Background: an optimization exercise with open tools, aiming at small area. Do not read the settings as production practice.
At most, simulation tests tie the RTL to the original design; equivalence was not proved.
Not every run is shown, and edits may drop behaviour that the tests do not exercise.
Only the layout flow was run in runs 13 and 14; the RTL was not checked for function there.
No activity file was given, so power comes from the tool's default toggle rates. No driver is modelled on the clock port, so clocking that relies on it looks cheaper here than on a real chip.

Fig. 1: run 1, power grid
Scale: 1.5 px per µm. Pins as bars on the die edge.
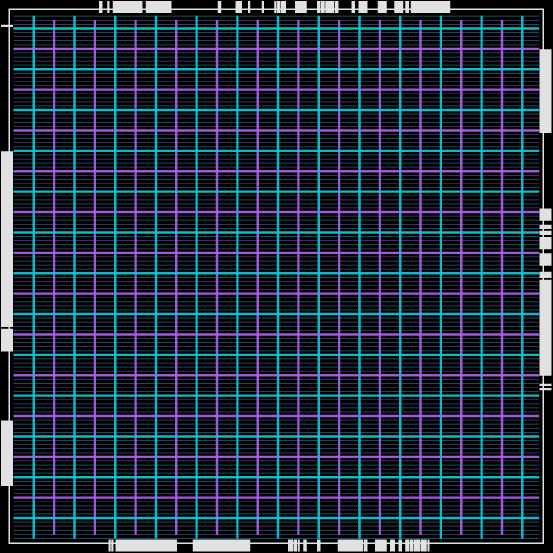
Fig. 2: run 1, placement by cell class
Scale: 1.5 px per µm.
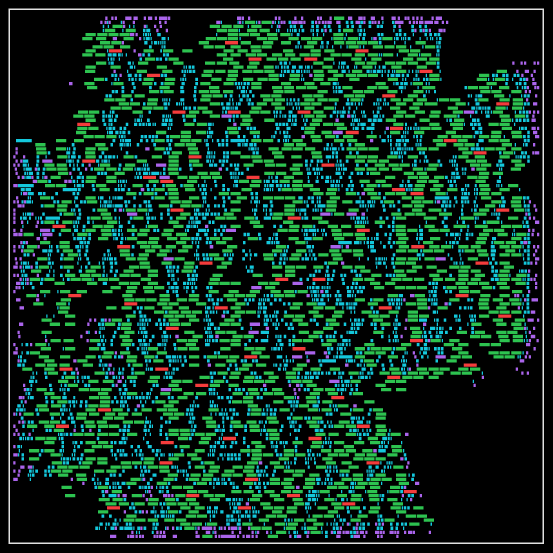
Fig. 3: run 1, clock network drawn from the DEF
Scale: 1.5 px per µm.
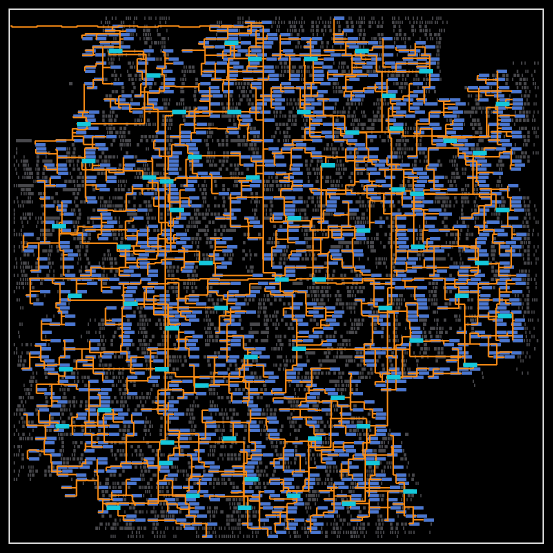
==> design/flow/config.mk <==
export PLATFORM = sky130hd
export DESIGN_NAME = sort
export DESIGN_NICKNAME = sort
export VERILOG_FILES = /design/flow/design.v
export SDC_FILE = /design/flow/constraint.sdc
export NUM_CORES = 4
export LEC_CHECK = 0
export CAP_MARGIN = 20
export CORE_MARGIN = 2
export CORE_UTILIZATION = 40
export SLEW_MARGIN = 20
==> design/flow/constraint.sdc <==
create_clock -name core_clock -period 4.0 [get_ports {i_clk}]
set_input_delay 0.8000 -clock core_clock [delete_from_list [all_inputs] [get_ports {i_clk}]]
set_output_delay 0.8000 -clock core_clock [all_outputs]
set_load 0.01 [all_outputs]
==> design/flow/design.v <==
module sort #(
	parameter DATA_W = 32
)(
	input i_clk,
	input i_rst_n,
	input  [DATA_W*8-1:0] i_input,
	output [DATA_W*8-1:0] o_output
);
	function gt32(input [31:0] a, input [31:0] b);
		reg [31:0] g, e;
		integer k, n;
		begin
			g = a & ~b;
			e = a | ~b;
			for (n = 16; n >= 1; n = n / 2)
				for (k = 0; k < n; k = k + 1) begin
					g[k] = g[2*k+1] | (e[2*k+1] & g[2*k]);
					e[k] = e[2*k+1] & e[2*k];
				end
			gt32 = g[0];
		end
	endfunction
	reg [6:1] vld;
	always @(posedge i_clk or negedge i_rst_n) begin
		if (~i_rst_n) vld <= 6'd0;
		else         vld <= {vld[5:1], 1'b1};
	end
	wire c1_0_gt = gt32(i_input[0 +: 32], i_input[32 +: 32]);   
	wire c1_1_gt = gt32(i_input[64 +: 32], i_input[96 +: 32]);   
	wire c1_2_gt = gt32(i_input[128 +: 32], i_input[160 +: 32]);   
	wire c1_3_gt = gt32(i_input[192 +: 32], i_input[224 +: 32]);   
	wire [31:0] y1_0 = ~((i_input[0 +: 32] | {32{c1_0_gt}}) & (i_input[32 +: 32] | {32{~c1_0_gt}}));
	wire [31:0] y1_1 = ~((i_input[32 +: 32] | {32{c1_0_gt}}) & (i_input[0 +: 32] | {32{~c1_0_gt}}));
	wire [31:0] y1_2 = ~((i_input[64 +: 32] | {32{c1_1_gt}}) & (i_input[96 +: 32] | {32{~c1_1_gt}}));
	wire [31:0] y1_3 = ~((i_input[96 +: 32] | {32{c1_1_gt}}) & (i_input[64 +: 32] | {32{~c1_1_gt}}));
	wire [31:0] y1_4 = ~((i_input[128 +: 32] | {32{c1_2_gt}}) & (i_input[160 +: 32] | {32{~c1_2_gt}}));
	wire [31:0] y1_5 = ~((i_input[160 +: 32] | {32{c1_2_gt}}) & (i_input[128 +: 32] | {32{~c1_2_gt}}));
	wire [31:0] y1_6 = ~((i_input[192 +: 32] | {32{c1_3_gt}}) & (i_input[224 +: 32] | {32{~c1_3_gt}}));
	wire [31:0] y1_7 = ~((i_input[224 +: 32] | {32{c1_3_gt}}) & (i_input[192 +: 32] | {32{~c1_3_gt}}));
	reg [31:0] r1 [0:7];
	always @(posedge i_clk) begin
		r1[0] <= y1_0;
		r1[1] <= y1_1;
		r1[2] <= y1_2;
		r1[3] <= y1_3;
		r1[4] <= y1_4;
		r1[5] <= y1_5;
		r1[6] <= y1_6;
		r1[7] <= y1_7;
	end
	wire c2_0_gt = gt32(~r1[0], ~r1[2]);   
	wire c2_1_gt = gt32(~r1[1], ~r1[3]);   
	wire c2_2_gt = gt32(~r1[4], ~r1[6]);   
	wire c2_3_gt = gt32(~r1[5], ~r1[7]);   
	wire [31:0] y2_0 = ~((r1[0] | {32{c2_0_gt}}) & (r1[2] | {32{~c2_0_gt}}));
	wire [31:0] y2_2 = ~((r1[2] | {32{c2_0_gt}}) & (r1[0] | {32{~c2_0_gt}}));
	wire [31:0] y2_1 = ~((r1[1] | {32{c2_1_gt}}) & (r1[3] | {32{~c2_1_gt}}));
	wire [31:0] y2_3 = ~((r1[3] | {32{c2_1_gt}}) & (r1[1] | {32{~c2_1_gt}}));
	wire [31:0] y2_4 = ~((r1[4] | {32{c2_2_gt}}) & (r1[6] | {32{~c2_2_gt}}));
	wire [31:0] y2_6 = ~((r1[6] | {32{c2_2_gt}}) & (r1[4] | {32{~c2_2_gt}}));
	wire [31:0] y2_5 = ~((r1[5] | {32{c2_3_gt}}) & (r1[7] | {32{~c2_3_gt}}));
	wire [31:0] y2_7 = ~((r1[7] | {32{c2_3_gt}}) & (r1[5] | {32{~c2_3_gt}}));
	reg [31:0] r2 [0:7];
	always @(posedge i_clk) begin
		r2[0] <= y2_0;
		r2[1] <= y2_1;
		r2[2] <= y2_2;
		r2[3] <= y2_3;
		r2[4] <= y2_4;
		r2[5] <= y2_5;
		r2[6] <= y2_6;
		r2[7] <= y2_7;
	end
	wire c3_0_gt = gt32(r2[1], r2[2]);   
	wire c3_1_gt = gt32(r2[5], r2[6]);   
	wire [31:0] y3_1 = ~((r2[1] | {32{c3_0_gt}}) & (r2[2] | {32{~c3_0_gt}}));
	wire [31:0] y3_2 = ~((r2[2] | {32{c3_0_gt}}) & (r2[1] | {32{~c3_0_gt}}));
	wire [31:0] y3_5 = ~((r2[5] | {32{c3_1_gt}}) & (r2[6] | {32{~c3_1_gt}}));
	wire [31:0] y3_6 = ~((r2[6] | {32{c3_1_gt}}) & (r2[5] | {32{~c3_1_gt}}));
	reg [31:0] r3 [0:7];
	always @(posedge i_clk) begin
		r3[0] <= r2[0];
		r3[1] <= y3_1;
		r3[2] <= y3_2;
		r3[3] <= r2[3];
		r3[4] <= r2[4];
		r3[5] <= y3_5;
		r3[6] <= y3_6;
		r3[7] <= r2[7];
	end
	wire c4_0_gt = gt32(r3[0], r3[4]);   
	wire c4_1_gt = gt32(~r3[1], ~r3[5]);   
	wire c4_2_gt = gt32(~r3[2], ~r3[6]);   
	wire c4_3_gt = gt32(r3[3], r3[7]);   
	wire [31:0] y4_0 = ~((r3[0] | {32{c4_0_gt}}) & (r3[4] | {32{~c4_0_gt}}));
	wire [31:0] y4_4 = ~((r3[4] | {32{c4_0_gt}}) & (r3[0] | {32{~c4_0_gt}}));
	wire [31:0] y4_1 = ~((r3[1] | {32{c4_1_gt}}) & (r3[5] | {32{~c4_1_gt}}));
	wire [31:0] y4_5 = ~((r3[5] | {32{c4_1_gt}}) & (r3[1] | {32{~c4_1_gt}}));
	wire [31:0] y4_2 = ~((r3[2] | {32{c4_2_gt}}) & (r3[6] | {32{~c4_2_gt}}));
	wire [31:0] y4_6 = ~((r3[6] | {32{c4_2_gt}}) & (r3[2] | {32{~c4_2_gt}}));
	wire [31:0] y4_3 = ~((r3[3] | {32{c4_3_gt}}) & (r3[7] | {32{~c4_3_gt}}));
	wire [31:0] y4_7 = ~((r3[7] | {32{c4_3_gt}}) & (r3[3] | {32{~c4_3_gt}}));
	reg [31:0] r4 [0:7];
	always @(posedge i_clk) begin
		r4[0] <= y4_0;
		r4[1] <= y4_1;
		r4[2] <= y4_2;
		r4[3] <= y4_3;
		r4[4] <= y4_4;
		r4[5] <= y4_5;
		r4[6] <= y4_6;
		r4[7] <= y4_7;
	end
	wire c5_0_gt = gt32(r4[2], ~r4[4]);   
	wire c5_1_gt = gt32(~r4[3], r4[5]);   
	wire [31:0] y5_2 = ~((r4[2] | {32{c5_0_gt}}) & ((~r4[4]) | {32{~c5_0_gt}}));
	wire [31:0] y5_4 = ~(((~r4[4]) | {32{c5_0_gt}}) & (r4[2] | {32{~c5_0_gt}}));
	wire [31:0] y5_3 = ~((r4[3] | {32{c5_1_gt}}) & ((~r4[5]) | {32{~c5_1_gt}}));
	wire [31:0] y5_5 = ~(((~r4[5]) | {32{c5_1_gt}}) & (r4[3] | {32{~c5_1_gt}}));
	reg [31:0] r5 [0:7];
	always @(posedge i_clk) begin
		r5[0] <= r4[0];
		r5[1] <= r4[1];
		r5[2] <= y5_2;
		r5[3] <= y5_3;
		r5[4] <= y5_4;
		r5[5] <= y5_5;
		r5[6] <= r4[6];
		r5[7] <= r4[7];
	end
	wire c6_0_gt = gt32(r5[1], ~r5[2]);   
	wire c6_1_gt = gt32(r5[3], ~r5[4]);   
	wire c6_2_gt = gt32(r5[5], r5[6]);   
	reg [31:0] r6 [0:7];
	always @(posedge i_clk) begin
		r6[0] <= r5[0];
		r6[1] <= r5[1];
		r6[2] <= r5[2];
		r6[3] <= r5[3];
		r6[4] <= r5[4];
		r6[5] <= r5[5];
		r6[6] <= r5[6];
		r6[7] <= r5[7];
	end
	reg [2:0] s6, ns6;
	always @(posedge i_clk or negedge i_rst_n) begin
		if (~i_rst_n) begin
			s6[0]  <= 1'b0;
			ns6[0] <= 1'b0;
			s6[1]  <= 1'b0;
			ns6[1] <= 1'b0;
			s6[2]  <= 1'b0;
			ns6[2] <= 1'b0;
		end else begin
			s6[0]  <= c6_0_gt & vld[5];
			ns6[0] <= ~c6_0_gt & vld[5];
			s6[1]  <= c6_1_gt & vld[5];
			ns6[1] <= ~c6_1_gt & vld[5];
			s6[2]  <= c6_2_gt & vld[5];
			ns6[2] <= ~c6_2_gt & vld[5];
		end
	end
	wire [31:0] y6_1 = ((~r6[2]) & {32{s6[0]}}) | (r6[1] & {32{ns6[0]}});
	wire [31:0] y6_2 = (r6[1] & {32{s6[0]}}) | ((~r6[2]) & {32{ns6[0]}});
	wire [31:0] y6_3 = ((~r6[4]) & {32{s6[1]}}) | (r6[3] & {32{ns6[1]}});
	wire [31:0] y6_4 = (r6[3] & {32{s6[1]}}) | ((~r6[4]) & {32{ns6[1]}});
	wire [31:0] y6_5 = (r6[6] & {32{s6[2]}}) | (r6[5] & {32{ns6[2]}});
	wire [31:0] y6_6 = (r6[5] & {32{s6[2]}}) | (r6[6] & {32{ns6[2]}});
	wire [31:0] y6_0 = ~(r6[0] | {32{~vld[6]}});
	wire [31:0] y6_7 = ~(r6[7] | {32{~vld[6]}});
	assign o_output[0 +: 32] = y6_0;
	assign o_output[32 +: 32] = y6_1;
	assign o_output[64 +: 32] = y6_2;
	assign o_output[96 +: 32] = y6_3;
	assign o_output[128 +: 32] = y6_4;
	assign o_output[160 +: 32] = y6_5;
	assign o_output[192 +: 32] = y6_6;
	assign o_output[224 +: 32] = y6_7;
endmodule
==> design/flow/flow/run.sh <==
#!/bin/bash
# Own layout flow: the standard ORFS flow (standard.sh) with three changes:
#  - synthesis maps the logic with an area-oriented ABC script (flow/area.abc);
#    everything else in the synthesis, registers included, is the standard flow's own
#    (synth_recipe.tcl),
#  - port buffers use the smallest buffer cell,
#  - clock tree synthesis clusters more sinks per leaf buffer and inserts no
#    dummy loads.
# Each tool's output is in orfs/logs/; make's output is in run_make.log.
set -euo pipefail
W=$(pwd)
cat > "$W/own_synth.tcl" <<EOT
# The standard flow's synthesis, with ABC's mapping script replaced
proc abc {args} {
  set i [lsearch -exact \$args -script]
  if {\$i >= 0} { lset args [expr {\$i + 1}] $W/flow/area.abc }
  yosys abc {*}\$args
}
source $W/synth_recipe.tcl
EOT
bash "$W/standard.sh" \
  "SYNTH_SCRIPT=$W/own_synth.tcl" \
  "BUFFER_PORTS_ARGS=-buffer_cell sky130_fd_sc_hd__buf_1" \
  "CTS_ARGS=-sink_clustering_enable -repair_clock_nets -dont_use_dummy_load -buf_list sky130_fd_sc_hd__clkbuf_16 -sink_clustering_size 30 -sink_clustering_max_diameter 80" \
  finish > "$W/run_make.log" 2>&1
==> design/flow/flow/area.abc <==
strash
dch -f
amap
topo
==> design/flow/standard.sh <==
#!/bin/bash
# synth_recipe.tcl (not shown) runs the flow's synth.tcl, then flattens the netlist and writes it again
# the make line also repeats each setting of config.mk as NAME=value (left out here)
make -C /OpenROAD-flow-scripts/flow DESIGN_CONFIG=/design/flow/config.mk WORK_HOME=/design/flow/orfs CLKGATE_MAP_FILE= SYNTH_SCRIPT=/design/flow/synth_recipe.tcl "${@:-finish}"
==> summary.md, run 1 <==
| Metric | Value |
|---|---|
| Outcome | timing/DRC/antenna clean |
| Seq. pwr | between 20 and 30 mW |
| Biggest consumer | sequential cells |
| Avg Synthesized Cell Area | around 10 µm² |
| Placed insts | a little over 7000 |
| Most common cell after layout, fill and taps aside | dfxtp_1 |
| CP Buf/Inv Count | 3 |
| Antenna viol nets, final | 0 |
| Sw frac | between 40% and 50% |
| Via-per-instance ratio | roughly 5.7 |
| WL/cell | ~24 µm |
| Reg power frac | a little under half |
| Crit path max-delay family | compound AO/OA/AOI/OAI gates |
| Worst min path class | in -> async |
| Area grow syn2layout | 14.3% |
| Worst path required time | roughly 4.5 ns |
| Commonest non-fill, non-tap cells in the layout | dfxtp_1, o22ai_1, clkinv_1, buf_1, nor2_1 |
| Resize count post-CTS | 0 |
| GP Congestion | 0.966 |
| Reg2reg end | r4[4][7]$_DFF_P_ |
| Fmax | approximately 280 MHz |
| CTS tree | done |
| Post-Synthesis Cells | 4848 |
| Crit path depth | 9 |
| Final hold violation count | 0 |
| Register area share after synthesis | a little over three fifths |
| Number of synthesized flops with an enable pin | 0 |
| TritonCTS Buffers | between 60 and 70 |
| Total global routing track utilization | between 20% and 30% |
| Signal buffers | 591 |
| CP max stage cell | o31ai_1 |
| Signal buffers share of area | 4.99% |
| Final #Nets | roughly 5800 |
| Top-count cell post-synth | dfxtp_1 |
| Top cell type's share of synthesized area | between 60 and 70% |
| Drt pass-1 iters | 7 |
| Comb power frac | between 40% and 50% |
## Picture notes: Fig. 1
color	net
purple	VDD
cyan	VSS
met1 rails	129
signal pins	514
rows	128
Worst VDD drop: 0.000755 V
Die Ht: 355 µm
core region area: 0.122 mm²
Die Wd: 355 µm

## Picture notes: Fig. 2
color	class	cells
green	sequential cells	1548
purple	remaining buffers and delay cells	591
red	clock-net drivers	67
cyan	remaining logic cells	3300
final instance area: 0.0563 mm²
sequential cell area share: 55.2%
row cnt: 128

## Picture notes: Fig. 3
[blue] flip-flops | count: 1548
[orange] clock wires | length: 14500 µm
[cyan] clock-net drivers | count: 67
routed clock nets	68
clock latency (worst-skew pair): 0.70 ns
Clk power: 7.59 mW
clock power share: 12.2%
clk_skew: 0.0938 ns

==> run 1: metrics by stage <==
stage / util, % / hold slack, ns
3_5_place_dp: 44.8 / 0.312
6_report: 46.2 / 0.226
5_1_grt: 46.1 / 0.227
2_1_floorplan: - / 0.310
4_1_cts: 46.1 / 0.188
3_3_place_gp: 44.7 / 0.311
==> run 1: cell families (layout without fill, tap and decap cells) <==
group / after synthesis / in the layout / share of synthesized area, %
other: 1 / 15 / 0.00761
flip-flops: 1548 / 1548 / 63.0
buffers and inverters: 679 / 1337 / 5.17
AO/OA/AOI/OAI: 1858 / 1858 / 24.8
AND/OR/NAND/NOR: 762 / 762 / 6.98
==> run 1: registers in the layout (all words and copies together), names as in the netlist <==
register / count
r2: 256
r5: 256
s6: 3
r3: 256
r4: 256
vld: 6
ns6: 3
r1: 256
r6: 256
==> run 1: per-layer routing <==
metal,track usage [%],up-vias,wire [µm]
li1,-,19400,-
met1,35.3,19200,74400
met2,41.1,1574,76100
met3,3.42,246,11700
met4,9.57,18,6340
met5,0,-,118
==> run 2, diff against run 1 <==
==> design/flow/flow/area.abc (replaced) <==
strash
&get -n
&syn2
&put
dc2
dch -f
amap
topo
--- a/design/flow/config.mk
+++ b/design/flow/config.mk
@@ -8,4 +8,5 @@
 export CAP_MARGIN = 20
 export CORE_MARGIN = 2
-export CORE_UTILIZATION = 40
+export CORE_UTILIZATION = 70
+export PLACE_DENSITY = 0.8
 export SLEW_MARGIN = 20
==> run 2 against run 1 <==
The flow now stops in global routing; synthesized cell count fell by 0.97%; synthesized area fell by 1.2%.
==> summary.md, run 2 <==
| Metric | Value |
|---|---|
| Clock tree sinks | about 1500 |
| Top-count cell post-synth | dfxtp_1 |
| GP Congestion | between 0.9 and 1 |
| H-tree Lvls | 2 |
| Pre-CTS WS | -1.05 ns |
| TritonCTS Buffers | 58 |
| Number of synthesized flops with an enable pin | 0 |
| Synth Area in Adders | 0% |
| Syn nets | between 5000 and 6000 |
| Total global routing track utilization | between 80% and 90% |
| Worst EP kind | register data pin |
| Error | [ERROR GRT-0232] Routing congestion too high. Check the congestion heatmap in the GUI. |
| Worst setup endpoint GRT | r1[1][4]$_DFF_P_/D |
| #FFs+latches synth | approximately 1500 |
| Exit stage | global routing |
| Clk buf depth | 3 |
| Top cells by area, synth | dfxtp_1, o22ai_1, clkinv_1 |
| Initial Util | a little under three quarters |
| Placed wire-length estimate | around 110000 µm |
| Area leader, netlist | dfxtp_1 |
| Outcome | aborted with a tool error |
| Input/output buffers | 513 |
| Post-Synthesis Cells | between 4000 and 5000 |
| Die Wd | roughly 270 µm |
| Asr flop ratio synth | less than 1% |
| Placed Area | around 0.054 mm² |
| Main combinational cell family by area after synthesis | compound AO/OA/AOI/OAI gates |
| Pin count of the biggest net entering global routing | 65 |
| Cell area after synthesis | between 0.04 and 0.05 mm² |
| Post-Synth XOR/XNOR Area | 0% |
| Placed insts | about 6500 |
| Avg Synthesized Cell Area | roughly 10 µm² |
| Synth Flop Type | dfxtp_1 |
| Initial antenna violation count | 90 |
| I/O pin count | roughly 510 |
| Synth Area in Simple Gates | 6.29% |
| Mux cell area share after synthesis | 0% |
| Post-synthesis compound-gate area fraction | about a quarter |
| Synth unique cells | 43 |
| Top cell type's share of synthesized area | ~63% |
| Grt total ovfl | between 300 and 400 |
| Register area share after synthesis | a little under two thirds |
| Clock Tree Root | clkbuf_16 |
| Commonest cells in the synthesized netlist | dfxtp_1, o22ai_1, clkinv_1 |
| Synth warnings | 7 |
| Die Ht | about 270 µm |
| Row cnt | 96 |
-- run 2: changes by cell type after synthesis, moves of 26 or more --
cell,before,now
nand2_1,91,134
a21oi_1,154,128
nor3_1,86,38
nor2_1,411,443
a211oi_1,25,53
a221oi_1,71,35
o22ai_1,1182,1242
-- run 2: worst min path at each step --
stage                     slack, ns         startpoint  cells past startpoint           endpoint
after detailed placement       0.31  r2[0][16]$_DFF_P_                      0  r3[0][16]$_DFF_P_
after floorplan                0.31   r2[3][1]$_DFF_P_                      0   r3[3][1]$_DFF_P_
after global placement         0.31   r2[7][3]$_DFF_P_                      0   r3[7][3]$_DFF_P_
after CTS                      0.11            i_rst_n                      1    s6[1]$_DFF_PN0_
-- run 2: timing repair --
action / CTS
buffers inserted: 30
gates cloned: 33
resized for setup: 307
hold buffers: 0
hold endpoints to repair: 0
pin swaps: 41
setup endpoints to repair: 707
-- run 2: power groups by stage --
stage,Sequential (mW),Clock (mW),Combinational (mW)
floorplan,25.5,0,12.9
global placement,27.2,0,19.4
CTS,27.4,6.89,23.2
detailed placement,27.5,0,20.0
-- run 2: layer usage --
layer	GRT usage, %	overflow
met5	52.6	6
met4	86.7	121
met3	77.3	24
met2	97.2	153
met1	84.0	9
==> run 3, diff against run 2 <==
--- a/design/flow/config.mk
+++ b/design/flow/config.mk
@@ -8,5 +8,4 @@
 export CAP_MARGIN = 20
 export CORE_MARGIN = 2
-export CORE_UTILIZATION = 70
-export PLACE_DENSITY = 0.8
+export CORE_UTILIZATION = 60
 export SLEW_MARGIN = 20
Fig. 4: run 3, metal layers overlaid
Scale: 2 px per µm.
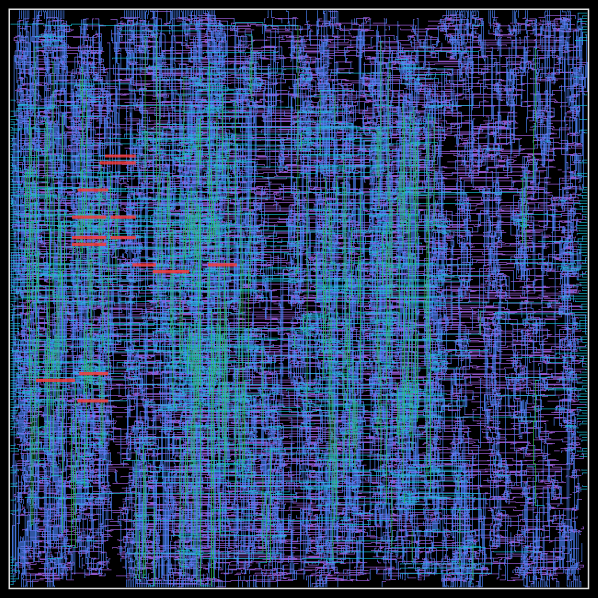
color	layer	wire length
red	M5	197 µm
green	M4	10400 µm
cyan	M3	18600 µm
purple	M1	66.0 mm
blue	M2	77.5 mm
total global routing track utilization: 33.7%
vias: 43900

Fig. 5: run 3, placement by cell class
Scale: 1.5 px per µm.
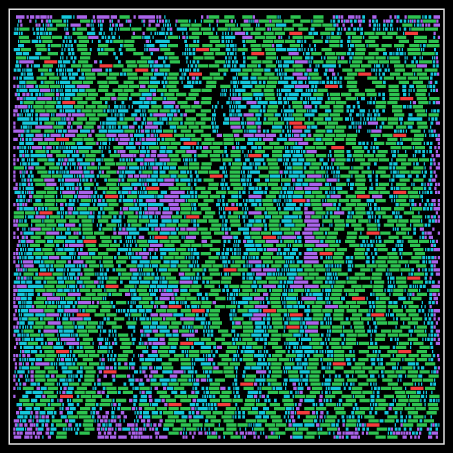
color	class	cells
green	sequential cells	1548
red	clock-net drivers	58
cyan	remaining logic cells	3269
purple	remaining buffers and delay cells	925
core region area: 0.0804 mm²
final instance area: 0.0646 mm²

==> run 3 against run 2 <==
Now fails the layout checks on negative setup slack; synthesized cell count did not move; synthesized area unchanged.
==> summary.md, run 3 <==
| Metric | Value |
|---|---|
| Outcome | finished with violations |
| Failed Checks | negative setup slack |
| Initial Util | between 60% and 70% |
| Final #Nets | around 6100 |
| TritonCTS Buffers | 58 |
| Worst setup margin | -0.350 ns |
| #FFs+latches synth | approximately 1500 |
| Via-per-instance ratio | 6.39 |
| Worst VDD drop | around 0.00072 V |
| Syn nets | 5059 |
| Area leader, netlist | dfxtp_1 |
| Avg Synthesized Cell Area | slightly above 10 µm² |
| Antenna viol nets, final | 0 |
| Final hold violation count | 0 |
| Crit path depth | 27 |
| Synth Flop Type | dfxtp_1 |
| WL/cell | ~25 µm |
| Post-CTS Hold Fix Bufs | 0 |
| CP Buf/Inv Count | 5 |
| Number of synthesized flops with an enable pin | 0 |
| Pre-CTS WS | -1.07 ns |
| Top cell type's share of synthesized area | approximately 63% |
| Area grow syn2layout | 32.6% |
| Biggest consumer | combinational cells |
| Register area share after synthesis | between 60 and 70% |
| Top cells by area, synth | dfxtp_1, o22ai_1, clkinv_1 |
| Placed wire-length estimate | roughly 110000 µm |
| # setup viols final | just under 600 |
| Placed Area | roughly 0.055 mm² |
| Clock tree sinks | 1548 |
| Row cnt | around 100 |
| Clk buf depth | 3 |
| Drt pass-1 iters | 10 |
| Die Ht | around 290 µm |
| Sw frac | around two fifths |
Fig. 6: run 3, clock network drawn from the DEF
Scale: 1.5 px per µm.
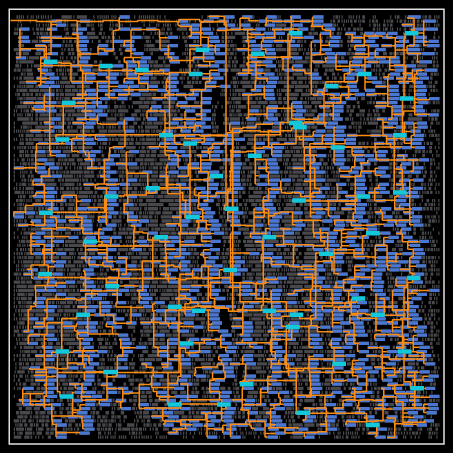
[blue] flip-flops | count: 1548
[cyan] clock-net drivers | count: 58
[orange] clock wires | length: 13000 µm
flops lie	all over the die
clk_skew: 0.0344 ns
Clk power: 7.06 mW
clock latency (worst-skew pair): 0.69 ns
clock power share: 10.4%

run 3: cell counts after synthesis:
No cell type changed its count.
run 3: final cells by class:
class	count	area, µm²
Multi-Input combinational cell	2563	19800
Fill cell	4863	15900
Clock buffer	58	1450
Inverter	690	2770
Tap cell	1060	1330
Timing Repair inverter	16	314
Timing Repair Buffer	925	7760
Antenna cell	10	25.0
Sequential cell	1548	31100
run 3: cell families after synthesis:
logic type	synth area share, %
buf+inv	5.32
simple gates	6.29
other cells	0.00770
compound gates	24.6
flops	63.8
run 3: routing by layer:
layer	GRT usage [%]	part of all wire (%)	up-vias
met5	0	0.11	-
met4	11.2	6.0	28
met3	6.13	11	627
met2	52.1	45	2712
met1	47.8	38	20800
li1	-	-	19700
run 3: timing repair:
action / CTS / global route
pin swaps: 63 / 115
setup buffers: 35 / 56
cloned: 38 / 59
gates resized for setup: 338 / 676
endpoints found under the setup margin: 558 / 980
run 3: metrics by stage:
step                hold slack [ns]  power (mW)
detailed placement            0.312        48.1
finish                        0.114        67.7
CTS                           0.103        59.0
floorplan                     0.310        38.4
global placement              0.310        47.6
global route                  0.157        70.1
==> run 4, diff against run 3 <==
==> design/flow/flow/area.abc (replaced) <==
strash
dch -f
amap
topo
Fig. 7: run 4, clock network drawn from the DEF
Scale: 1.5 px per µm.
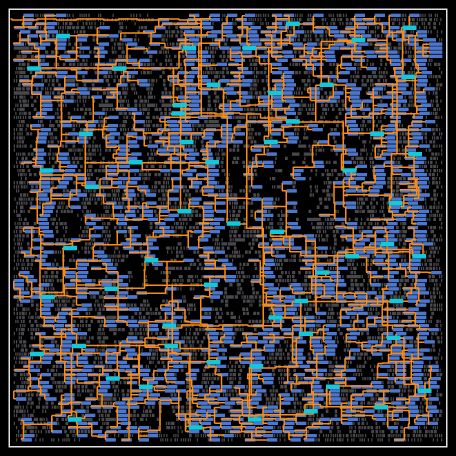
[blue] flip-flops | count: 1548
[orange] clock wires | length: 12600 µm
[cyan] clock-net drivers | count: 58
flops lie	all over the die
routed clock nets	59
clock latency (worst-skew pair): 0.70 ns
clk_skew: 0.0500 ns
Clk power: 6.94 mW
clock power share: 11.3%

Fig. 8: run 4, power grid
Scale: 1.5 px per µm. Pins as bars on the die edge.
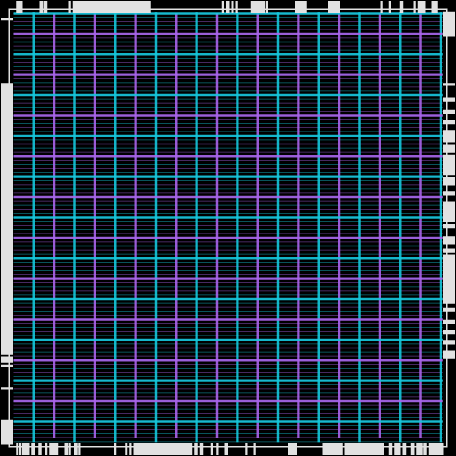
color	net
purple	VDD
cyan	VSS
met4 straps	21
met1 rails	106
rows	105
met5 straps	21
Die Ht: 291 µm
Worst VDD drop: 0.00101 V
core region area: 0.0817 mm²

==> run 4 against run 3 <==
Count of clock-buffer cells in the layout stayed put; setup slack better by 0.81 ns; largest power group is now sequential cells; global-route usage is 2.3 points higher; via count is 6.9% lower; cell count is 4.4% lower; the run now finishes clean; register-to-register slack better by 0.81 ns; synthesized area is 1.2% higher.
==> summary.md, run 4 <==
| Metric | Value |
|---|---|
| Input/output buffers | roughly 500 |
| Reg2reg end | r2[6][13]$_DFF_P_ |
| Fillcell total | 6510 |
| Seq. pwr | around 30 mW |
| Commonest non-fill, non-tap cells in the layout | dfxtp_1, o22ai_1, clkinv_1, buf_1, nor2_1 |
| Min Hold Slack | around 0.15 ns |
| #FFs+latches synth | around 1500 |
| Grt total ovfl | 0 |
| Final instance area | 0.0552 mm² |
| Total global routing track utilization | between 30% and 40% |
| Register area share after synthesis | between 60% and 70% |
| Post-Synthesis Cells | 4848 |
| Cell area after synthesis | ~0.05 mm² |
| Most common cell after layout, fill and taps aside | dfxtp_1 |
| Row cnt | 105 |
| Pre-CTS WS | -0.0283 ns |
| Final #Nets | 5745 |
| Top cell type's share of synthesized area | between 60 and 70% |
| Worst path required time | 4.53 ns |
| Drt pass-1 iters | 8 |
| Area leader, netlist | dfxtp_1 |
| Asr flop ratio synth | less than 1% |
| Die Wd | about 290 µm |
| Total power | ~60 mW |
| Clock Tree Root | clkbuf_16 |
| Initial Util | a little over 60% |
| Fmax | 283 MHz |
| Placed insts | about 6500 |
| Final Core Density | just under 70% |
| Top cells by area, synth | dfxtp_1, o22ai_1, clkinv_1 |
| Worst min path class | in -> async |
| WL/cell | ~24 µm |
| Synth Flop Type | dfxtp_1 |
| Post-synthesis compound-gate area fraction | 24.8% |
| Antenna viol nets, final | 0 |
| Avg Synthesized Cell Area | between 10 and 15 µm² |
| # setup viols final | 0 |
| Placed Area | 0.0537 mm² |
| Resize count post-CTS | 0 |
| Worst setup margin | around 0.46 ns |
| Outcome | timing/DRC/antenna clean |
| Syn nets | 5106 |
| Mux cell area share after synthesis | 0% |
| Post-CTS Setup Bufs | 0 |
| Post-Synth XOR/XNOR Area | 0% |
| I/O pin count | 514 |
| Via-per-instance ratio | 6.22 |
| Synth unique cells | 48 |
| GP Congestion | ~1 |
| Post-CTS Hold Fix Bufs | 0 |
| CTS tree | done |
| Placed wire-length estimate | 127000 µm |
| Vias | between 40000 and 50000 |
| TritonCTS Buffers | slightly below 60 |
| Number of synthesized flops with an enable pin | 0 |
| Clock tree sinks | 1548 |
| Final hold violation count | 0 |
| Pin count of the biggest net entering global routing | 65 |
| Sw frac | between 40% and 50% |
Fig. 9: run 4, placement by cell class
Scale: 1.5 px per µm.
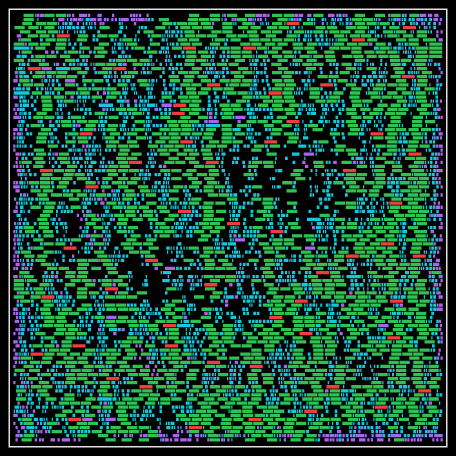
color	class	cells
cyan	remaining logic cells	3300
green	sequential cells	1548
red	clock-net drivers	58
purple	remaining buffers and delay cells	579

## run 4: changes by cell type in the layout (fill, tap and decap cells not counted), sizes merged, moves of 26 or more
cell	previous run	this run
nor2	443	411
a211oi	53	25
clkbuf	99	58
nand2	134	91
o22ai	1242	1182
a21oi	128	154
buf	883	579
a221oi	35	71
nor3	38	86
## run 4: final cells by class
class	count	area, µm²	area share, %
flip-flops and latches	1548	31100	56.3
multi-input cells	2621	16000	29.1
inverters	679	2650	4.80
repair buffers	579	2580	4.68
clock buffers	58	1450	2.63
well taps	1070	1340	2.43
diodes	14	35.0	0.0635
## run 4: critical path: stages (launching register included)
cell and delay [ns]:
dfxtp_1 0.40, clkinv_1 0.10, a221oi_1 0.33, o21ai_0 0.18
a2111o_1 0.43, a2111o_1 0.41, o221ai_4 0.16, clkinv_1 0.68
o22ai_1 0.69
## run 4: routing by layer
layer | wire length, µm | track usage, %
met1 | 65300 | 47.9
met2 | 71600 | 58.2
met3 | 13800 | 6.27
met4 | 7490 | 14.5
met5 | 154 | 0
## run 4: kinds of logic after synthesis
group                  after synthesis
AOI/OAI and AO/OA                 1858
buffers and inverters              679
DFF                               1548
other                                1
and+or+nand+nor                    762
==> run 5, diff against run 4 <==
==> design/flow/flow/area.abc (replaced) <==
strash
dc2 -b -l
dch -f
amap
topo
Fig. 10: run 5, power grid
Scale: 1.5 px per µm. Pins as bars on the die edge.
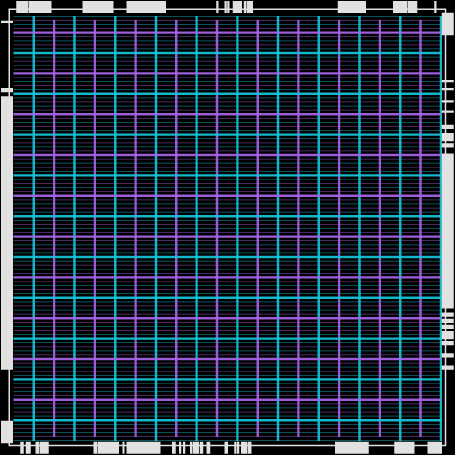
color	net
cyan	VSS
purple	VDD
met5 straps	20
signal pins	514
Worst VDD drop: 0.000872 V
core region area: 0.0807 mm²
Die Wd: 290 µm
Die Ht: 290 µm

Fig. 11: run 5, placement by cell class
Scale: 1.5 px per µm.
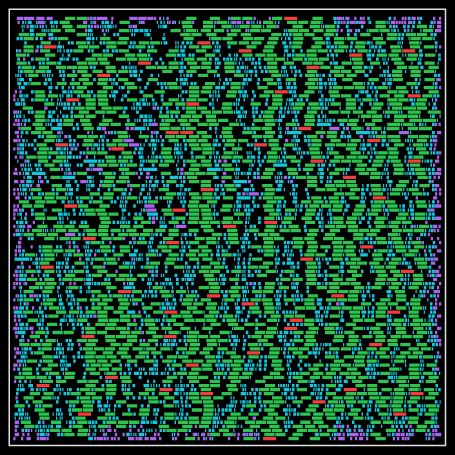
color	class	cells
green	sequential cells	1548
cyan	remaining logic cells	3180
red	clock-net drivers	58
purple	remaining buffers and delay cells	566

==> run 5 against run 4 <==
Synthesized cell count shrank 2.5%; clock skew down 0.018 ns; global-route usage decreased by 4.9 points; sequential cell count did not move; power decreased by 0.32%; synthesized area fell by 0.57%; register-to-register slack about the same; critical path depth increased by 3; non-clock buffer count is 13 lower.
==> summary.md, run 5 <==
| Metric | Value |
|---|---|
| CTS tree | done |
| Biggest consumer | sequential cells |
| CP max stage cell | clkinv_1 |
| Min Hold Slack | around 0.12 ns |
| H-tree Lvls | 2 |
| Comb power frac | about two fifths |
| Total global routing track utilization | a little under a third |
| Area grow syn2layout | 11.5% |
| Outcome | timing/DRC/antenna clean |
| Final #Nets | roughly 5600 |
| Post-CTS Setup Bufs | 0 |
| Crit path depth | 11 |
| Synth unique cells | 40 |
| Post-CTS Hold Fix Bufs | 0 |
| Synth Area in Simple Gates | under 10% |
| Reg2reg end | r3[2][1]$_DFF_P_ |
| Final hold violation count | 0 |
| Clock power share | about 11% |
| Clk_skew | 0.0315 ns |
| Commonest cells in the synthesized netlist | dfxtp_1, o22ai_1, clkinv_1 |
| Synth warnings | 7 |
| Initial antenna violation count | 42 |
| Avg Synthesized Cell Area | 10.4 µm² |
| Row cnt | around 100 |
| Synth Area in Adders | 0% |
| Register area share after synthesis | 63.4% |
| Reg power frac | roughly 47% |
| Seq. pwr | just under 30 mW |
| CP Buf/Inv Count | 4 |
| Post-Synthesis Cells | approximately 4700 |
| Synth Flop Type | dfxtp_1 |
| Total power | approximately 61 mW |
| Clk power | between 6 and 7 mW |
| Post-Synth XOR/XNOR Area | 0% |
| Pre-CTS WS | around 0.51 ns |
| Placed wire-length estimate | ~110000 µm |
| Top cells by area, synth | dfxtp_1, o22ai_1, clkinv_1 |
| Worst setup margin | 0.470 ns |
| Fmax | roughly 280 MHz |
| # setup viols final | 0 |
| Mux cell area share after synthesis | 0% |
| Via-per-instance ratio | 6.12 |
| Crit path max-delay family | compound AO/OA/AOI/OAI gates |
| Worst path required time | around 4.6 ns |
| Clock tree sinks | 1548 |
| Commonest non-fill, non-tap cells in the layout | dfxtp_1, o22ai_1, clkinv_1, buf_1, nor2_1 |
| TritonCTS Buffers | 58 |
| #FFs+latches synth | roughly 1500 |
| Asr flop ratio synth | less than 1% |
| GP Congestion | around 0.95 |
| Main combinational cell family by area after synthesis | compound AO/OA/AOI/OAI gates |
| CP peak stage delay | around 0.56 ns |
Fig. 12: run 5, routing congestion
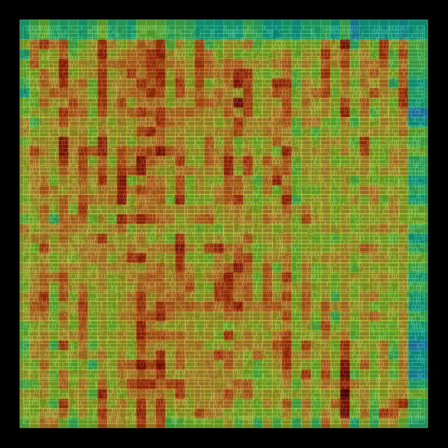
Final Core Density: 67.7%
WL/cell: 21.3 µm

## run 5: changes by cell type in the layout (fill, tap and decap cells not counted), moves of 43 or more
cell	change
a21oi_1	-84
a221o_1	+43
a221oi_1	-57
a222oi_1	+78
clkinv_1	+100
nor2_1	-114
nor3_1	-68
o22a_1	+74
o22ai_1	+179
or2_0	-48
## run 5: metrics by stage
stage          instance area, µm²  cells
5_1_grt                     54600   6421
3_5_place_dp                53100   6353
4_1_cts                     54600   6411
2_1_floorplan               49300   4728
3_3_place_gp                53100   6353
6_report                    54600   6427
## run 5: metal layers
metal	wire, µm	GRT usage (%)	up-vias	part of all wire [%]
li1	-	-	19100	-
met1	62900	46.2	18500	46
met2	57900	46.1	1508	42
met3	12800	6.49	177	9.4
met4	2890	7.33	30	2.1
met5	207	0	-	0.15
## run 5: layout make-up
type                            count  area [µm²]
Timing Repair Buffer              566        2450
Inverter                          771        2950
Clock buffer                       58        1450
Sequential cell                  1548       31100
Fill cell                        6448       26000
Antenna cell                       15        37.5
Multi-Input combinational cell   2409       15400
Tap cell                         1060        1330
==> run 6, diff against run 5 <==
==> design/flow/flow/area.abc (replaced) <==
strash
dc2 -b -l
dc2 -b -l
dc2 -b -l
dch -f
amap
topo
Fig. 13: run 6, placement by cell class
Scale: 1.5 px per µm.
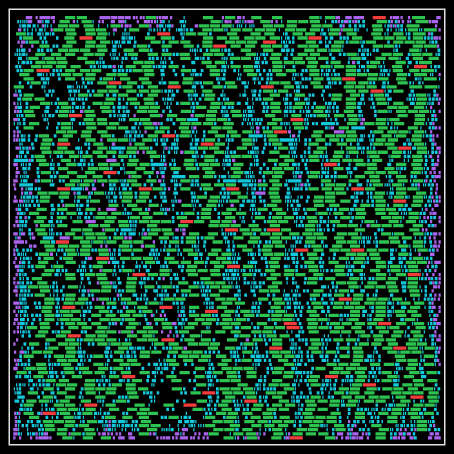
color	class	cells
purple	remaining buffers and delay cells	564
cyan	remaining logic cells	3136
green	sequential cells	1548
red	clock-net drivers	58

Fig. 14: run 6, routing congestion
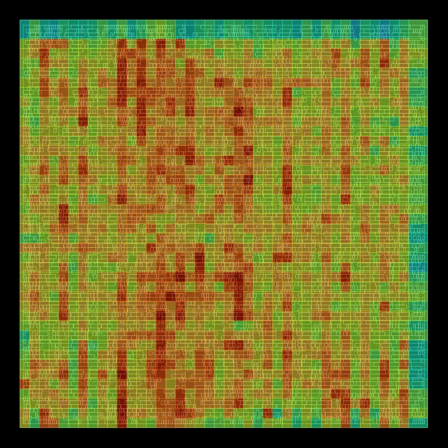
M2 GR Usage: 46.9%
Final Core Density: 67.6%

==> run 6 against run 5 <==
Non-clock buffer count down 2; sequential share of layout area grew 0.24 points; sequential cell count unchanged; worst hold slack better by 0.0081 ns; synthesized cell count decreased by 0.93%; utilization shrank 0.16 points; die area fell by 0.33%; register-to-register slack better by 0.08 ns; maximum frequency grew 2.2%; via count shrank 0.49%; critical endpoint is now r5[4][0]$_DFF_P_.
==> summary.md, run 6 <==
| Metric | Value |
|---|---|
| Avg Synthesized Cell Area | 10.4 µm² |
| TritonCTS Buffers | just under 60 |
| Asr flop ratio synth | less than 1% |
| Clk_skew | ~0.044 ns |
| Initial Util | roughly 61% |
| Grt total ovfl | 0 |
| I/O pin count | roughly 500 |
| Drt pass-1 iters | 8 |
| Final #Nets | about 5600 |
| Top cells by area, synth | dfxtp_1, o22ai_1, clkinv_1 |
| Sw frac | 42.4% |
| CP max stage cell | clkinv_1 |
| Number of synthesized flops with an enable pin | 0 |
| Antenna viol nets, final | 0 |
| Final instance area | approximately 0.054 mm² |
| Row cnt | between 100 and 150 |
| Fillcell total | 6500 |
| Biggest consumer | sequential cells |
| CTS tree | done |
| Outcome | timing/DRC/antenna clean |
| Via-per-instance ratio | 6.13 |
| Input/output buffers | approximately 510 |
| Clock latency (worst-skew pair) | about 0.7 ns |
| Clock tree sinks | 1548 |
| Placed Area | ~0.053 mm² |
| Commonest non-fill, non-tap cells in the layout | dfxtp_1, o22ai_1, clkinv_1, buf_1, nor2_1 |
| Die Ht | about 290 µm |
| Fmax | 289 MHz |
| Seq. pwr | 29.3 mW |
| Worst path required time | 4.54 ns |
| Register area share after synthesis | between 60% and 70% |
| CP Buf/Inv Count | 3 |
| Synth unique cells | 38 |
| Initial antenna violation count | 38 |
| Syn nets | between 4000 and 5000 |
| CP peak stage delay | 0.49 ns |
| Min Hold Slack | between 0.1 and 0.15 ns |
| Commonest cells in the synthesized netlist | dfxtp_1, o22ai_1, clkinv_1 |
Fig. 15: run 6, metal layers overlaid
Scale: 2 px per µm.
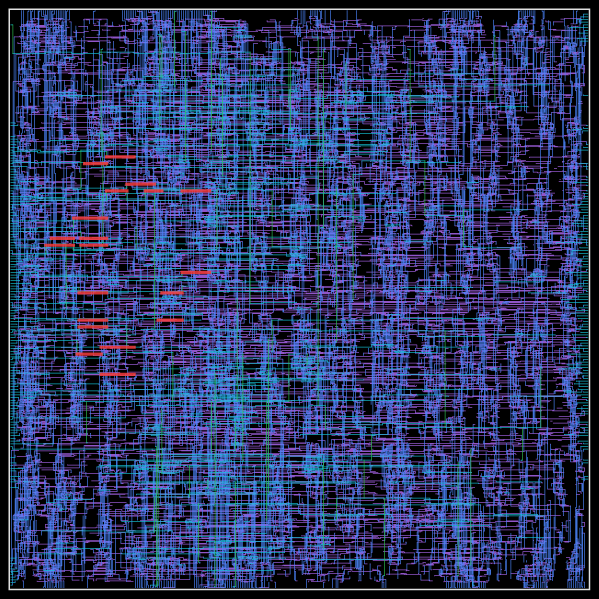
color	layer	wire length
green	M4	2560 µm
blue	M2	58.3 mm
red	M5	260 µm
cyan	M3	13300 µm
purple	M1	62.5 mm
vias: 39100
total wire length: 137000 µm
total global routing track utilization: 31.1%
WL/cell: 21.4 µm

## run 6: area by class of cell
cell class                      count  area [µm²]  area share [%]
Tap cell                         1060        1330            2.44
Antenna cell                       14        35.0          0.0644
Timing Repair Buffer              564        2400            4.40
Sequential cell                  1548       31100            57.1
Inverter                          783        2960            5.43
Clock buffer                       58        1450            2.67
Multi-Input combinational cell   2353       15200            27.9
## run 6: kinds of logic (layout without fill, tap and decap cells)
group,after synthesis,after routing,share of synthesized area (%)
AOI/OAI and AO/OA,1929,1929,26.9
and+or+nand+nor,423,423,3.49
buffers and inverters,783,1405,6.02
DFF,1548,1548,63.6
other,1,15,0.00768
## run 6: per-stage QoR
stage	utilization, %	setup WS [ns]	cells
after CTS	67.5	0.614	6366
after floorplan	-	-1.71	4684
after global routing	67.5	0.274	6374
after detailed placement	65.7	0.489	6308
final	67.6	0.546	6380
after global placement	65.7	0.545	6308
## run 6: per-layer routing
layer / wire length (µm) / up-vias / track usage [%]
li1: - / 18900 / -
met1: 62500 / 18400 / 46.3
met2: 58300 / 1527 / 46.9
met3: 13300 / 176 / 6.39
met4: 2560 / 40 / 6.10
met5: 260 / - / 0
==> run 7, diff against run 6 <==
==> design/flow/flow/area.abc (replaced) <==
strash
dc2 -b -l
dch -f
dc2 -b -l
dch -f
amap
topo
Fig. 16: run 7, routing congestion
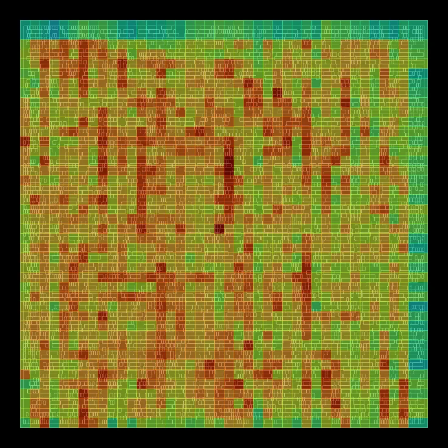
Final Core Density: 67.5%
total global routing track utilization: 31.6%
M2 GR Usage: 46.4%
GR peak layer: met1
global routing usage on met1: 49.5%

Fig. 17: run 7, metal layers overlaid
Scale: 2 px per µm.
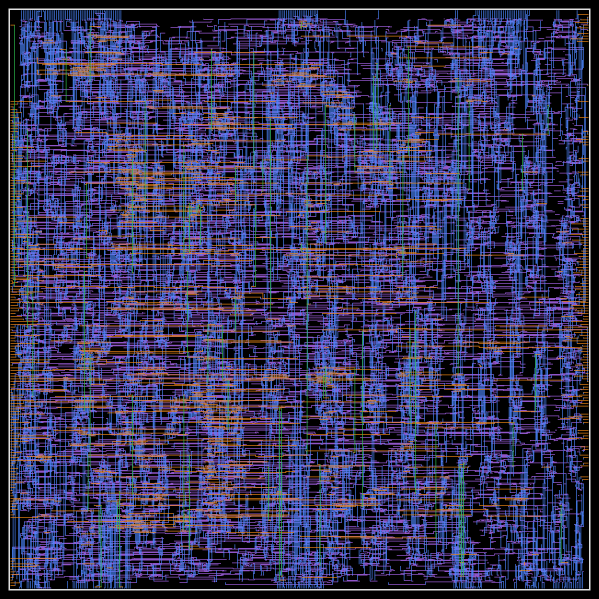
color	layer	wire length
green	M4	2970 µm
blue	M2	57.7 mm
orange	M3	12900 µm
purple	M1	64.6 mm
WL/cell: 21.8 µm
total wire length: 138000 µm
vias: 39100

==> run 7 against run 6 <==
Still clean; count of clock-buffer cells in the layout unchanged; routed wire length increased by 0.95%; clock skew decreased by 0.0082 ns; cell count decreased by 0.74%; sequential cell count unchanged; non-clock buffer count decreased by 8; maximum frequency increased by 3.3%; global-route usage increased by 0.52 points; die area increased by 0.11%; sequential share of layout area increased by 0.075 points; highest routed layer is now met4.
==> summary.md, run 7 <==
| Metric | Value |
|---|---|
| Outcome | timing/DRC/antenna clean |
| Input/output buffers | between 500 and 600 |
| Clk buf depth | 3 |
| CP max stage cell | clkinv_2 |
| Worst path required time | around 4.5 ns |
| Inverter count | 750 |
| Clock latency (worst-skew pair) | around 0.67 ns |
| WL met2 | approximately 58000 µm |
| Final instance area | approximately 0.054 mm² |
| Clkbuf count | 58 |
| Placed insts | 6273 |
| Initial antenna violation count | 15 |
| Worst VDD drop | between 0.0009 and 0.001 V |
| GP Congestion | ~0.94 |
| Synth warnings | 7 |
| Row cnt | 104 |
| Routed met3 length | between 10000 and 15000 µm |
| CTS tree | done |
| Clock Tree Root | clkbuf_16 |
| Final #Nets | between 5000 and 6000 |
| Asr flop ratio synth | less than 1% |
| Top cells by area, synth | dfxtp_1, o22ai_1, clkinv_1 |
| Die Ht | 289 µm |
| Crit path max-delay family | compound AO/OA/AOI/OAI gates |
| Placed wire-length estimate | 110000 µm |
| Seq Cell Count | between 1500 and 2000 |
| Crit-path cells | or2_0, o221a_1, o21ai_0, a21oi_1, o221ai_1, o21bai_1, o221a_1, o221ai_4, clkinv_2, buf_4, o22ai_1 |
| Post-CTS Hold Fix Bufs | 0 |
| Signal buffers | 556 |
| Synth unique cells | 39 |
| I/O pin count | 514 |
| Area leader, netlist | dfxtp_1 |
| H-tree Lvls | 2 |
| Footprint of the multi-input gates | around 0.015 mm² |
| M1 WL | approximately 65000 µm |
| Total power | 61.2 mW |
| Fmax | between 200 and 300 MHz |
| Avg Synthesized Cell Area | around 11 µm² |
| Clock tree sinks | roughly 1500 |
| Max-area cell class | registers |
| Top sig layer | met4 |
| # setup viols final | 0 |
| Top cell type's share of synthesized area | 62.9% |
Fig. 18: run 7, clock network drawn from the DEF
Scale: 1.5 px per µm.
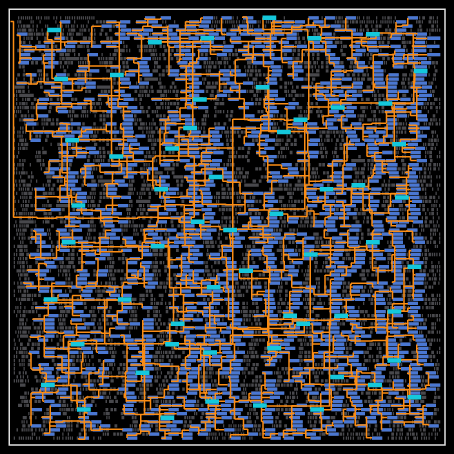
[orange] clock wires | length: 12600 µm
[blue] flip-flops | count: 1548
[cyan] clock-net drivers | count: 58
routed clock nets	59
flops lie	all over the die

[run 7: final timing paths]
| path | from | depth (start not counted) | slack, ns | to |
|---|---|---|---|---|
| worst min register to register | r5[0][10]$_DFF_P_ | 0 | 0.32 | r6[0][10]$_DFF_P_ |
| worst max-delay path | r4[2][15]$_DFF_P_ | 11 | 0.66 | r5[4][18]$_DFF_P_ |
| worst min-delay path | i_rst_n | 1 | 0.11 | vld[5]$_DFF_PN0_ |
| min in group core_clock | r5[0][10]$_DFF_P_ | 0 | 0.32 | r6[0][10]$_DFF_P_ |
| worst max register to register | r4[2][15]$_DFF_P_ | 11 | 0.66 | r5[4][18]$_DFF_P_ |
| max in group asynchronous | i_rst_n | 1 | 3.51 | ns6[0]$_DFF_PN0_ |
[run 7: cell families (layout without fill, tap and decap cells)]
kind of cell	Yosys count	in the layout	share of synthesized area, %
and+or+nand+nor	428	428	3.51
AOI/OAI and AO/OA	1930	1930	27.2
buffers and inverters	750	1364	5.76
other	1	3	0.00767
DFF	1548	1548	63.5
==> run 8, diff against run 7 <==
==> design/flow/flow/area.abc (replaced) <==
strash
dch -f
amap
topo
--- a/design/flow/config.mk
+++ b/design/flow/config.mk
@@ -9,3 +9,4 @@
 export CORE_MARGIN = 2
 export CORE_UTILIZATION = 60
+export GPL_TIMING_DRIVEN = 0
 export SLEW_MARGIN = 20
Fig. 19: run 8, metal layers overlaid
Scale: 2 px per µm.
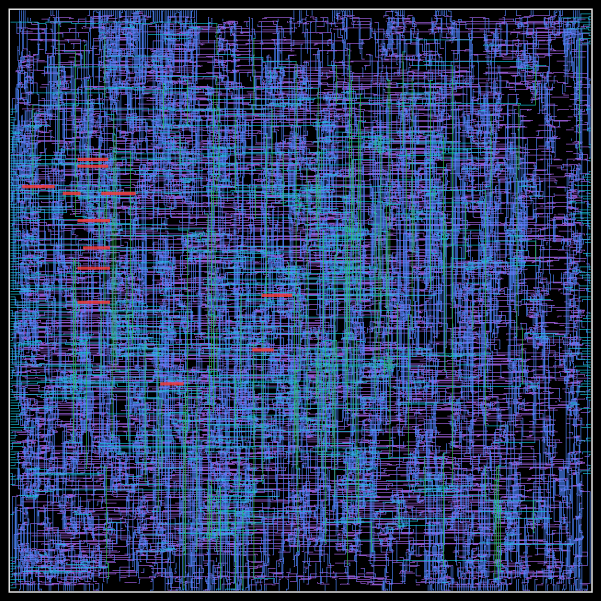
color	layer	wire length
green	M4	7260 µm
blue	M2	70.8 mm
red	M5	155 µm
purple	M1	63.6 mm
cyan	M3	13100 µm
total wire length: 155000 µm
vias: 40900
total global routing track utilization: 35.0%

Fig. 20: run 8, placement by cell class
Scale: 1.5 px per µm.
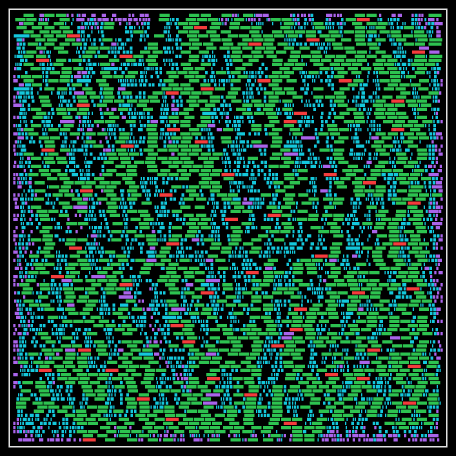
color	class	cells
green	sequential cells	1548
purple	remaining buffers and delay cells	586
cyan	remaining logic cells	3304
red	clock-net drivers	58
Final Core Density: 68.3%
sequential cell area share: 55.7%
core region area: 0.0817 mm²
row cnt: 105
final instance area: 0.0558 mm²

==> run 8 against run 7 <==
Sequential power is essentially flat; still clean; largest power group unchanged; routed wire length up 12%; non-clock buffer count rose by 30; synthesized cell count is 4.1% higher; combinational power increased by 5%; power grew 2.5%; highest routed layer is now met5; clock skew is 0.011 ns lower; clock power about the same; global-route usage increased by 3.4 points; via count grew 4.7%.
==> summary.md, run 8 <==
| Metric | Value |
|---|---|
| Outcome | timing/DRC/antenna clean |
| Worst path required time | ~4.5 ns |
| Clock power share | a little over a tenth |
| Placed insts | 6497 |
| Most common cell after layout, fill and taps aside | dfxtp_1 |
| Post-CTS Hold Fix Bufs | 0 |
| GP Congestion | roughly 1.0 |
| Initial antenna violation count | 36 |
| Inverter count | 679 |
| Die Ht | 291 µm |
| Min Hold Slack | approximately 0.16 ns |
| Clk_skew | between 0.02 and 0.025 ns |
| RR Startpoint | r3[2][7]$_DFF_P_ |
| M3 GR Usage | under 10% |
| Sw frac | approximately 44% |
| Final hold violation count | 0 |
| Top cells by area, synth | dfxtp_1, o22ai_1, clkinv_1 |
| Routed met3 length | about 13000 µm |
| Post-Synthesis Cells | slightly below 5000 |
| Via-per-instance ratio | around 6.2 |
| Register area share after synthesis | 63.0% |
| N_taps | 1070 |
| Commonest cells in the synthesized netlist | dfxtp_1, o22ai_1, clkinv_1 |
| Footprint of the multi-input gates | approximately 0.016 mm² |
| Top sig layer | met5 |
| Fillcell total | 6419 |
| Placed Area | between 0.05 and 0.06 mm² |
| Max-area cell class | registers |
| Number of synthesized flops with an enable pin | 0 |
| Biggest consumer | sequential cells |
| CTS tree | done |
| WL/cell | 23.6 µm |
| Worst Setup EP | r4[6][9]$_DFF_P_ |
| Synth unique cells | 48 |
| Worst VDD drop | between 0.0008 and 0.0009 V |
| Area grow syn2layout | 13.2% |
| Seq. pwr | between 20 and 30 mW |
| Initial Util | between 60% and 70% |
| Antenna viol nets, final | 0 |
| Top cell type's share of synthesized area | between 60% and 70% |
| Antenna diodes | 14 |
| Clk buf depth | 3 |
| Synth Flop Type | dfxtp_1 |
| Signal buffers | between 500 and 600 |
| Placed wire-length estimate | between 100000 and 150000 µm |
| # setup viols final | 0 |
| Comb power frac | between 40% and 50% |
| Worst min path class | in -> async |
| GR peak layer | met2 |
| Commonest non-fill, non-tap cells in the layout | dfxtp_1, o22ai_1, clkinv_1, buf_1, nor2_1 |
| Pin count of the biggest net entering global routing | 65 |
| Top-count cell post-synth | dfxtp_1 |
| Input/output buffers | 513 |
| Final #Nets | 5756 |
| R2r setup slk | 0.05 ns |
| Reg2reg end | r4[6][9]$_DFF_P_ |
| H-tree Lvls | 2 |
| Syn nets | slightly above 5000 |
| Cell area after synthesis | 0.0493 mm² |
| #FFs+latches synth | 1548 |
Fig. 21: run 8, routing congestion
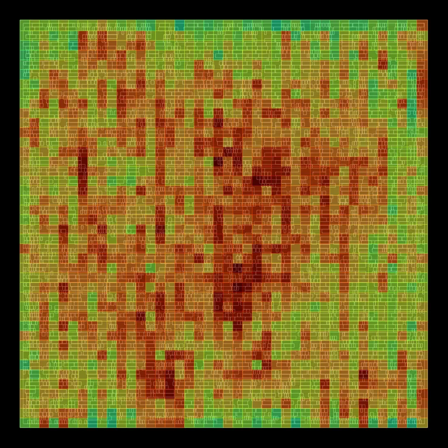
global routing usage on met1: 47.0%
M2 GR Usage: 56.3%

[run 8: cell types whose count changed in the layout (fill, tap and decap cells not counted), sizes merged, moves of 68 or more]
cell / change
a222oi: -80
o22ai: -164
nor2: +149
nor3: +76
a21oi: +97
clkinv: -68
o22a: -74
[run 8: critical path, cell delays in order, from the launching register on]
cell	delay, ns
dfxtp_1	0.41
clkinv_1	0.12
nor2_1	0.15
a21oi_1	0.05
o21ai_0	0.11
nor2_1	0.09
a2111oi_2	0.52
or4_1	0.21
a311oi_2	0.16
nor3_4	0.41
buf_8	0.25
buf_8	0.20
clkinv_2	0.25
buf_12	0.27
o22ai_1	0.52
[run 8: kinds of logic after synthesis]
| family | Yosys count | synth area share, % |
|---|---|---|
| AOI/OAI and AO/OA | 1858 | 24.8 |
| buffers and inverters | 679 | 5.17 |
| DFF | 1548 | 63.0 |
| other | 1 | 0.00761 |
| and+or+nand+nor | 762 | 6.98 |
[run 8: timing repair]
item / 4_1_cts / 5_1_grt
endpoints found under the setup margin: 212 / 139
buffers inserted: 2 / 5
endpoints found under the hold margin: 0 / 0
gates cloned: 0 / 4
pin swaps: 2 / 5
resized for setup: 10 / 13
==> run 9, diff against run 8 <==
==> design/flow/flow/area.abc (replaced) <==
strash
&get -n
&syn2
&put
dc2
dch -f
amap
topo
--- a/design/flow/config.mk
+++ b/design/flow/config.mk
@@ -6,7 +6,6 @@
 export NUM_CORES = 4
 export LEC_CHECK = 0
-export CAP_MARGIN = 20
+export CAP_MARGIN = 5
 export CORE_MARGIN = 2
 export CORE_UTILIZATION = 60
-export GPL_TIMING_DRIVEN = 0
-export SLEW_MARGIN = 20
+export SLEW_MARGIN = 5
Fig. 22: run 9, routing congestion
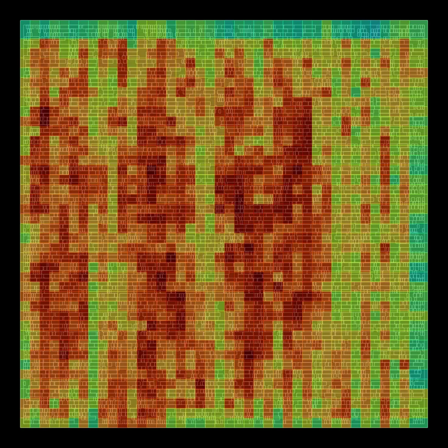
total global routing track utilization: 33.7%
WL/cell: 25.1 µm

Fig. 23: run 9, metal layers overlaid
Scale: 2 px per µm.
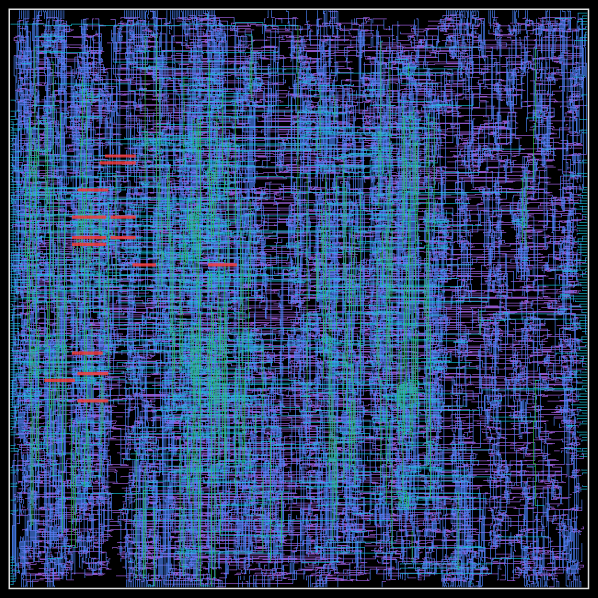
color	layer	wire length
red	M5	191 µm
blue	M2	77.6 mm
green	M4	10300 µm
cyan	M3	18500 µm
purple	M1	66.2 mm
total wire length: 173000 µm
vias: 43800

==> run 9 against run 8 <==
The layout now fails its checks (negative setup slack); worst hold slack lost 0.054 ns; clock power rose by 2%; setup slack got worse by 0.38 ns; via count grew 7.0%; largest cell class unchanged; critical path depth grew 13; non-clock buffer count is 338 higher; utilization is 12 points higher; count of clock-buffer cells in the layout stayed put; critical endpoint is now r4[1][6]$_DFF_P_.
==> summary.md, run 9 <==
| Metric | Value |
|---|---|
| TritonCTS Buffers | 58 |
| Syn nets | between 5000 and 6000 |
| RR Startpoint | r3[5][1]$_DFF_P_ |
| CP max stage cell | dfxtp_2 |
| Clkbuf count | 58 |
| Top-count cell post-synth | dfxtp_1 |
| Area leader, netlist | dfxtp_1 |
| Footprint of the multi-input gates | ~0.020 mm² |
| Clock power share | a little over a tenth |
| Comb power frac | 47.7% |
| Synth Flop Type | dfxtp_1 |
| CP Buf/Inv Count | 5 |
| Failed Checks | negative setup slack |
| Final non-filler cell total | slightly below 7000 |
| CP Launch Point | r3[5][1]$_DFF_P_ |
| Synth warnings | 7 |
| Signal buffers share of area | a little under an eighth |
| I/O pin count | between 500 and 600 |
| Final instance area | between 0.06 and 0.07 mm² |
| H-tree Lvls | 2 |
| Worst setup margin | -0.331 ns |
| Clk buf depth | 3 |
| Worst path required time | 4.56 ns |
| # setup viols final | approximately 570 |
| M1 WL | 66200 µm |
| Fraction of area in multi-input gates | a little under a third |
| Core region area | 0.0804 mm² |
| Outcome | finished with violations |
| Cell area after synthesis | 0.0487 mm² |
| Fmax | approximately 230 MHz |
| Number of synthesized flops with an enable pin | 0 |
| Row cnt | ~100 |
| Placed insts | approximately 6600 |
| Clock tree sinks | ~1500 |
| Inverter count | roughly 710 |
| Reg power frac | 41.8% |
| Top cell type's share of synthesized area | 63.1% |
| Via-per-instance ratio | 6.38 |
| CTS tree | done |
| Commonest non-fill, non-tap cells in the layout | dfxtp_1, o22ai_1, clkinv_1, buf_1, nor2_1 |
| Seq Cell Count | 1548 |
| Asr flop ratio synth | less than 1% |
| Routed met3 length | 18500 µm |
| Top cells by area, synth | dfxtp_1, o22ai_1, clkinv_1 |
| Synth unique cells | 43 |
| Placed Area | between 0.05 and 0.06 mm² |
| Mux cell area share after synthesis | 0% |
| #FFs+latches synth | approximately 1500 |
| Worst VDD drop | ~0.00072 V |
| Sw frac | 41.6% |
Fig. 24: run 9, placement by cell class
Scale: 1.5 px per µm.
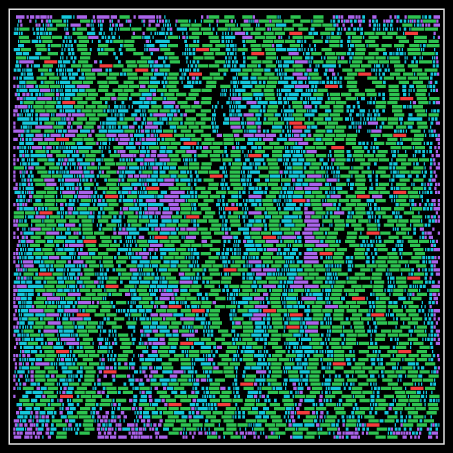
color	class	cells
green	sequential cells	1548
cyan	remaining logic cells	3269
red	clock-net drivers	58
purple	remaining buffers and delay cells	924

run 9: cell types whose count changed after synthesis, sizes merged, moves of 24 or more:
cell     previous run  this run
a221oi             71        35
a211oi             25        53
o21a                3        27
a21oi             154       128
nor2              411       443
a2111oi            37        13
o22ai            1182      1242
nand2              91       134
nor3               86        38
run 9: worst paths after layout:
path	cells after the start	slack (ns)	endpoint
worst max-delay path	27	-0.33	r4[1][6]$_DFF_P_
worst min-delay path	1	0.11	ns6[1]$_DFF_PN0_
worst max register to register	27	-0.33	r4[1][6]$_DFF_P_
worst min register to register	0	0.31	r3[7][17]$_DFF_P_
max in group asynchronous	1	3.49	s6[0]$_DFF_PN0_
min in group core_clock	0	0.31	r3[7][17]$_DFF_P_
run 9: timing repair:
| item | 4_1_cts | 5_1_grt |
|---|---|---|
| setup endpoints to repair | 558 | 980 |
| hold buffers | 0 | 0 |
| gates resized for setup | 338 | 676 |
| setup buffers | 35 | 56 |
| pin swaps | 63 | 115 |
| cloned | 38 | 59 |
==> run 10, diff against run 9 <==
==> design/flow/flow/area.abc (replaced) <==
strash
dch -f
amap
topo
Fig. 25: run 10, clock network drawn from the DEF
Scale: 1.5 px per µm.
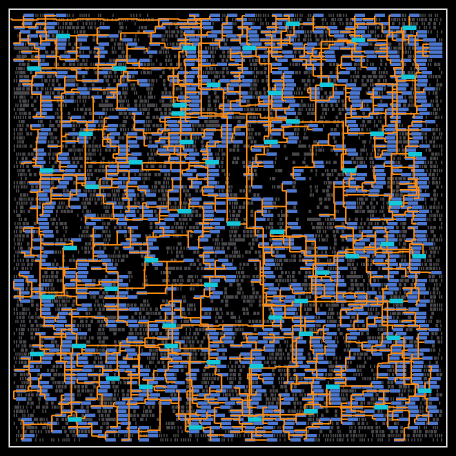
[blue] flip-flops | count: 1548
[cyan] clock-net drivers | count: 58
[orange] clock wires | length: 12600 µm
flops lie	all over the die
routed clock nets	59

Fig. 26: run 10, metal layers overlaid
Scale: 2 px per µm.
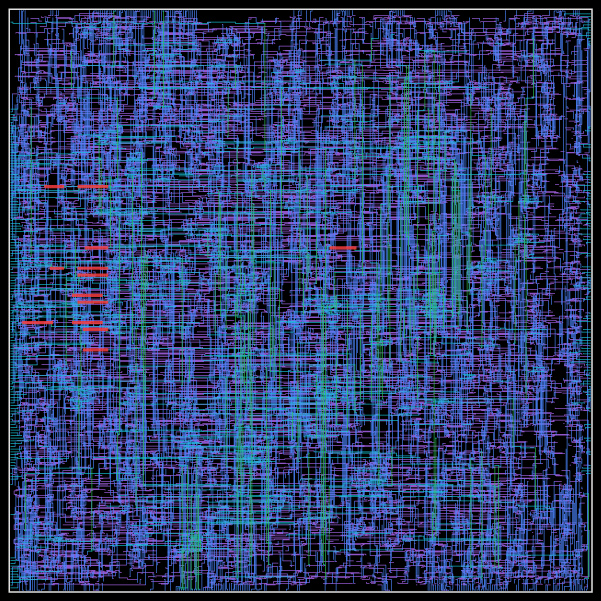
color	layer	wire length
green	M4	7500 µm
red	M5	155 µm
purple	M1	65.2 mm
blue	M2	71.7 mm
cyan	M3	13800 µm
total wire length: 158000 µm
WL/cell: 24.1 µm
vias: 40900
total global routing track utilization: 35.9%

==> run 10 against run 9 <==
The run now finishes clean; synthesized area is 1.2% higher; final area fell by 15%; setup slack gained 0.79 ns; largest power group is now sequential cells; critical path depth fell by 19; clock power is 2% lower; clock skew grew 0.012 ns; die area grew 1.2%; critical endpoint is now r2[6][13]$_DFF_P_; synthesized cell count is 0.98% higher; critical path type unchanged; register-to-register slack better by 0.79 ns; routed wire length down 8.3%.
==> summary.md, run 10 <==
| Metric | Value |
|---|---|
| Outcome | timing/DRC/antenna clean |
| H-tree Lvls | 2 |
| CP Buf/Inv Count | 2 |
| Clock latency (worst-skew pair) | 0.70 ns |
| Placed wire-length estimate | roughly 130000 µm |
| Clock power share | 11.3% |
| Reg2reg end | r2[6][13]$_DFF_P_ |
| Final hold violation count | 0 |
| Crit path depth | 8 |
| Clock Tree Root | clkbuf_16 |
| #FFs+latches synth | 1548 |
| Commonest cells in the synthesized netlist | dfxtp_1, o22ai_1, clkinv_1 |
| CP peak stage delay | 0.69 ns |
| Worst Setup EP | r2[6][13]$_DFF_P_ |
| Initial Util | between 60% and 70% |
| M3 GR Usage | 6.27% |
| CP max stage cell | clkinv_1 |
| Most common cell after layout, fill and taps aside | dfxtp_1 |
| Clk power | about 7 mW |
| Global routing usage on met1 | 47.9% |
| Footprint of the multi-input gates | 0.0160 mm² |
| Final #Nets | 5745 |
| Commonest non-fill, non-tap cells in the layout | dfxtp_1, o22ai_1, clkinv_1, buf_1, nor2_1 |
| CP Launch Point | r1[6][29]$_DFF_P_ |
| Syn nets | 5106 |
| RR Startpoint | r1[6][29]$_DFF_P_ |
| Post-Synthesis Cells | about 4800 |
| Via-per-instance ratio | between 6 and 7 |
| Post-synthesis compound-gate area fraction | approximately 25% |
| R2r setup slk | about 0.46 ns |
| TritonCTS Buffers | 58 |
| Seq. pwr | 29.3 mW |
| Synth Flop Type | dfxtp_1 |
| Post-CTS Hold Fix Bufs | 0 |
| Biggest consumer | sequential cells |
| Post-CTS Setup Bufs | 0 |
| Clk_skew | ~0.05 ns |
| Reg power frac | approximately 48% |
| Top cells by area, synth | dfxtp_1, o22ai_1, clkinv_1 |
| M2 GR Usage | between 50% and 60% |
| Crit-path cells | clkinv_1, a221oi_1, o21ai_0, a2111o_1, a2111o_1, o221ai_4, clkinv_1, o22ai_1 |
| GR peak layer | met2 |
| Fmax | between 200 and 300 MHz |
| Die Ht | around 290 µm |
| Crit path max-delay family | compound AO/OA/AOI/OAI gates |
| Post-Synth XOR/XNOR Area | 0% |
| GP Congestion | around 1 |
| Asr flop ratio synth | less than 1% |
| Avg Synthesized Cell Area | ~10 µm² |
| Top-count cell post-synth | dfxtp_1 |
| Worst setup margin | ~0.46 ns |
| Pre-CTS WS | -0.0283 ns |
| Mux cell area share after synthesis | 0% |
| Cell area after synthesis | a little under 0.05 mm² |
| Antenna viol nets, final | 0 |
| Pin count of the biggest net entering global routing | 65 |
| Initial antenna violation count | 30 |
| Number of synthesized flops with an enable pin | 0 |
Fig. 27: run 10, placement by cell class
Scale: 1.5 px per µm.
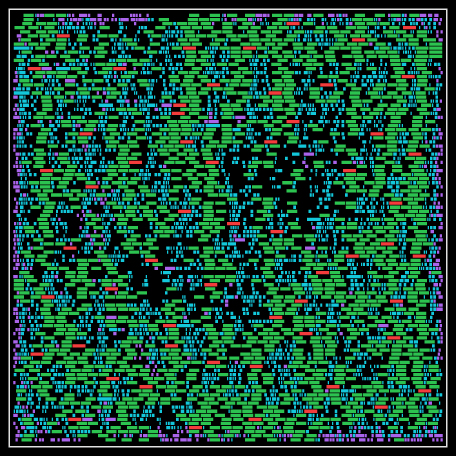
color	class	cells
purple	remaining buffers and delay cells	579
red	clock-net drivers	58
cyan	remaining logic cells	3300
green	sequential cells	1548
Final Core Density: 67.5%
sequential cell area share: 56.3%
final instance area: 0.0552 mm²

-- run 10: cell count changes in the layout (fill, tap and decap cells not counted), moves of 50 or more --
cell,previous run,this run
o22ai_1,818,1182
o22ai_2,258,0
o22ai_4,166,0
buf_4,188,53
buf_12,86,13
buf_6,56,0
nor3_1,29,80
a221oi_1,21,71
-- run 10: routing by layer --
metal | part of all wire (%) | up-vias
met2 | 45 | 1898
met3 | 8.7 | 367
met5 | 0.097 | -
met4 | 4.7 | 26
li1 | - | 19300
met1 | 41 | 19200
-- run 10: area by class of cell --
type                    count  share of cell area [%]
clock buffers              58                    2.63
repair buffers            579                    4.68
multi-input cells        2621                    29.1
well taps                1070                    2.43
inverters                 679                    4.80
flip-flops and latches   1548                    56.3
diodes                     14                  0.0635
-- run 10: per-stage QoR --
| step | hold WS (ns) | std cells | area, µm² | power [mW] |
|---|---|---|---|---|
| finish | 0.154 | 6569 | 55200 | 61.5 |
| global route | 0.196 | 6562 | 55100 | 64.2 |
| CTS | 0.164 | 6555 | 55100 | 60.7 |
| detailed placement | 0.312 | 6497 | 53700 | 53.9 |
| global placement | 0.309 | 6497 | 53700 | 53.4 |
| floorplan | 0.310 | 4848 | 49700 | 41.9 |
==> run 11, diff against run 10 <==
--- a/design/flow/flow/run.sh
+++ b/design/flow/flow/run.sh
@@ -22,4 +22,4 @@
   "SYNTH_SCRIPT=$W/own_synth.tcl" \
   "BUFFER_PORTS_ARGS=-buffer_cell sky130_fd_sc_hd__buf_1" \
-  "CTS_ARGS=-sink_clustering_enable -repair_clock_nets -dont_use_dummy_load -buf_list sky130_fd_sc_hd__clkbuf_16 -sink_clustering_size 30 -sink_clustering_max_diameter 80" \
+  "CTS_ARGS=-sink_clustering_enable -repair_clock_nets -dont_use_dummy_load -buf_list sky130_fd_sc_hd__clkbuf_16 -sink_clustering_size 32 -sink_clustering_max_diameter 100" \
   finish > "$W/run_make.log" 2>&1
--- a/design/flow/config.mk
+++ b/design/flow/config.mk
@@ -6,6 +6,6 @@
 export NUM_CORES = 4
 export LEC_CHECK = 0
-export CAP_MARGIN = 5
+export CAP_MARGIN = 20
 export CORE_MARGIN = 2
-export CORE_UTILIZATION = 60
-export SLEW_MARGIN = 5
+export CORE_UTILIZATION = 65
+export SLEW_MARGIN = 20
Fig. 28: run 11, metal layers overlaid
Scale: 2 px per µm.
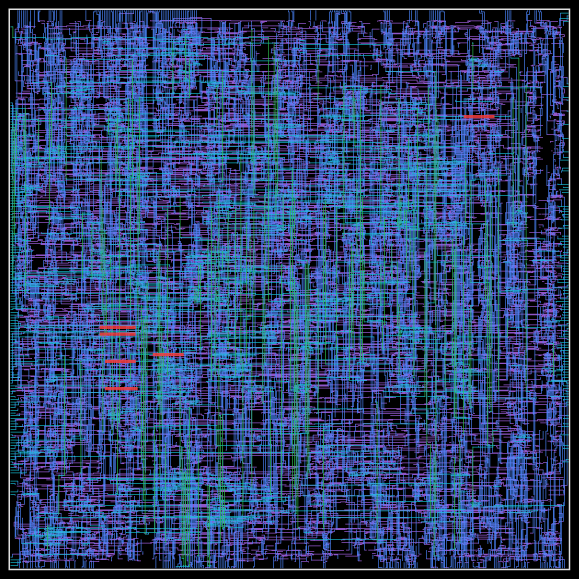
color	layer	wire length
green	M4	9400 µm
cyan	M3	15400 µm
blue	M2	69.9 mm
purple	M1	60.3 mm
red	M5	89.2 µm
vias: 41500
total wire length: 155000 µm
WL/cell: 24.0 µm
total global routing track utilization: 38.3%

Fig. 29: run 11, routing congestion
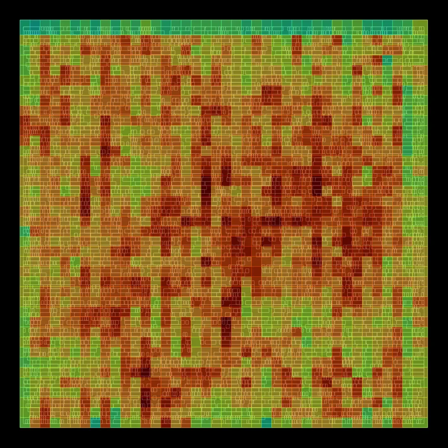
GR peak layer: met2
M3 GR Usage: 5.43%
global routing usage on met1: 50.9%

==> run 11 against run 10 <==
Still clean on timing, DRC and antenna; clock skew up 0.0097 ns; setup slack improved by 0.018 ns; combinational power is essentially flat; sequential power is essentially flat; final area fell by 0.50%; cell count decreased by 1.7%; maximum frequency rose by 0.52%; first-iteration DRC count grew 15%; synthesized cell count did not move; power shrank 0.19%; critical path type unchanged; largest cell class unchanged.
==> summary.md, run 11 <==
| Metric | Value |
|---|---|
| Final #Nets | ~5700 |
| Min Hold Slack | roughly 0.11 ns |
| Placed wire-length estimate | approximately 120000 µm |
| Mux cell area share after synthesis | 0% |
| # setup viols final | 0 |
| CTS tree | done |
| Fmax | between 200 and 300 MHz |
| Worst path required time | approximately 4.5 ns |
| Pin count of the biggest net entering global routing | between 60 and 70 |
| Top cell type's share of synthesized area | 62.4% |
| Cell count of the worst reg-to-reg path | 12 |
| CP Launch Point | r2[5][7]$_DFF_P_ |
| Core region area | 0.0747 mm² |
| Drt pass-1 iters | 7 |
| Reg power frac | 47.5% |
| Outcome | timing/DRC/antenna clean |
| Total power | 61.3 mW |
| Worst setup margin | about 0.48 ns |
| Reg area | a little over 0.03 mm² |
| Final hold violation count | 0 |
| Final instance area | roughly 0.055 mm² |
| Sw frac | 44.7% |
| Post-CTS Setup Bufs | 0 |
| Post-synthesis compound-gate area fraction | 24.8% |
| Via-per-instance ratio | about 6.4 |
| TritonCTS Buffers | 54 |
| Commonest cells in the synthesized netlist | dfxtp_1, o22ai_1, clkinv_1 |
| Worst Setup EP | r3[6][27]$_DFF_P_ |
| Footprint of the multi-input gates | ~0.016 mm² |
| Final non-filler cell total | about 6500 |
| Initial Util | between 60 and 70% |
| WL met2 | ~70000 µm |
| Final Core Density | roughly 73% |
| Resize count post-CTS | 0 |
| Top cells by area, synth | dfxtp_1, o22ai_1, clkinv_1 |
| Worst VDD drop | roughly 0.00087 V |
| Area grow syn2layout | 11.4% |
| Input/output buffers | 513 |
| Asr flop ratio synth | less than 1% |
| I/O pin count | slightly above 500 |
| GP Congestion | about 1.1 |
| Seq. pwr | slightly below 30 mW |
| Synth warnings | 7 |
| Post-CTS Hold Fix Bufs | 0 |
| Clock tree sinks | around 1500 |
| Post-Synthesis Cells | 4848 |
| Synth Area in Adders | 0% |
| Synth Flop Type | dfxtp_1 |
| Number of synthesized flops with an enable pin | 0 |
| Avg Synthesized Cell Area | 10.2 µm² |
| Fillcell total | around 5400 |
| Most common cell after layout, fill and taps aside | dfxtp_1 |
| Post-Synth XOR/XNOR Area | 0% |
| H-tree Lvls | 2 |
| Area leader, netlist | dfxtp_1 |
Fig. 30: run 11, clock network drawn from the DEF
Scale: 1.5 px per µm.
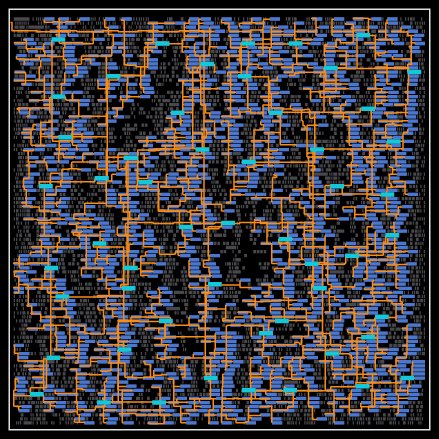
[orange] clock wires | length: 12400 µm
[cyan] clock-net drivers | count: 54
[blue] flip-flops | count: 1548
flops lie	all over the die
routed clock nets	55
clk_skew: 0.0594 ns
clock power share: 11.0%
Clk power: 6.75 mW
clock latency (worst-skew pair): 0.67 ns

==> run 11: cell type report <==
class | count | share of cell area (%)
antenna | 13 | 0.0593
clock buffer | 54 | 2.46
inverter | 679 | 4.82
multi-input combinational | 2621 | 29.2
sequential | 1548 | 56.6
tap | 969 | 2.21
timing repair buffer | 574 | 4.59
==> run 11: how the worst min path moves through the flow <==
stage | start | endpoint | cells after the start
after floorplan | r2[3][6]$_DFF_P_ | r3[3][6]$_DFF_P_ | 0
after global placement | r4[7][17]$_DFF_P_ | r5[7][17]$_DFF_P_ | 0
after detailed placement | r2[3][6]$_DFF_P_ | r3[3][6]$_DFF_P_ | 0
after CTS | i_rst_n | s6[2]$_DFF_PN0_ | 1
after global routing | i_rst_n | ns6[1]$_DFF_PN0_ | 1
final | i_rst_n | s6[2]$_DFF_PN0_ | 1
==> run 11: critical path, cell delays in order, from the launching register on <==
cell,delay [ns]
dfxtp_1,0.48
clkinv_1,0.15
a21oi_1,0.21
a21oi_1,0.08
a2111oi_0,0.39
a2111oi_0,0.13
buf_4,0.18
a2111oi_0,0.42
nor4b_1,0.17
o21ai_4,0.19
clkinv_2,0.34
buf_4,0.33
o22ai_1,0.33
==> run 12, diff against run 11 <==
==> design/flow/flow/area.abc (replaced) <==
strash
dc2 -b -l
dch -f
amap
topo
Fig. 31: run 12, placement by cell class
Scale: 1.5 px per µm.
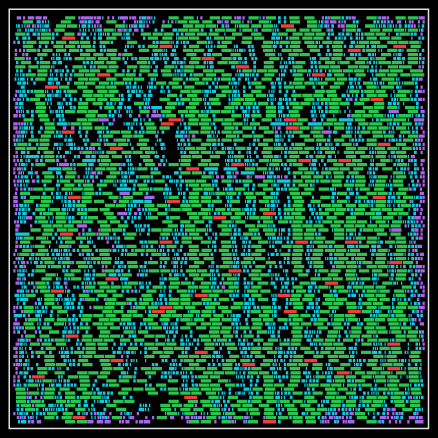
color	class	cells
purple	remaining buffers and delay cells	556
cyan	remaining logic cells	3180
green	sequential cells	1548
red	clock-net drivers	54

Fig. 32: run 12, clock network drawn from the DEF
Scale: 1.5 px per µm.
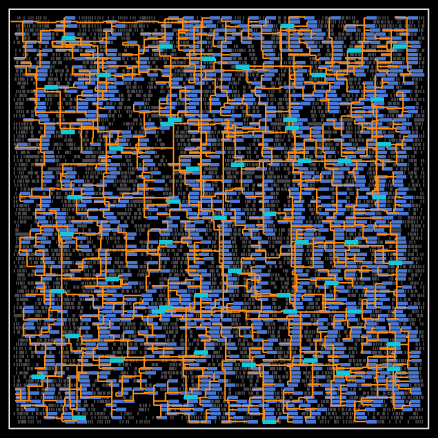
[cyan] clock-net drivers | count: 54
[orange] clock wires | length: 12300 µm
[blue] flip-flops | count: 1548
flops lie	all over the die

==> run 12 against run 11 <==
Critical path depth increased by 1; still clean on timing, DRC and antenna; cell count is 2.1% lower; synthesized cell count down 2.5%.
==> summary.md, run 12 <==
| Metric | Value |
|---|---|
| Comb power frac | 41.6% |
| Synth unique cells | 40 |
| Routed met3 length | approximately 14000 µm |
| Top cells by area, synth | dfxtp_1, o22ai_1, clkinv_1 |
| Count of multi-input gates | approximately 2400 |
| Fraction of area in multi-input gates | between 20% and 30% |
| Inverter count | a little under 800 |
| Post-CTS Setup Bufs | 0 |
| Area leader, netlist | dfxtp_1 |
| Resize count post-CTS | 0 |
| Final #Nets | ~5600 |
| Grt total ovfl | 0 |
| Placed insts | 6251 |
| Outcome | timing/DRC/antenna clean |
| Post-Synth XOR/XNOR Area | 0% |
| I/O pin count | 514 |
| Pin count of the biggest net entering global routing | 65 |
| # setup viols final | 0 |
| Total global routing track utilization | about a third |
| Fmax | just under 300 MHz |
| Placed wire-length estimate | around 110000 µm |
| Min Hold Slack | 0.135 ns |
| Clk buf depth | 3 |
| Input/output buffers | 513 |
| Cell count of the worst reg-to-reg path | 13 |
| R2r setup slk | around 0.54 ns |
| M2 GR Usage | around half |
| Reg power frac | between 40% and 50% |
| Synth Flop Type | dfxtp_1 |
| Fillcell total | about 5600 |
| Via-per-instance ratio | roughly 6.3 |
| Top sig layer | met5 |
| Cell area after synthesis | 0.0490 mm² |
| Worst min path class | in -> async |
| Synth Area in Simple Gates | approximately 3.8% |
| Top cell type's share of synthesized area | between 60% and 70% |
| Commonest cells in the synthesized netlist | dfxtp_1, o22ai_1, clkinv_1 |
| Clock power share | roughly 11% |
| Main combinational cell family by area after synthesis | compound AO/OA/AOI/OAI gates |
| Vias | a little under 40000 |
| Reg area | slightly above 0.03 mm² |
| Die Ht | roughly 280 µm |
| Commonest non-fill, non-tap cells in the layout | dfxtp_1, o22ai_1, clkinv_1, buf_1, nor2_1 |
| Signal buffers | ~560 |
| Sw frac | between 40% and 50% |
| Global routing usage on met1 | about half |
| Final Core Density | 72.9% |
| Number of synthesized flops with an enable pin | 0 |
| Avg Synthesized Cell Area | between 10 and 15 µm² |
| Antenna diodes | 16 |
| Drt pass-1 iters | 9 |
| Seq Cell Count | 1548 |
| Top-count cell post-synth | dfxtp_1 |
Fig. 33: run 12, routing congestion
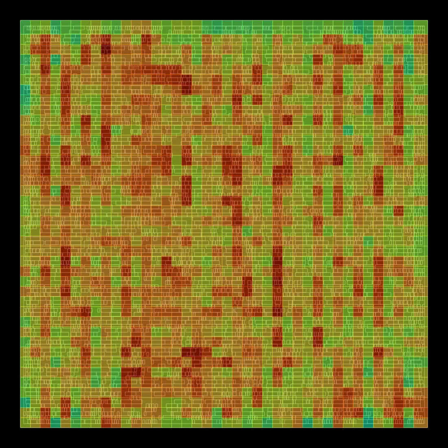
WL/cell: 21.3 µm
GR peak layer: met1

[run 12: cell types whose count changed after synthesis, moves of 34 or more]
cell and change:
a21oi_1 -88, nor3_1 -73, o22a_1 +74, a221o_1 +43, a2111oi_0 -34, nor2_1 -117
o22ai_1 +179, clkinv_1 +92, a222oi_1 +78, a221oi_1 -53, or2_0 -48
[run 12: through the flow]
step / power [mW] / setup WS (ns) / area [µm²] / TNS [ns]
2_1_floorplan: 43.6 / -1.69 / 49300 / -1242.01
3_3_place_gp: 52.9 / 0.314 / 52900 / 0
3_5_place_dp: 53.5 / 0.223 / 52900 / 0
4_1_cts: 60.0 / 0.627 / 54300 / 0
5_1_grt: 64.0 / 0.350 / 54300 / 0
6_report: 60.8 / 0.537 / 54400 / 0
[run 12: worst max-delay path, stage by stage (launching register included)]
cell,delay [ns]
dfxtp_1,0.44
clkinv_1,0.12
a22oi_1,0.19
a2111o_1,0.12
o21ai_0,0.11
a222oi_1,0.27
clkinv_1,0.19
a31oi_1,0.31
nor4b_1,0.10
buf_4,0.16
nor4_4,0.15
clkinv_1,0.48
buf_12,0.37
o22ai_1,0.31
==> run 13, diff against run 12 <==
--- a/design/flow/design.v
+++ b/design/flow/design.v
@@ -8,10 +8,16 @@
 );
 	function gt32(input [31:0] a, input [31:0] b);
-		reg [31:0] g, e;
+		reg [7:0] g, e;
+		reg c;
 		integer k, n;
 		begin
-			g = a & ~b;
-			e = a | ~b;
-			for (n = 16; n >= 1; n = n / 2)
+			for (k = 0; k < 8; k = k + 1) begin
+				c = 1'b0;
+				for (n = 0; n < 4; n = n + 1)
+					c = (a[4*k+n] & ~b[4*k+n]) | ((a[4*k+n] | ~b[4*k+n]) & c);
+				g[k] = c;
+				e[k] = &(a[4*k +: 4] | ~b[4*k +: 4]);
+			end
+			for (n = 4; n >= 1; n = n / 2)
 				for (k = 0; k < n; k = k + 1) begin
 					g[k] = g[2*k+1] | (e[2*k+1] & g[2*k]);
--- a/design/flow/flow/run.sh
+++ b/design/flow/flow/run.sh
@@ -22,4 +22,4 @@
   "SYNTH_SCRIPT=$W/own_synth.tcl" \
   "BUFFER_PORTS_ARGS=-buffer_cell sky130_fd_sc_hd__buf_1" \
-  "CTS_ARGS=-sink_clustering_enable -repair_clock_nets -dont_use_dummy_load -buf_list sky130_fd_sc_hd__clkbuf_16 -sink_clustering_size 32 -sink_clustering_max_diameter 100" \
+  "CTS_ARGS=-sink_clustering_enable -repair_clock_nets -dont_use_dummy_load -buf_list sky130_fd_sc_hd__clkbuf_16 -sink_clustering_size 30 -sink_clustering_max_diameter 80" \
   finish > "$W/run_make.log" 2>&1
==> design/flow/flow/area.abc (replaced) <==
strash
dc2 -b -l
dch -f
dc2 -b -l
dch -f
amap
topo
--- a/design/flow/config.mk
+++ b/design/flow/config.mk
@@ -8,4 +8,4 @@
 export CAP_MARGIN = 20
 export CORE_MARGIN = 2
-export CORE_UTILIZATION = 65
+export CORE_UTILIZATION = 60
 export SLEW_MARGIN = 20
Fig. 34: run 13, placement by cell class
Scale: 1.5 px per µm.
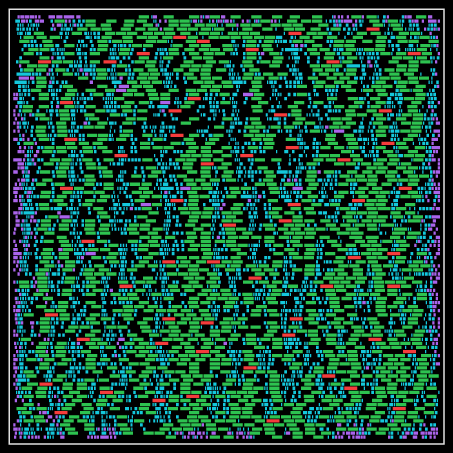
color	class	cells
green	sequential cells	1548
purple	remaining buffers and delay cells	559
red	clock-net drivers	59
cyan	remaining logic cells	3190
final instance area: 0.0543 mm²
core region area: 0.0804 mm²
row cnt: 104

Fig. 35: run 13, routing congestion
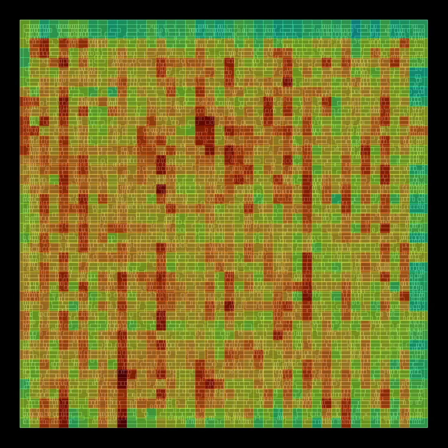
Final Core Density: 67.5%
M3 GR Usage: 3.49%
global routing usage on met1: 50.1%

==> run 13 against run 12 <==
Routed wire length is 3.5% higher; clock skew increased by 0.012 ns; highest routed layer is now met4; cell count grew 1.6%; still clean on timing, DRC and antenna; setup slack got worse by 0.045 ns; clock power grew 3.7%; via count rose by 0.23%; die area grew 7.5%; synthesized area down 0.64%; worst hold slack got worse by 0.016 ns; synthesized cell count grew 0.21%; global-route usage down 1.3 points.
==> summary.md, run 13 <==
| Metric | Value |
|---|---|
| Outcome | timing/DRC/antenna clean |
| Die Wd | a little under 300 µm |
| Pre-CTS WS | approximately 0.26 ns |
| Worst VDD drop | about 0.00067 V |
| Post-CTS Hold Fix Bufs | 0 |
| Final hold violation count | 0 |
| Clock tree sinks | 1548 |
| Top cell by count, worst path | clkinv_1 |
| Top cell type's share of synthesized area | between 60% and 70% |
| Setup_tns | 0 ns |
| Main combinational cell family by area after synthesis | compound AO/OA/AOI/OAI gates |
| Seq. pwr | 28.6 mW |
| Drt pass-1 iters | 6 |
| Synth unique cells | 56 |
| Placed wire-length estimate | around 110000 µm |
| Post-synthesis compound-gate area fraction | 25.7% |
| Die Ht | approximately 290 µm |
| Clk power | slightly below 7 mW |
| Area grow syn2layout | 11.4% |
| Worst min path class | in -> async |
| Fillcell total | between 6000 and 7000 |
| Area leader, netlist | dfxtp_1 |
| Clock power share | 12.0% |
| Initial antenna violation count | 12 |
| Reg power frac | slightly below 50% |
| Register area share after synthesis | about 64% |
| Top sig layer | met4 |
| #FFs+latches synth | 1548 |
| WL met2 | between 50000 and 60000 µm |
| Clock Tree Root | clkbuf_16 |
Fig. 36: run 13, metal layers overlaid
Scale: 2 px per µm.
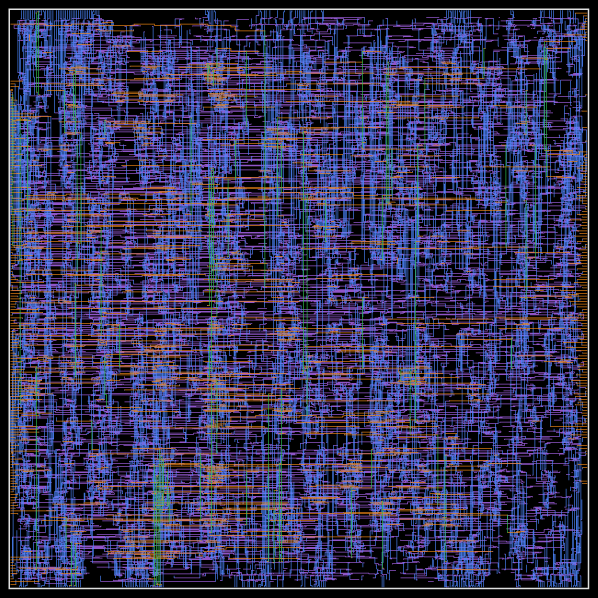
color	layer	wire length
green	M4	3510 µm
blue	M2	57.7 mm
purple	M1	65.1 mm
orange	M3	12900 µm
WL/cell: 21.7 µm
total wire length: 139000 µm
total global routing track utilization: 31.7%
vias: 39600

-- run 13: worst reg2reg max path: cells and delay by family, from the launching register on --
family          cells  cell delay (ns)
flops               1             0.38
compound gates      7             2.24
buf+inv             4             0.73
-- run 13: layout make-up --
class | count | area (µm²) | area share [%]
tap | 1060 | 1330 | 2.44
clock buffer | 59 | 1480 | 2.72
multi-input combinational | 2451 | 15100 | 27.9
timing repair buffer | 559 | 2410 | 4.44
sequential | 1548 | 31100 | 57.3
inverter | 739 | 2810 | 5.18
antenna | 9 | 22.5 | 0.0415
-- run 13: final timing paths --
path                                    from           endpoint  cells past startpoint
max reg2reg                r1[1][15]$_DFF_P_   r2[1][1]$_DFF_P_                     11
min reg2reg                r4[0][28]$_DFF_P_  r5[0][28]$_DFF_P_                      0
min                                  i_rst_n    s6[1]$_DFF_PN0_                      1
max in group asynchronous            i_rst_n   ns6[0]$_DFF_PN0_                      1
min in group core_clock    r4[0][28]$_DFF_P_  r5[0][28]$_DFF_P_                      0
max                        r1[1][15]$_DFF_P_   r2[1][1]$_DFF_P_                     11
==> run 14, diff against run 13 <==
--- a/design/flow/config.mk
+++ b/design/flow/config.mk
@@ -8,4 +8,4 @@
 export CAP_MARGIN = 20
 export CORE_MARGIN = 2
-export CORE_UTILIZATION = 60
+export CORE_UTILIZATION = 65
 export SLEW_MARGIN = 20
Fig. 37: run 14, power grid
Scale: 1.5 px per µm. Pins as bars on the die edge.
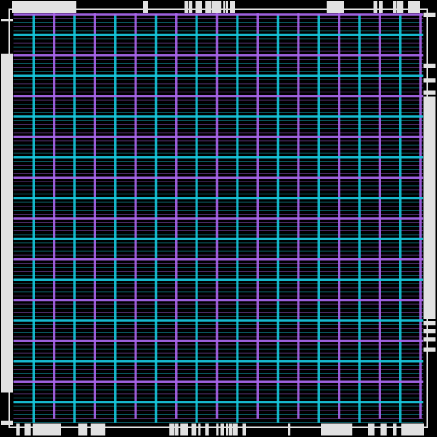
color	net
cyan	VSS
purple	VDD
signal pins	514
met4 straps	20
met1 rails	101
met5 straps	20
rows	100
Worst VDD drop: 0.000884 V
Die Wd: 278 µm
Die Ht: 278 µm
core region area: 0.0743 mm²

Fig. 38: run 14, metal layers overlaid
Scale: 2 px per µm.
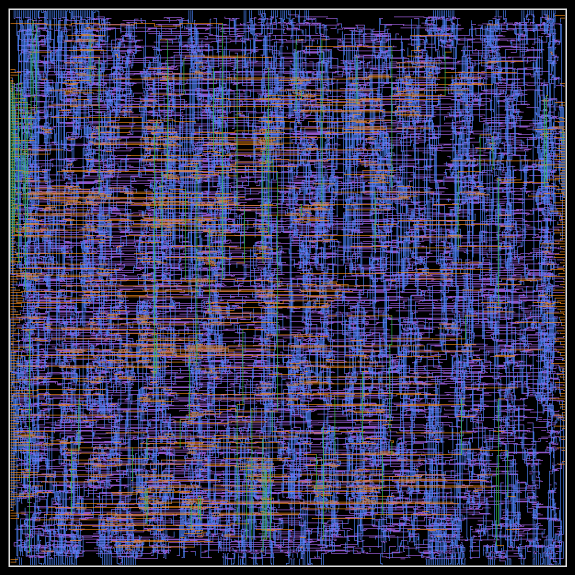
color	layer	wire length
green	M4	3340 µm
purple	M1	60.7 mm
blue	M2	58.4 mm
orange	M3	14600 µm

==> run 14 against run 13 <==
Global-route usage is 2.2 points higher; critical path type unchanged; power is 0.37% higher; die area is 7.6% lower; highest routed layer unchanged; routed wire length is 1.5% lower.
==> summary.md, run 14 <==
| Metric | Value |
|---|---|
| Top cells by area, synth | dfxtp_1, o22ai_1, clkinv_1 |
| #FFs+latches synth | between 1500 and 2000 |
| Reg power frac | ~50% |
| Area leader, netlist | dfxtp_1 |
| Count of multi-input gates | 2451 |
| Placed Area | around 0.053 mm² |
| M2 GR Usage | roughly 51% |
| TritonCTS Buffers | 58 |
| Final Core Density | 72.8% |
| Clock power share | a little under an eighth |
| Pin count of the biggest net entering global routing | 65 |
| Total power | 58.0 mW |
| WL/cell | 21.6 µm |
| Crit-path cells | clkinv_1, o22a_1, a222oi_1, clkinv_1, a222oi_1, nor2_1, o211ai_1, o21a_1, o221ai_4, clkinv_2, o22ai_1 |
| Total global routing track utilization | about 34% |
| Commonest non-fill, non-tap cells in the layout | dfxtp_1, o22ai_1, clkinv_1, buf_1, nor2_1 |
| Final instance area | around 0.054 mm² |
| Biggest consumer | sequential cells |
| Clock tree sinks | roughly 1500 |
| Fraction of area in multi-input gates | between 20 and 30% |
| Clkbuf count | just under 60 |
| Worst path required time | between 4 and 5 ns |
| Final non-filler cell total | between 6000 and 7000 |
| Cell area after synthesis | slightly below 0.05 mm² |
| Clk_skew | 0.0347 ns |
| Top-count cell post-synth | dfxtp_1 |
| Final hold violation count | 0 |
| Signal buffers share of area | between 4 and 5% |
| Register area share after synthesis | between 60% and 70% |
| Clk tree area frac | 2.68% |
| CP max stage cell | a222oi_1 |
| Drt pass-1 iters | 6 |
| Antenna diodes | 9 |
| Clock Tree Root | clkbuf_16 |
| Outcome | timing/DRC/antenna clean |
| Post-Synth XOR/XNOR Area | 0% |
| Vias | about 40000 |
Fig. 39: run 14, placement by cell class
Scale: 1.5 px per µm.
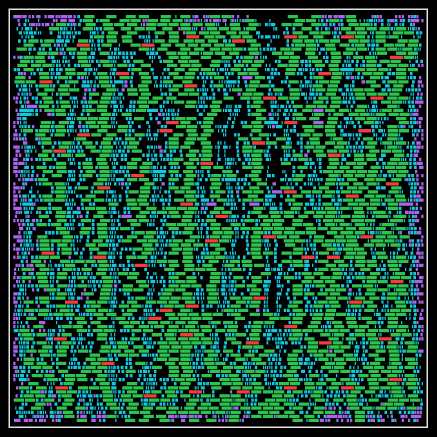
color	class	cells
cyan	remaining logic cells	3190
green	sequential cells	1548
red	clock-net drivers	58
purple	remaining buffers and delay cells	559

-- run 14: cell types whose count changed in the layout (fill, tap and decap cells not counted) --
| cell | delta |
|---|---|
| buf_16 | +1 |
| inv_2 | +1 |
| buf_12 | -3 |
| buf_4 | +2 |
| clkbuf_16 | -1 |
| clkinv_2 | -1 |
-- run 14: kinds of logic after synthesis --
group                  count (synthesis)
AO/OA/AOI/OAI                       1897
buffers and inverters                739
flip-flops                          1548
other                                  1
AND/OR/NAND/NOR                      553
-- run 14: worst paths after layout --
check	cells after the start	startpoint	slack [ns]	endpoint
worst max-delay path	11	r1[4][2]$_DFF_P_	0.39	r2[6][3]$_DFF_P_
worst min register to register	0	r2[3][30]$_DFF_P_	0.29	r3[3][30]$_DFF_P_
worst min-delay path	1	i_rst_n	0.15	vld[3]$_DFF_PN0_
max in group asynchronous	1	i_rst_n	3.41	ns6[2]$_DFF_PN0_
worst max register to register	11	r1[4][2]$_DFF_P_	0.39	r2[6][3]$_DFF_P_
min in group core_clock	0	r2[3][30]$_DFF_P_	0.29	r3[3][30]$_DFF_P_
==> run 15, diff against run 14 <==
--- a/design/flow/design.v
+++ b/design/flow/design.v
@@ -8,16 +8,16 @@
 );
 	function gt32(input [31:0] a, input [31:0] b);
-		reg [7:0] g, e;
+		reg [3:0] g, e;
 		reg c;
 		integer k, n;
 		begin
-			for (k = 0; k < 8; k = k + 1) begin
+			for (k = 0; k < 4; k = k + 1) begin
 				c = 1'b0;
-				for (n = 0; n < 4; n = n + 1)
-					c = (a[4*k+n] & ~b[4*k+n]) | ((a[4*k+n] | ~b[4*k+n]) & c);
+				for (n = 0; n < 8; n = n + 1)
+					c = (a[8*k+n] & ~b[8*k+n]) | ((a[8*k+n] | ~b[8*k+n]) & c);
 				g[k] = c;
-				e[k] = &(a[4*k +: 4] | ~b[4*k +: 4]);
+				e[k] = &(a[8*k +: 8] | ~b[8*k +: 8]);
 			end
-			for (n = 4; n >= 1; n = n / 2)
+			for (n = 2; n >= 1; n = n / 2)
 				for (k = 0; k < n; k = k + 1) begin
 					g[k] = g[2*k+1] | (e[2*k+1] & g[2*k]);
Fig. 40: run 15, placement by cell class
Scale: 1.5 px per µm.
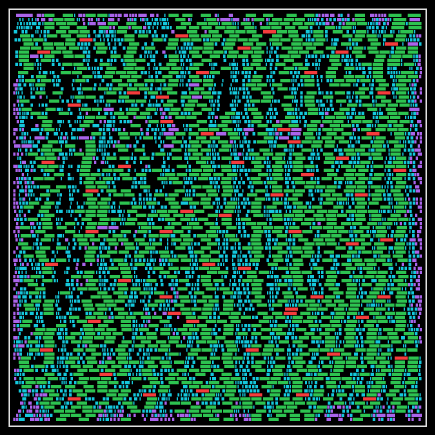
color	class	cells
cyan	remaining logic cells	3132
purple	remaining buffers and delay cells	572
green	sequential cells	1548
red	clock-net drivers	58

Fig. 41: run 15, routing congestion
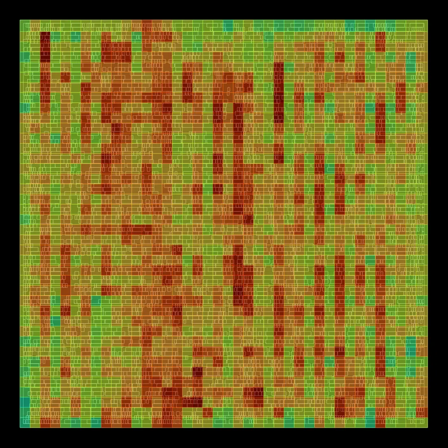
total global routing track utilization: 33.4%
M2 GR Usage: 50.1%
Final Core Density: 72.8%
global routing usage on met1: 49.0%
GR peak layer: met2

==> run 15 against run 14 <==
Combinational power is 8.8% lower; non-clock buffer count is 13 higher; synthesized area is 0.53% lower; synthesized cell count is 1.2% lower; highest routed layer is now met5; via count is 0.78% lower; clock skew is 0.0095 ns higher; critical path depth is 5 higher; power is 4.6% lower; sequential cell count stayed put; routed wire length is 2.2% lower.
==> summary.md, run 15 <==
| Metric | Value |
|---|---|
| Outcome | timing/DRC/antenna clean |
| Syn nets | 4937 |
| Worst setup margin | about 0.21 ns |
| CP Buf/Inv Count | 3 |
| WL met2 | between 50000 and 60000 µm |
| Input/output buffers | about 510 |
| Grt total ovfl | 0 |
| GP Congestion | around 0.96 |
| Post-CTS Hold Fix Bufs | 0 |
| Area leader, netlist | dfxtp_1 |
| RR Startpoint | r3[4][1]$_DFF_P_ |
| Most common cell after layout, fill and taps aside | dfxtp_1 |
| Total power | 55.3 mW |
| Area grow syn2layout | 11.4% |
| M1 WL | ~58000 µm |
| # setup viols final | 0 |
| CP Launch Point | r3[4][1]$_DFF_P_ |
| Initial antenna violation count | 38 |
| CP max stage cell | o22ai_1 |
| Clock Tree Root | clkbuf_16 |
| Antenna viol nets, final | 0 |
| Fillcell total | 5530 |
| TritonCTS Buffers | 58 |
| Row cnt | 100 |
| Seq. pwr | between 20 and 30 mW |
| Reg power frac | 50.0% |
| Final instance area | 0.0540 mm² |
| Register area share after synthesis | between 60% and 70% |
| Crit-path cells | clkinv_1, or2_0, a222oi_1, a211oi_1, a211oi_1, a211oi_1, o21ai_0, o211ai_1, a31oi_1, nor4bb_1, nor4_1, a211oi_1, nor2b_4, clkinv_2, buf_12, o22ai_1 |
| Placed Area | ~0.052 mm² |
| Post-CTS Setup Bufs | 0 |
| Drt pass-1 iters | 8 |
| Clock latency (worst-skew pair) | around 0.68 ns |
| Resize count post-CTS | 0 |
| Worst path required time | around 4.5 ns |
| Clock power share | between 10 and 15% |
| #FFs+latches synth | 1548 |
| Commonest cells in the synthesized netlist | dfxtp_1, o22ai_1, clkinv_1 |
| Biggest consumer | sequential cells |
| CP peak stage delay | between 0.5 and 0.6 ns |
| Initial Util | between 60% and 70% |
| Vias | a little under 40000 |
| Clk_skew | roughly 0.044 ns |
| Total wire length | between 100000 and 150000 µm |
| Clk buf depth | 3 |
| Comb power frac | 37.5% |
| Cell area after synthesis | between 0.04 and 0.05 mm² |
| Pin count of the biggest net entering global routing | 65 |
| CTS tree | done |
| Top cell type's share of synthesized area | a little under two thirds |
| Routed met3 length | approximately 15000 µm |
| Via-per-instance ratio | approximately 6.3 |
| WL/cell | 21.3 µm |
| I/O pin count | ~500 |
| Top sig layer | met5 |
| Post-Synthesis Cells | 4679 |
| Min Hold Slack | 0.118 ns |
| Clock tree sinks | 1548 |
Fig. 42: run 15, power grid
Scale: 1.5 px per µm. Pins as bars on the die edge.
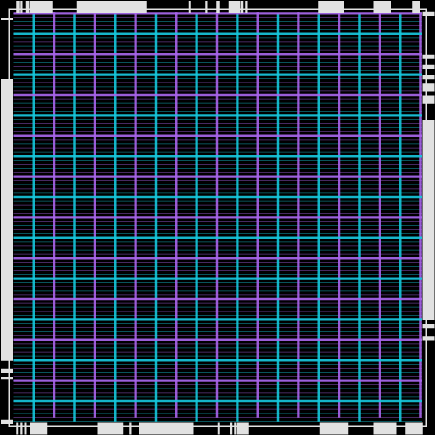
color	net
cyan	VSS
purple	VDD
met4 straps	20
met5 straps	20
signal pins	514
rows	100
met1 rails	101
Die Wd: 277 µm
core region area: 0.0741 mm²
Worst VDD drop: 0.00116 V
Die Ht: 277 µm

## run 15: logic make-up (layout without fill, tap and decap cells)
| family | count (synthesis) | in the layout | synth area share, % |
|---|---|---|---|
| AO/OA/AOI/OAI | 1862 | 1862 | 25.4 |
| buffers and inverters | 712 | 1342 | 5.52 |
| flip-flops | 1548 | 1548 | 64.1 |
| other | 1 | 15 | 0.00774 |
| AND/OR/NAND/NOR | 556 | 557 | 5.00 |
## run 15: final cells by class
cell class	instances	area [µm²]	area share [%]
tap	969	1210	2.25
sequential	1548	31000	57.5
inverter	712	2730	5.05
timing repair buffer	572	2610	4.83
multi-input combinational	2420	14900	27.6
clock buffer	58	1450	2.69
antenna	14	35.0	0.0649
## run 15: final timing paths
kind | depth (start not counted) | slack, ns | end
hold reg to reg | 0 | 0.32 | r6[7][9]$_DFF_P_
hold / removal | 1 | 0.12 | ns6[1]$_DFF_PN0_
setup reg to reg | 16 | 0.21 | r4[4][1]$_DFF_P_
setup / recovery | 16 | 0.21 | r4[4][1]$_DFF_P_
max in group asynchronous | 1 | 3.48 | s6[0]$_DFF_PN0_
min in group core_clock | 0 | 0.32 | r6[7][9]$_DFF_P_
==> run 16, diff against run 15 <==
==> design/flow/flow/area.abc (replaced) <==
strash
dc2 -b -l
dc2 -b -l
dc2 -b -l
dch -f
amap
topo
--- a/design/flow/config.mk
+++ b/design/flow/config.mk
@@ -8,4 +8,4 @@
 export CAP_MARGIN = 20
 export CORE_MARGIN = 2
-export CORE_UTILIZATION = 65
+export CORE_UTILIZATION = 60
 export SLEW_MARGIN = 20
Fig. 43: run 16, routing congestion
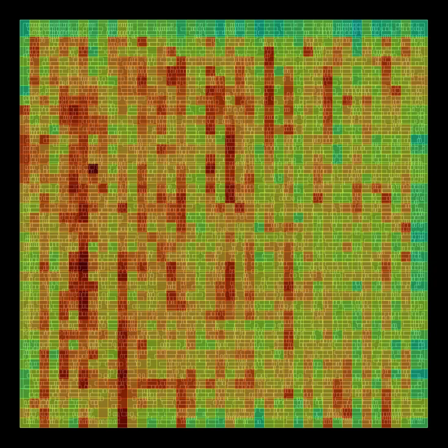
WL/cell: 21.8 µm
total global routing track utilization: 31.5%

Fig. 44: run 16, metal layers overlaid
Scale: 2 px per µm.
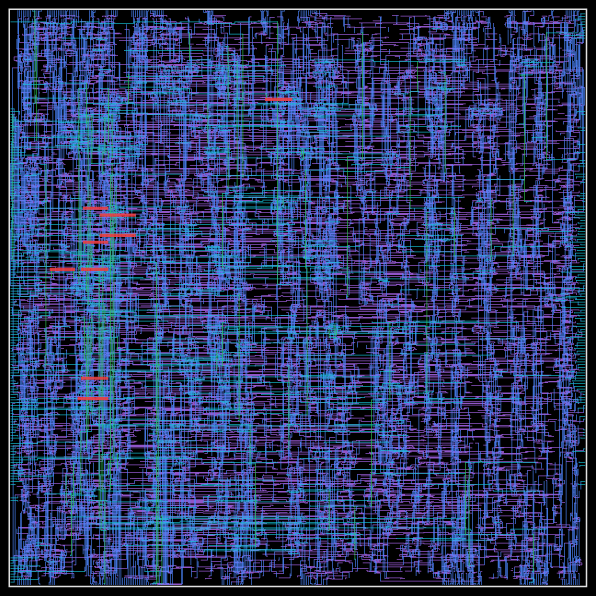
color	layer	wire length
cyan	M3	13100 µm
purple	M1	62.5 mm
blue	M2	59.3 mm
green	M4	3620 µm
red	M5	116 µm

==> run 16 against run 15 <==
Now fails the layout checks on negative setup slack; sequential share of layout area down 0.73 points; sequential power hardly changed; maximum frequency decreased by 6.0%; synthesized cell count decreased by 0.60%; via count down 1.6%; first-iteration DRC count rose by 5.3%; die area rose by 8.0%; non-clock buffer count is 15 higher; clock power about the same; setup slack got worse by 0.24 ns; combinational power grew 3%; count of clock-buffer cells in the layout did not move; critical path type unchanged; highest routed layer unchanged.
==> summary.md, run 16 <==
| Metric | Value |
|---|---|
| Top cell type's share of synthesized area | approximately 64% |
| Grt total ovfl | 0 |
| Clock Tree Root | clkbuf_16 |
| Outcome | finished with violations |
| Area leader, netlist | dfxtp_1 |
| Placed wire-length estimate | between 100000 and 150000 µm |
| M3 GR Usage | 5.40% |
| Worst setup margin | -0.0340 ns |
| #FFs+latches synth | between 1500 and 2000 |
| Final instance area | between 0.05 and 0.06 mm² |
| Worst min path class | in -> async |
| Resize count post-CTS | 25 |
| Crit path depth | 17 |
| Placed Area | between 0.05 and 0.06 mm² |
| Post-Synthesis Cells | 4651 |
| Failed Checks | negative setup slack |
| Top cells by area, synth | dfxtp_1, o22ai_1, clkinv_1 |
| # setup viols final | 24 |
| Crit path max-delay family | compound AO/OA/AOI/OAI gates |
| Reg2reg end | r2[7][27]$_DFF_P_ |
| Asr flop ratio synth | less than 1% |
| Commonest cells in the synthesized netlist | dfxtp_1, o22ai_1, clkinv_1 |
| Avg Synthesized Cell Area | roughly 10 µm² |
| Die Ht | 288 µm |
| Fmax | roughly 250 MHz |
Fig. 45: run 16, placement by cell class
Scale: 1.5 px per µm.
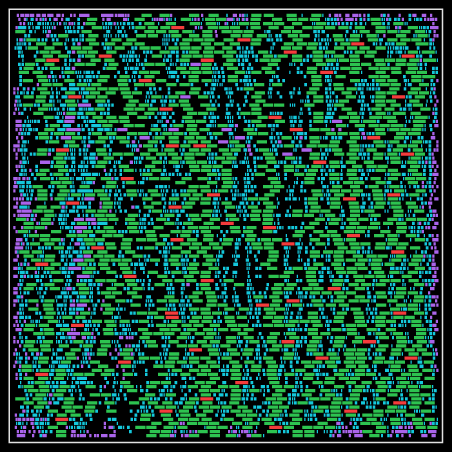
color	class	cells
red	clock-net drivers	58
green	sequential cells	1548
cyan	remaining logic cells	3108
purple	remaining buffers and delay cells	587

-- run 16: cell types whose count changed after synthesis, sizes merged, moves of 8 or more --
cell,change
a211oi,-17
a221oi,-18
nand3b,+9
a21oi,+15
a222oi,+15
o2111ai,-8
nor2,-41
o22a,+10
or2,-9
o22ai,+21
nor2b,-9
-- run 16: cells by family after synthesis --
family | count (synthesis) | synth area share [%]
buffers and inverters | 714 | 5.55
AO/OA/AOI/OAI | 1882 | 25.6
AND/OR/NAND/NOR | 506 | 4.58
other | 1 | 0.00776
flip-flops | 1548 | 64.2
-- run 16: area by class of cell --
class / instances / area [µm²]
Antenna cell: 8 / 20.0
Clock buffer: 58 / 1450
Fill cell: 6328 / 25500
Inverter: 714 / 2720
Multi-Input combinational cell: 2389 / 15100
Sequential cell: 1548 / 31100
Tap cell: 1060 / 1330
Timing Repair Buffer: 587 / 2900
Timing Repair inverter: 5 / 75.1
-- run 16: per-layer routing --
metal,vias up,part of all wire [%]
met3,224,9.5
met4,18,2.6
met5,-,0.083
li1,18800,-
met2,1586,43
met1,18200,45
-- run 16: report_power, final --
part / switching [mW] / internal, mW
sequential: 5.05 / 22.6
combinational: 13.7 / 7.80
clock: 4.32 / 2.60
==> run 17, diff against run 16 <==
==> design/flow/flow/area.abc (replaced) <==
strash
dc2 -b -l
dch -f
dc2 -b -l
dch -f
amap
topo
Fig. 46: run 17, metal layers overlaid
Scale: 2 px per µm.
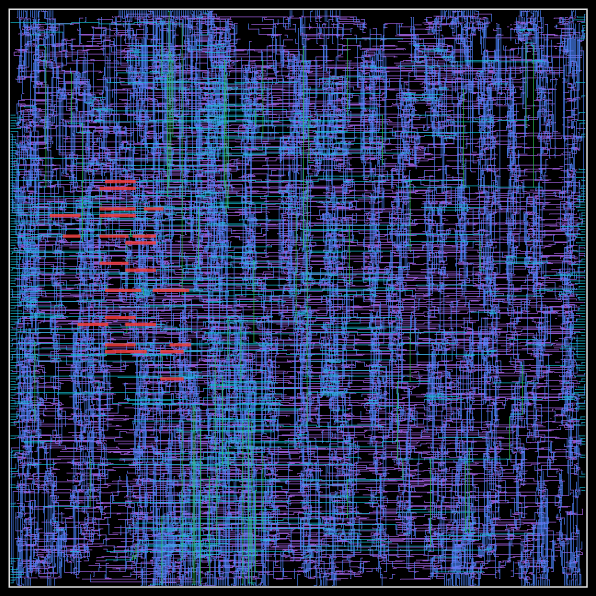
color	layer	wire length
green	M4	2760 µm
blue	M2	56.8 mm
cyan	M3	12600 µm
purple	M1	60.0 mm
red	M5	294 µm

Fig. 47: run 17, power grid
Scale: 1.5 px per µm. Pins as bars on the die edge.
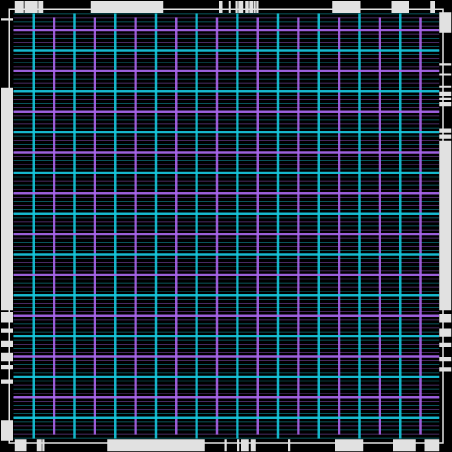
color	net
cyan	VSS
purple	VDD
rows	104
met4 straps	20
met5 straps	20
met1 rails	105
signal pins	514
core region area: 0.0803 mm²
Die Wd: 288 µm
Die Ht: 288 µm
Worst VDD drop: 0.00113 V

==> run 17 against run 16 <==
Now clean on timing, DRC and antenna; die area rose by 0.22%; combinational power fell by 4%; final area fell by 1.0%; synthesized area rose by 0.22%; critical path depth fell by 1; sequential cell count did not move; routed wire length fell by 4.5%; largest power group unchanged; highest routed layer unchanged.
==> summary.md, run 17 <==
| Metric | Value |
|---|---|
| GR peak layer | met2 |
| Placed insts | approximately 6300 |
| Clk tree area frac | between 2 and 3% |
| Clock Tree Root | clkbuf_16 |
| Pre-CTS WS | -0.250 ns |
| Area grow syn2layout | 11.7% |
| Commonest non-fill, non-tap cells in the layout | dfxtp_1, o22ai_1, clkinv_1, buf_1, nor2_1 |
| Crit path max-delay family | simple AND/OR/NAND/NOR gates |
| WL/cell | a little over 20 µm |
| Top-count cell post-synth | dfxtp_1 |
| Post-Synthesis Cells | between 4000 and 5000 |
| Top sig layer | met5 |
| Clock latency (worst-skew pair) | 0.67 ns |
| Worst path required time | roughly 4.6 ns |
| Clk buf depth | 3 |
| Initial Util | between 60% and 70% |
| M1 WL | between 60000 and 70000 µm |
| Outcome | timing/DRC/antenna clean |
| N_taps | 1060 |
| Worst setup margin | ~0.2 ns |
| Asr flop ratio synth | less than 1% |
| Initial antenna violation count | between 50 and 60 |
| Clk power | 6.90 mW |
| CP peak stage delay | 0.54 ns |
| Top cell type's share of synthesized area | a little under two thirds |
| Reg power frac | roughly half |
| Final #Nets | approximately 5600 |
Fig. 48: run 17, routing congestion
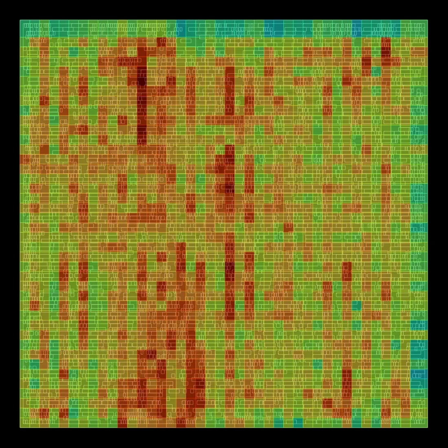
global routing usage on met1: 45.1%
Final Core Density: 67.4%
M2 GR Usage: 46.7%
total global routing track utilization: 30.5%

==> run 17: cell count changes in the layout (fill, tap and decap cells not counted), moves of 10 or more <==
| cell | delta |
|---|---|
| o22ai_2 | -44 |
| nor2_1 | +37 |
| o22ai_1 | +30 |
| a221oi_1 | +18 |
| a211oi_1 | +17 |
| a222oi_1 | -15 |
| a21oi_1 | -14 |
| diode_2 | +11 |
| o22a_1 | -10 |
==> run 17: cell families after synthesis <==
kind of cell | share of synthesized area, %
compound gates | 25.4
buf+inv | 5.52
flops | 64.1
other cells | 0.00774
simple gates | 5.00
==> run 17: final timing paths <==
kind | depth (start not counted) | endpoint | slack [ns] | from
setup / recovery | 16 | r2[1][20]$_DFF_P_ | 0.20 | r1[3][0]$_DFF_P_
hold reg to reg | 0 | r3[7][18]$_DFF_P_ | 0.31 | r2[7][18]$_DFF_P_
max in group asynchronous | 1 | ns6[2]$_DFF_PN0_ | 3.47 | i_rst_n
setup reg to reg | 16 | r2[1][20]$_DFF_P_ | 0.20 | r1[3][0]$_DFF_P_
hold / removal | 1 | s6[1]$_DFF_PN0_ | 0.12 | i_rst_n
min in group core_clock | 0 | r3[7][18]$_DFF_P_ | 0.31 | r2[7][18]$_DFF_P_

==> layout pictures side by side <==
Routing congestion.
shot_01.png
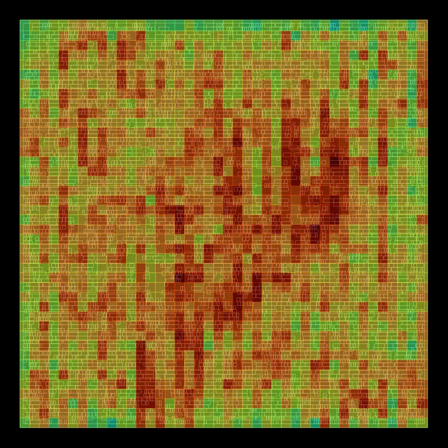
shot_02.png
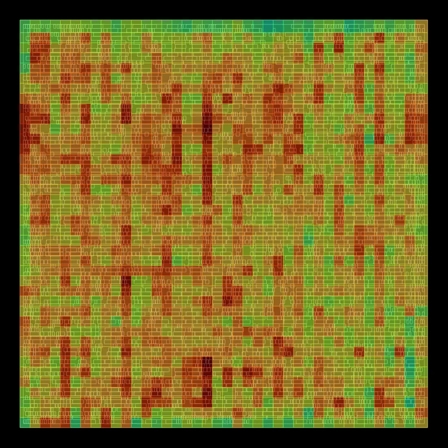
shot_03.png
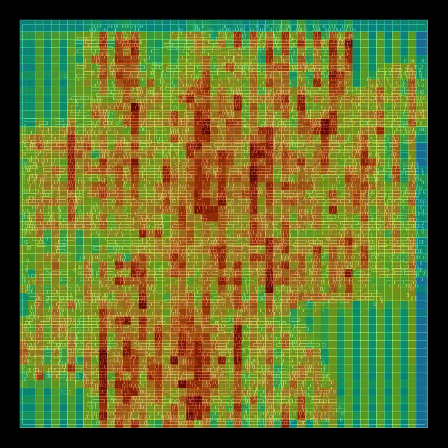
shot_04.png
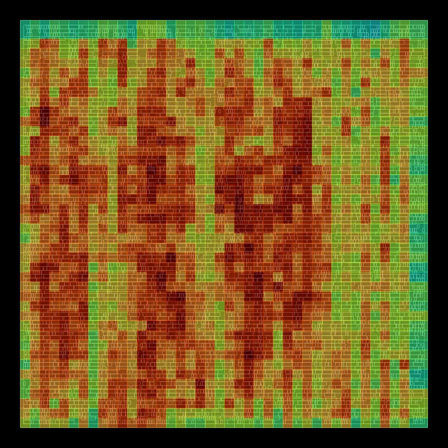
For run 14, see shot_02.png.
For run 3, see shot_04.png.
For run 1, see shot_03.png.
For run 4, see shot_01.png.
- lowest track usage: shot_03.png


## Gallery

Power grid.
Scale: 1.5 px per µm. Pins as bars on the die edge.
panel A
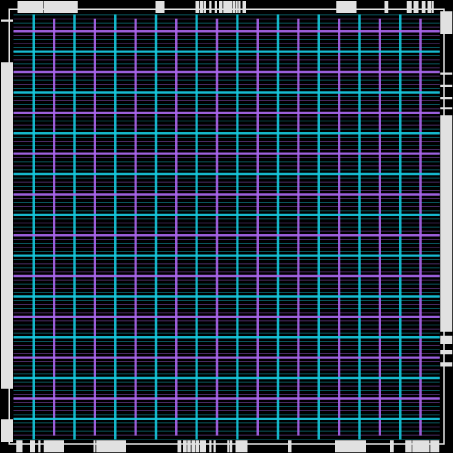
panel B
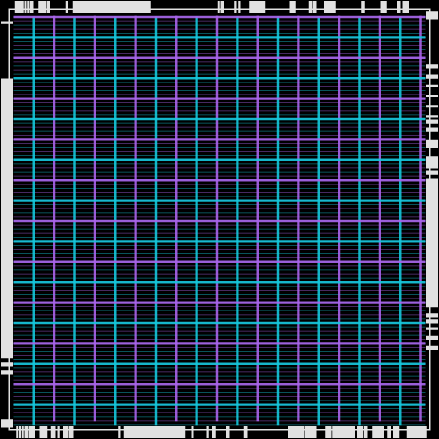
panel C
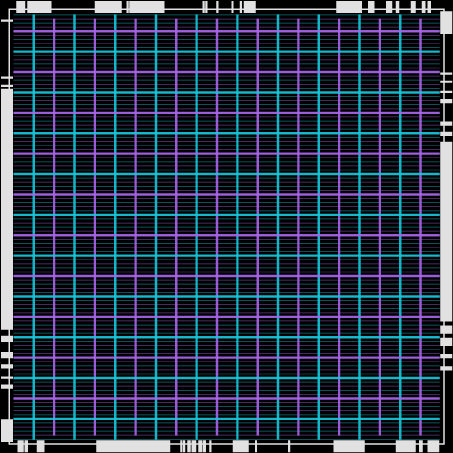
panel A -> run 13
panel B -> run 11
panel C -> run 9

## what the ideal ports hide
The flow's constraints put no driver on any port. The routed layouts listed below were extracted and timed again, unchanged, in two steps.
Step 1: set_driving_cell puts a clkbuf_16 on i_clk and a buf_2 on each other input, an assumption about the parent block.
Step 2 also shifts input and output timing later by t, the mid clock arrival at the registers, as if the neighbouring blocks saw the same clock.
Slacks: no drivers / after step 1 / after step 2; pairs: no drivers / after step 1.
| run | shift t [ns] | slack for setup (ns) | hold WS [ns] | worst slew at a driven data input, ns |
|---|---|---|---|---|
| run 1 | 0.735 | 0.392 / 0.392 / -0.175 | 0.226 / 0.193 / 0.261 | 0.12 |
| run 3 | 0.742 | -0.350 / -0.350 / -0.936 | 0.114 / 0.066 / 0.309 | 0.14 |
| run 4 | 0.744 | 0.464 / 0.464 / -0.158 | 0.153 / 0.112 / 0.311 | 0.10 |
| run 5 | 0.722 | 0.470 / 0.470 / 0.439 | 0.117 / 0.078 / 0.313 | 0.12 |
| run 6 | 0.738 | 0.546 / 0.546 / 0.412 | 0.125 / 0.078 / 0.313 | 0.16 |
| run 7 | 0.731 | 0.655 / 0.655 / 0.346 | 0.110 / 0.072 / 0.323 | 0.09 |
| run 8 | 0.732 | 0.053 / 0.053 / -0.571 | 0.161 / 0.115 / 0.326 | 0.11 |
| run 9 | 0.743 | -0.331 / -0.331 / -0.952 | 0.107 / 0.059 / 0.313 | 0.15 |
| run 10 | 0.744 | 0.459 / 0.459 / -0.153 | 0.154 / 0.113 / 0.311 | 0.10 |
| run 11 | 0.718 | 0.477 / 0.437 / 0.164 | 0.113 / 0.061 / 0.328 | 0.15 |
| run 12 | 0.704 | 0.537 / 0.537 / 0.255 | 0.135 / 0.120 / 0.319 | 0.11 |
| run 13 | 0.718 | 0.492 / 0.492 / 0.233 | 0.119 / 0.127 / 0.292 | 0.10 |
| run 14 | 0.720 | 0.389 / 0.389 / -0.053 | 0.146 / 0.102 / 0.295 | 0.13 |
| run 15 | 0.728 | 0.207 / 0.207 / -0.243 | 0.118 / 0.074 / 0.316 | 0.11 |
| run 16 | 0.726 | -0.034 / -0.034 / -0.034 | 0.146 / 0.107 / 0.314 | 0.13 |
| run 17 | 0.724 | 0.204 / 0.204 / -0.297 | 0.121 / 0.084 / 0.311 | 0.11 |
With both steps, setup timing fails in 7 of these runs, where it was met with ideal ports. For run 8, which loses most, drivers alone change the setup slack by 0.000 ns; drivers and shift together by -0.624 ns.
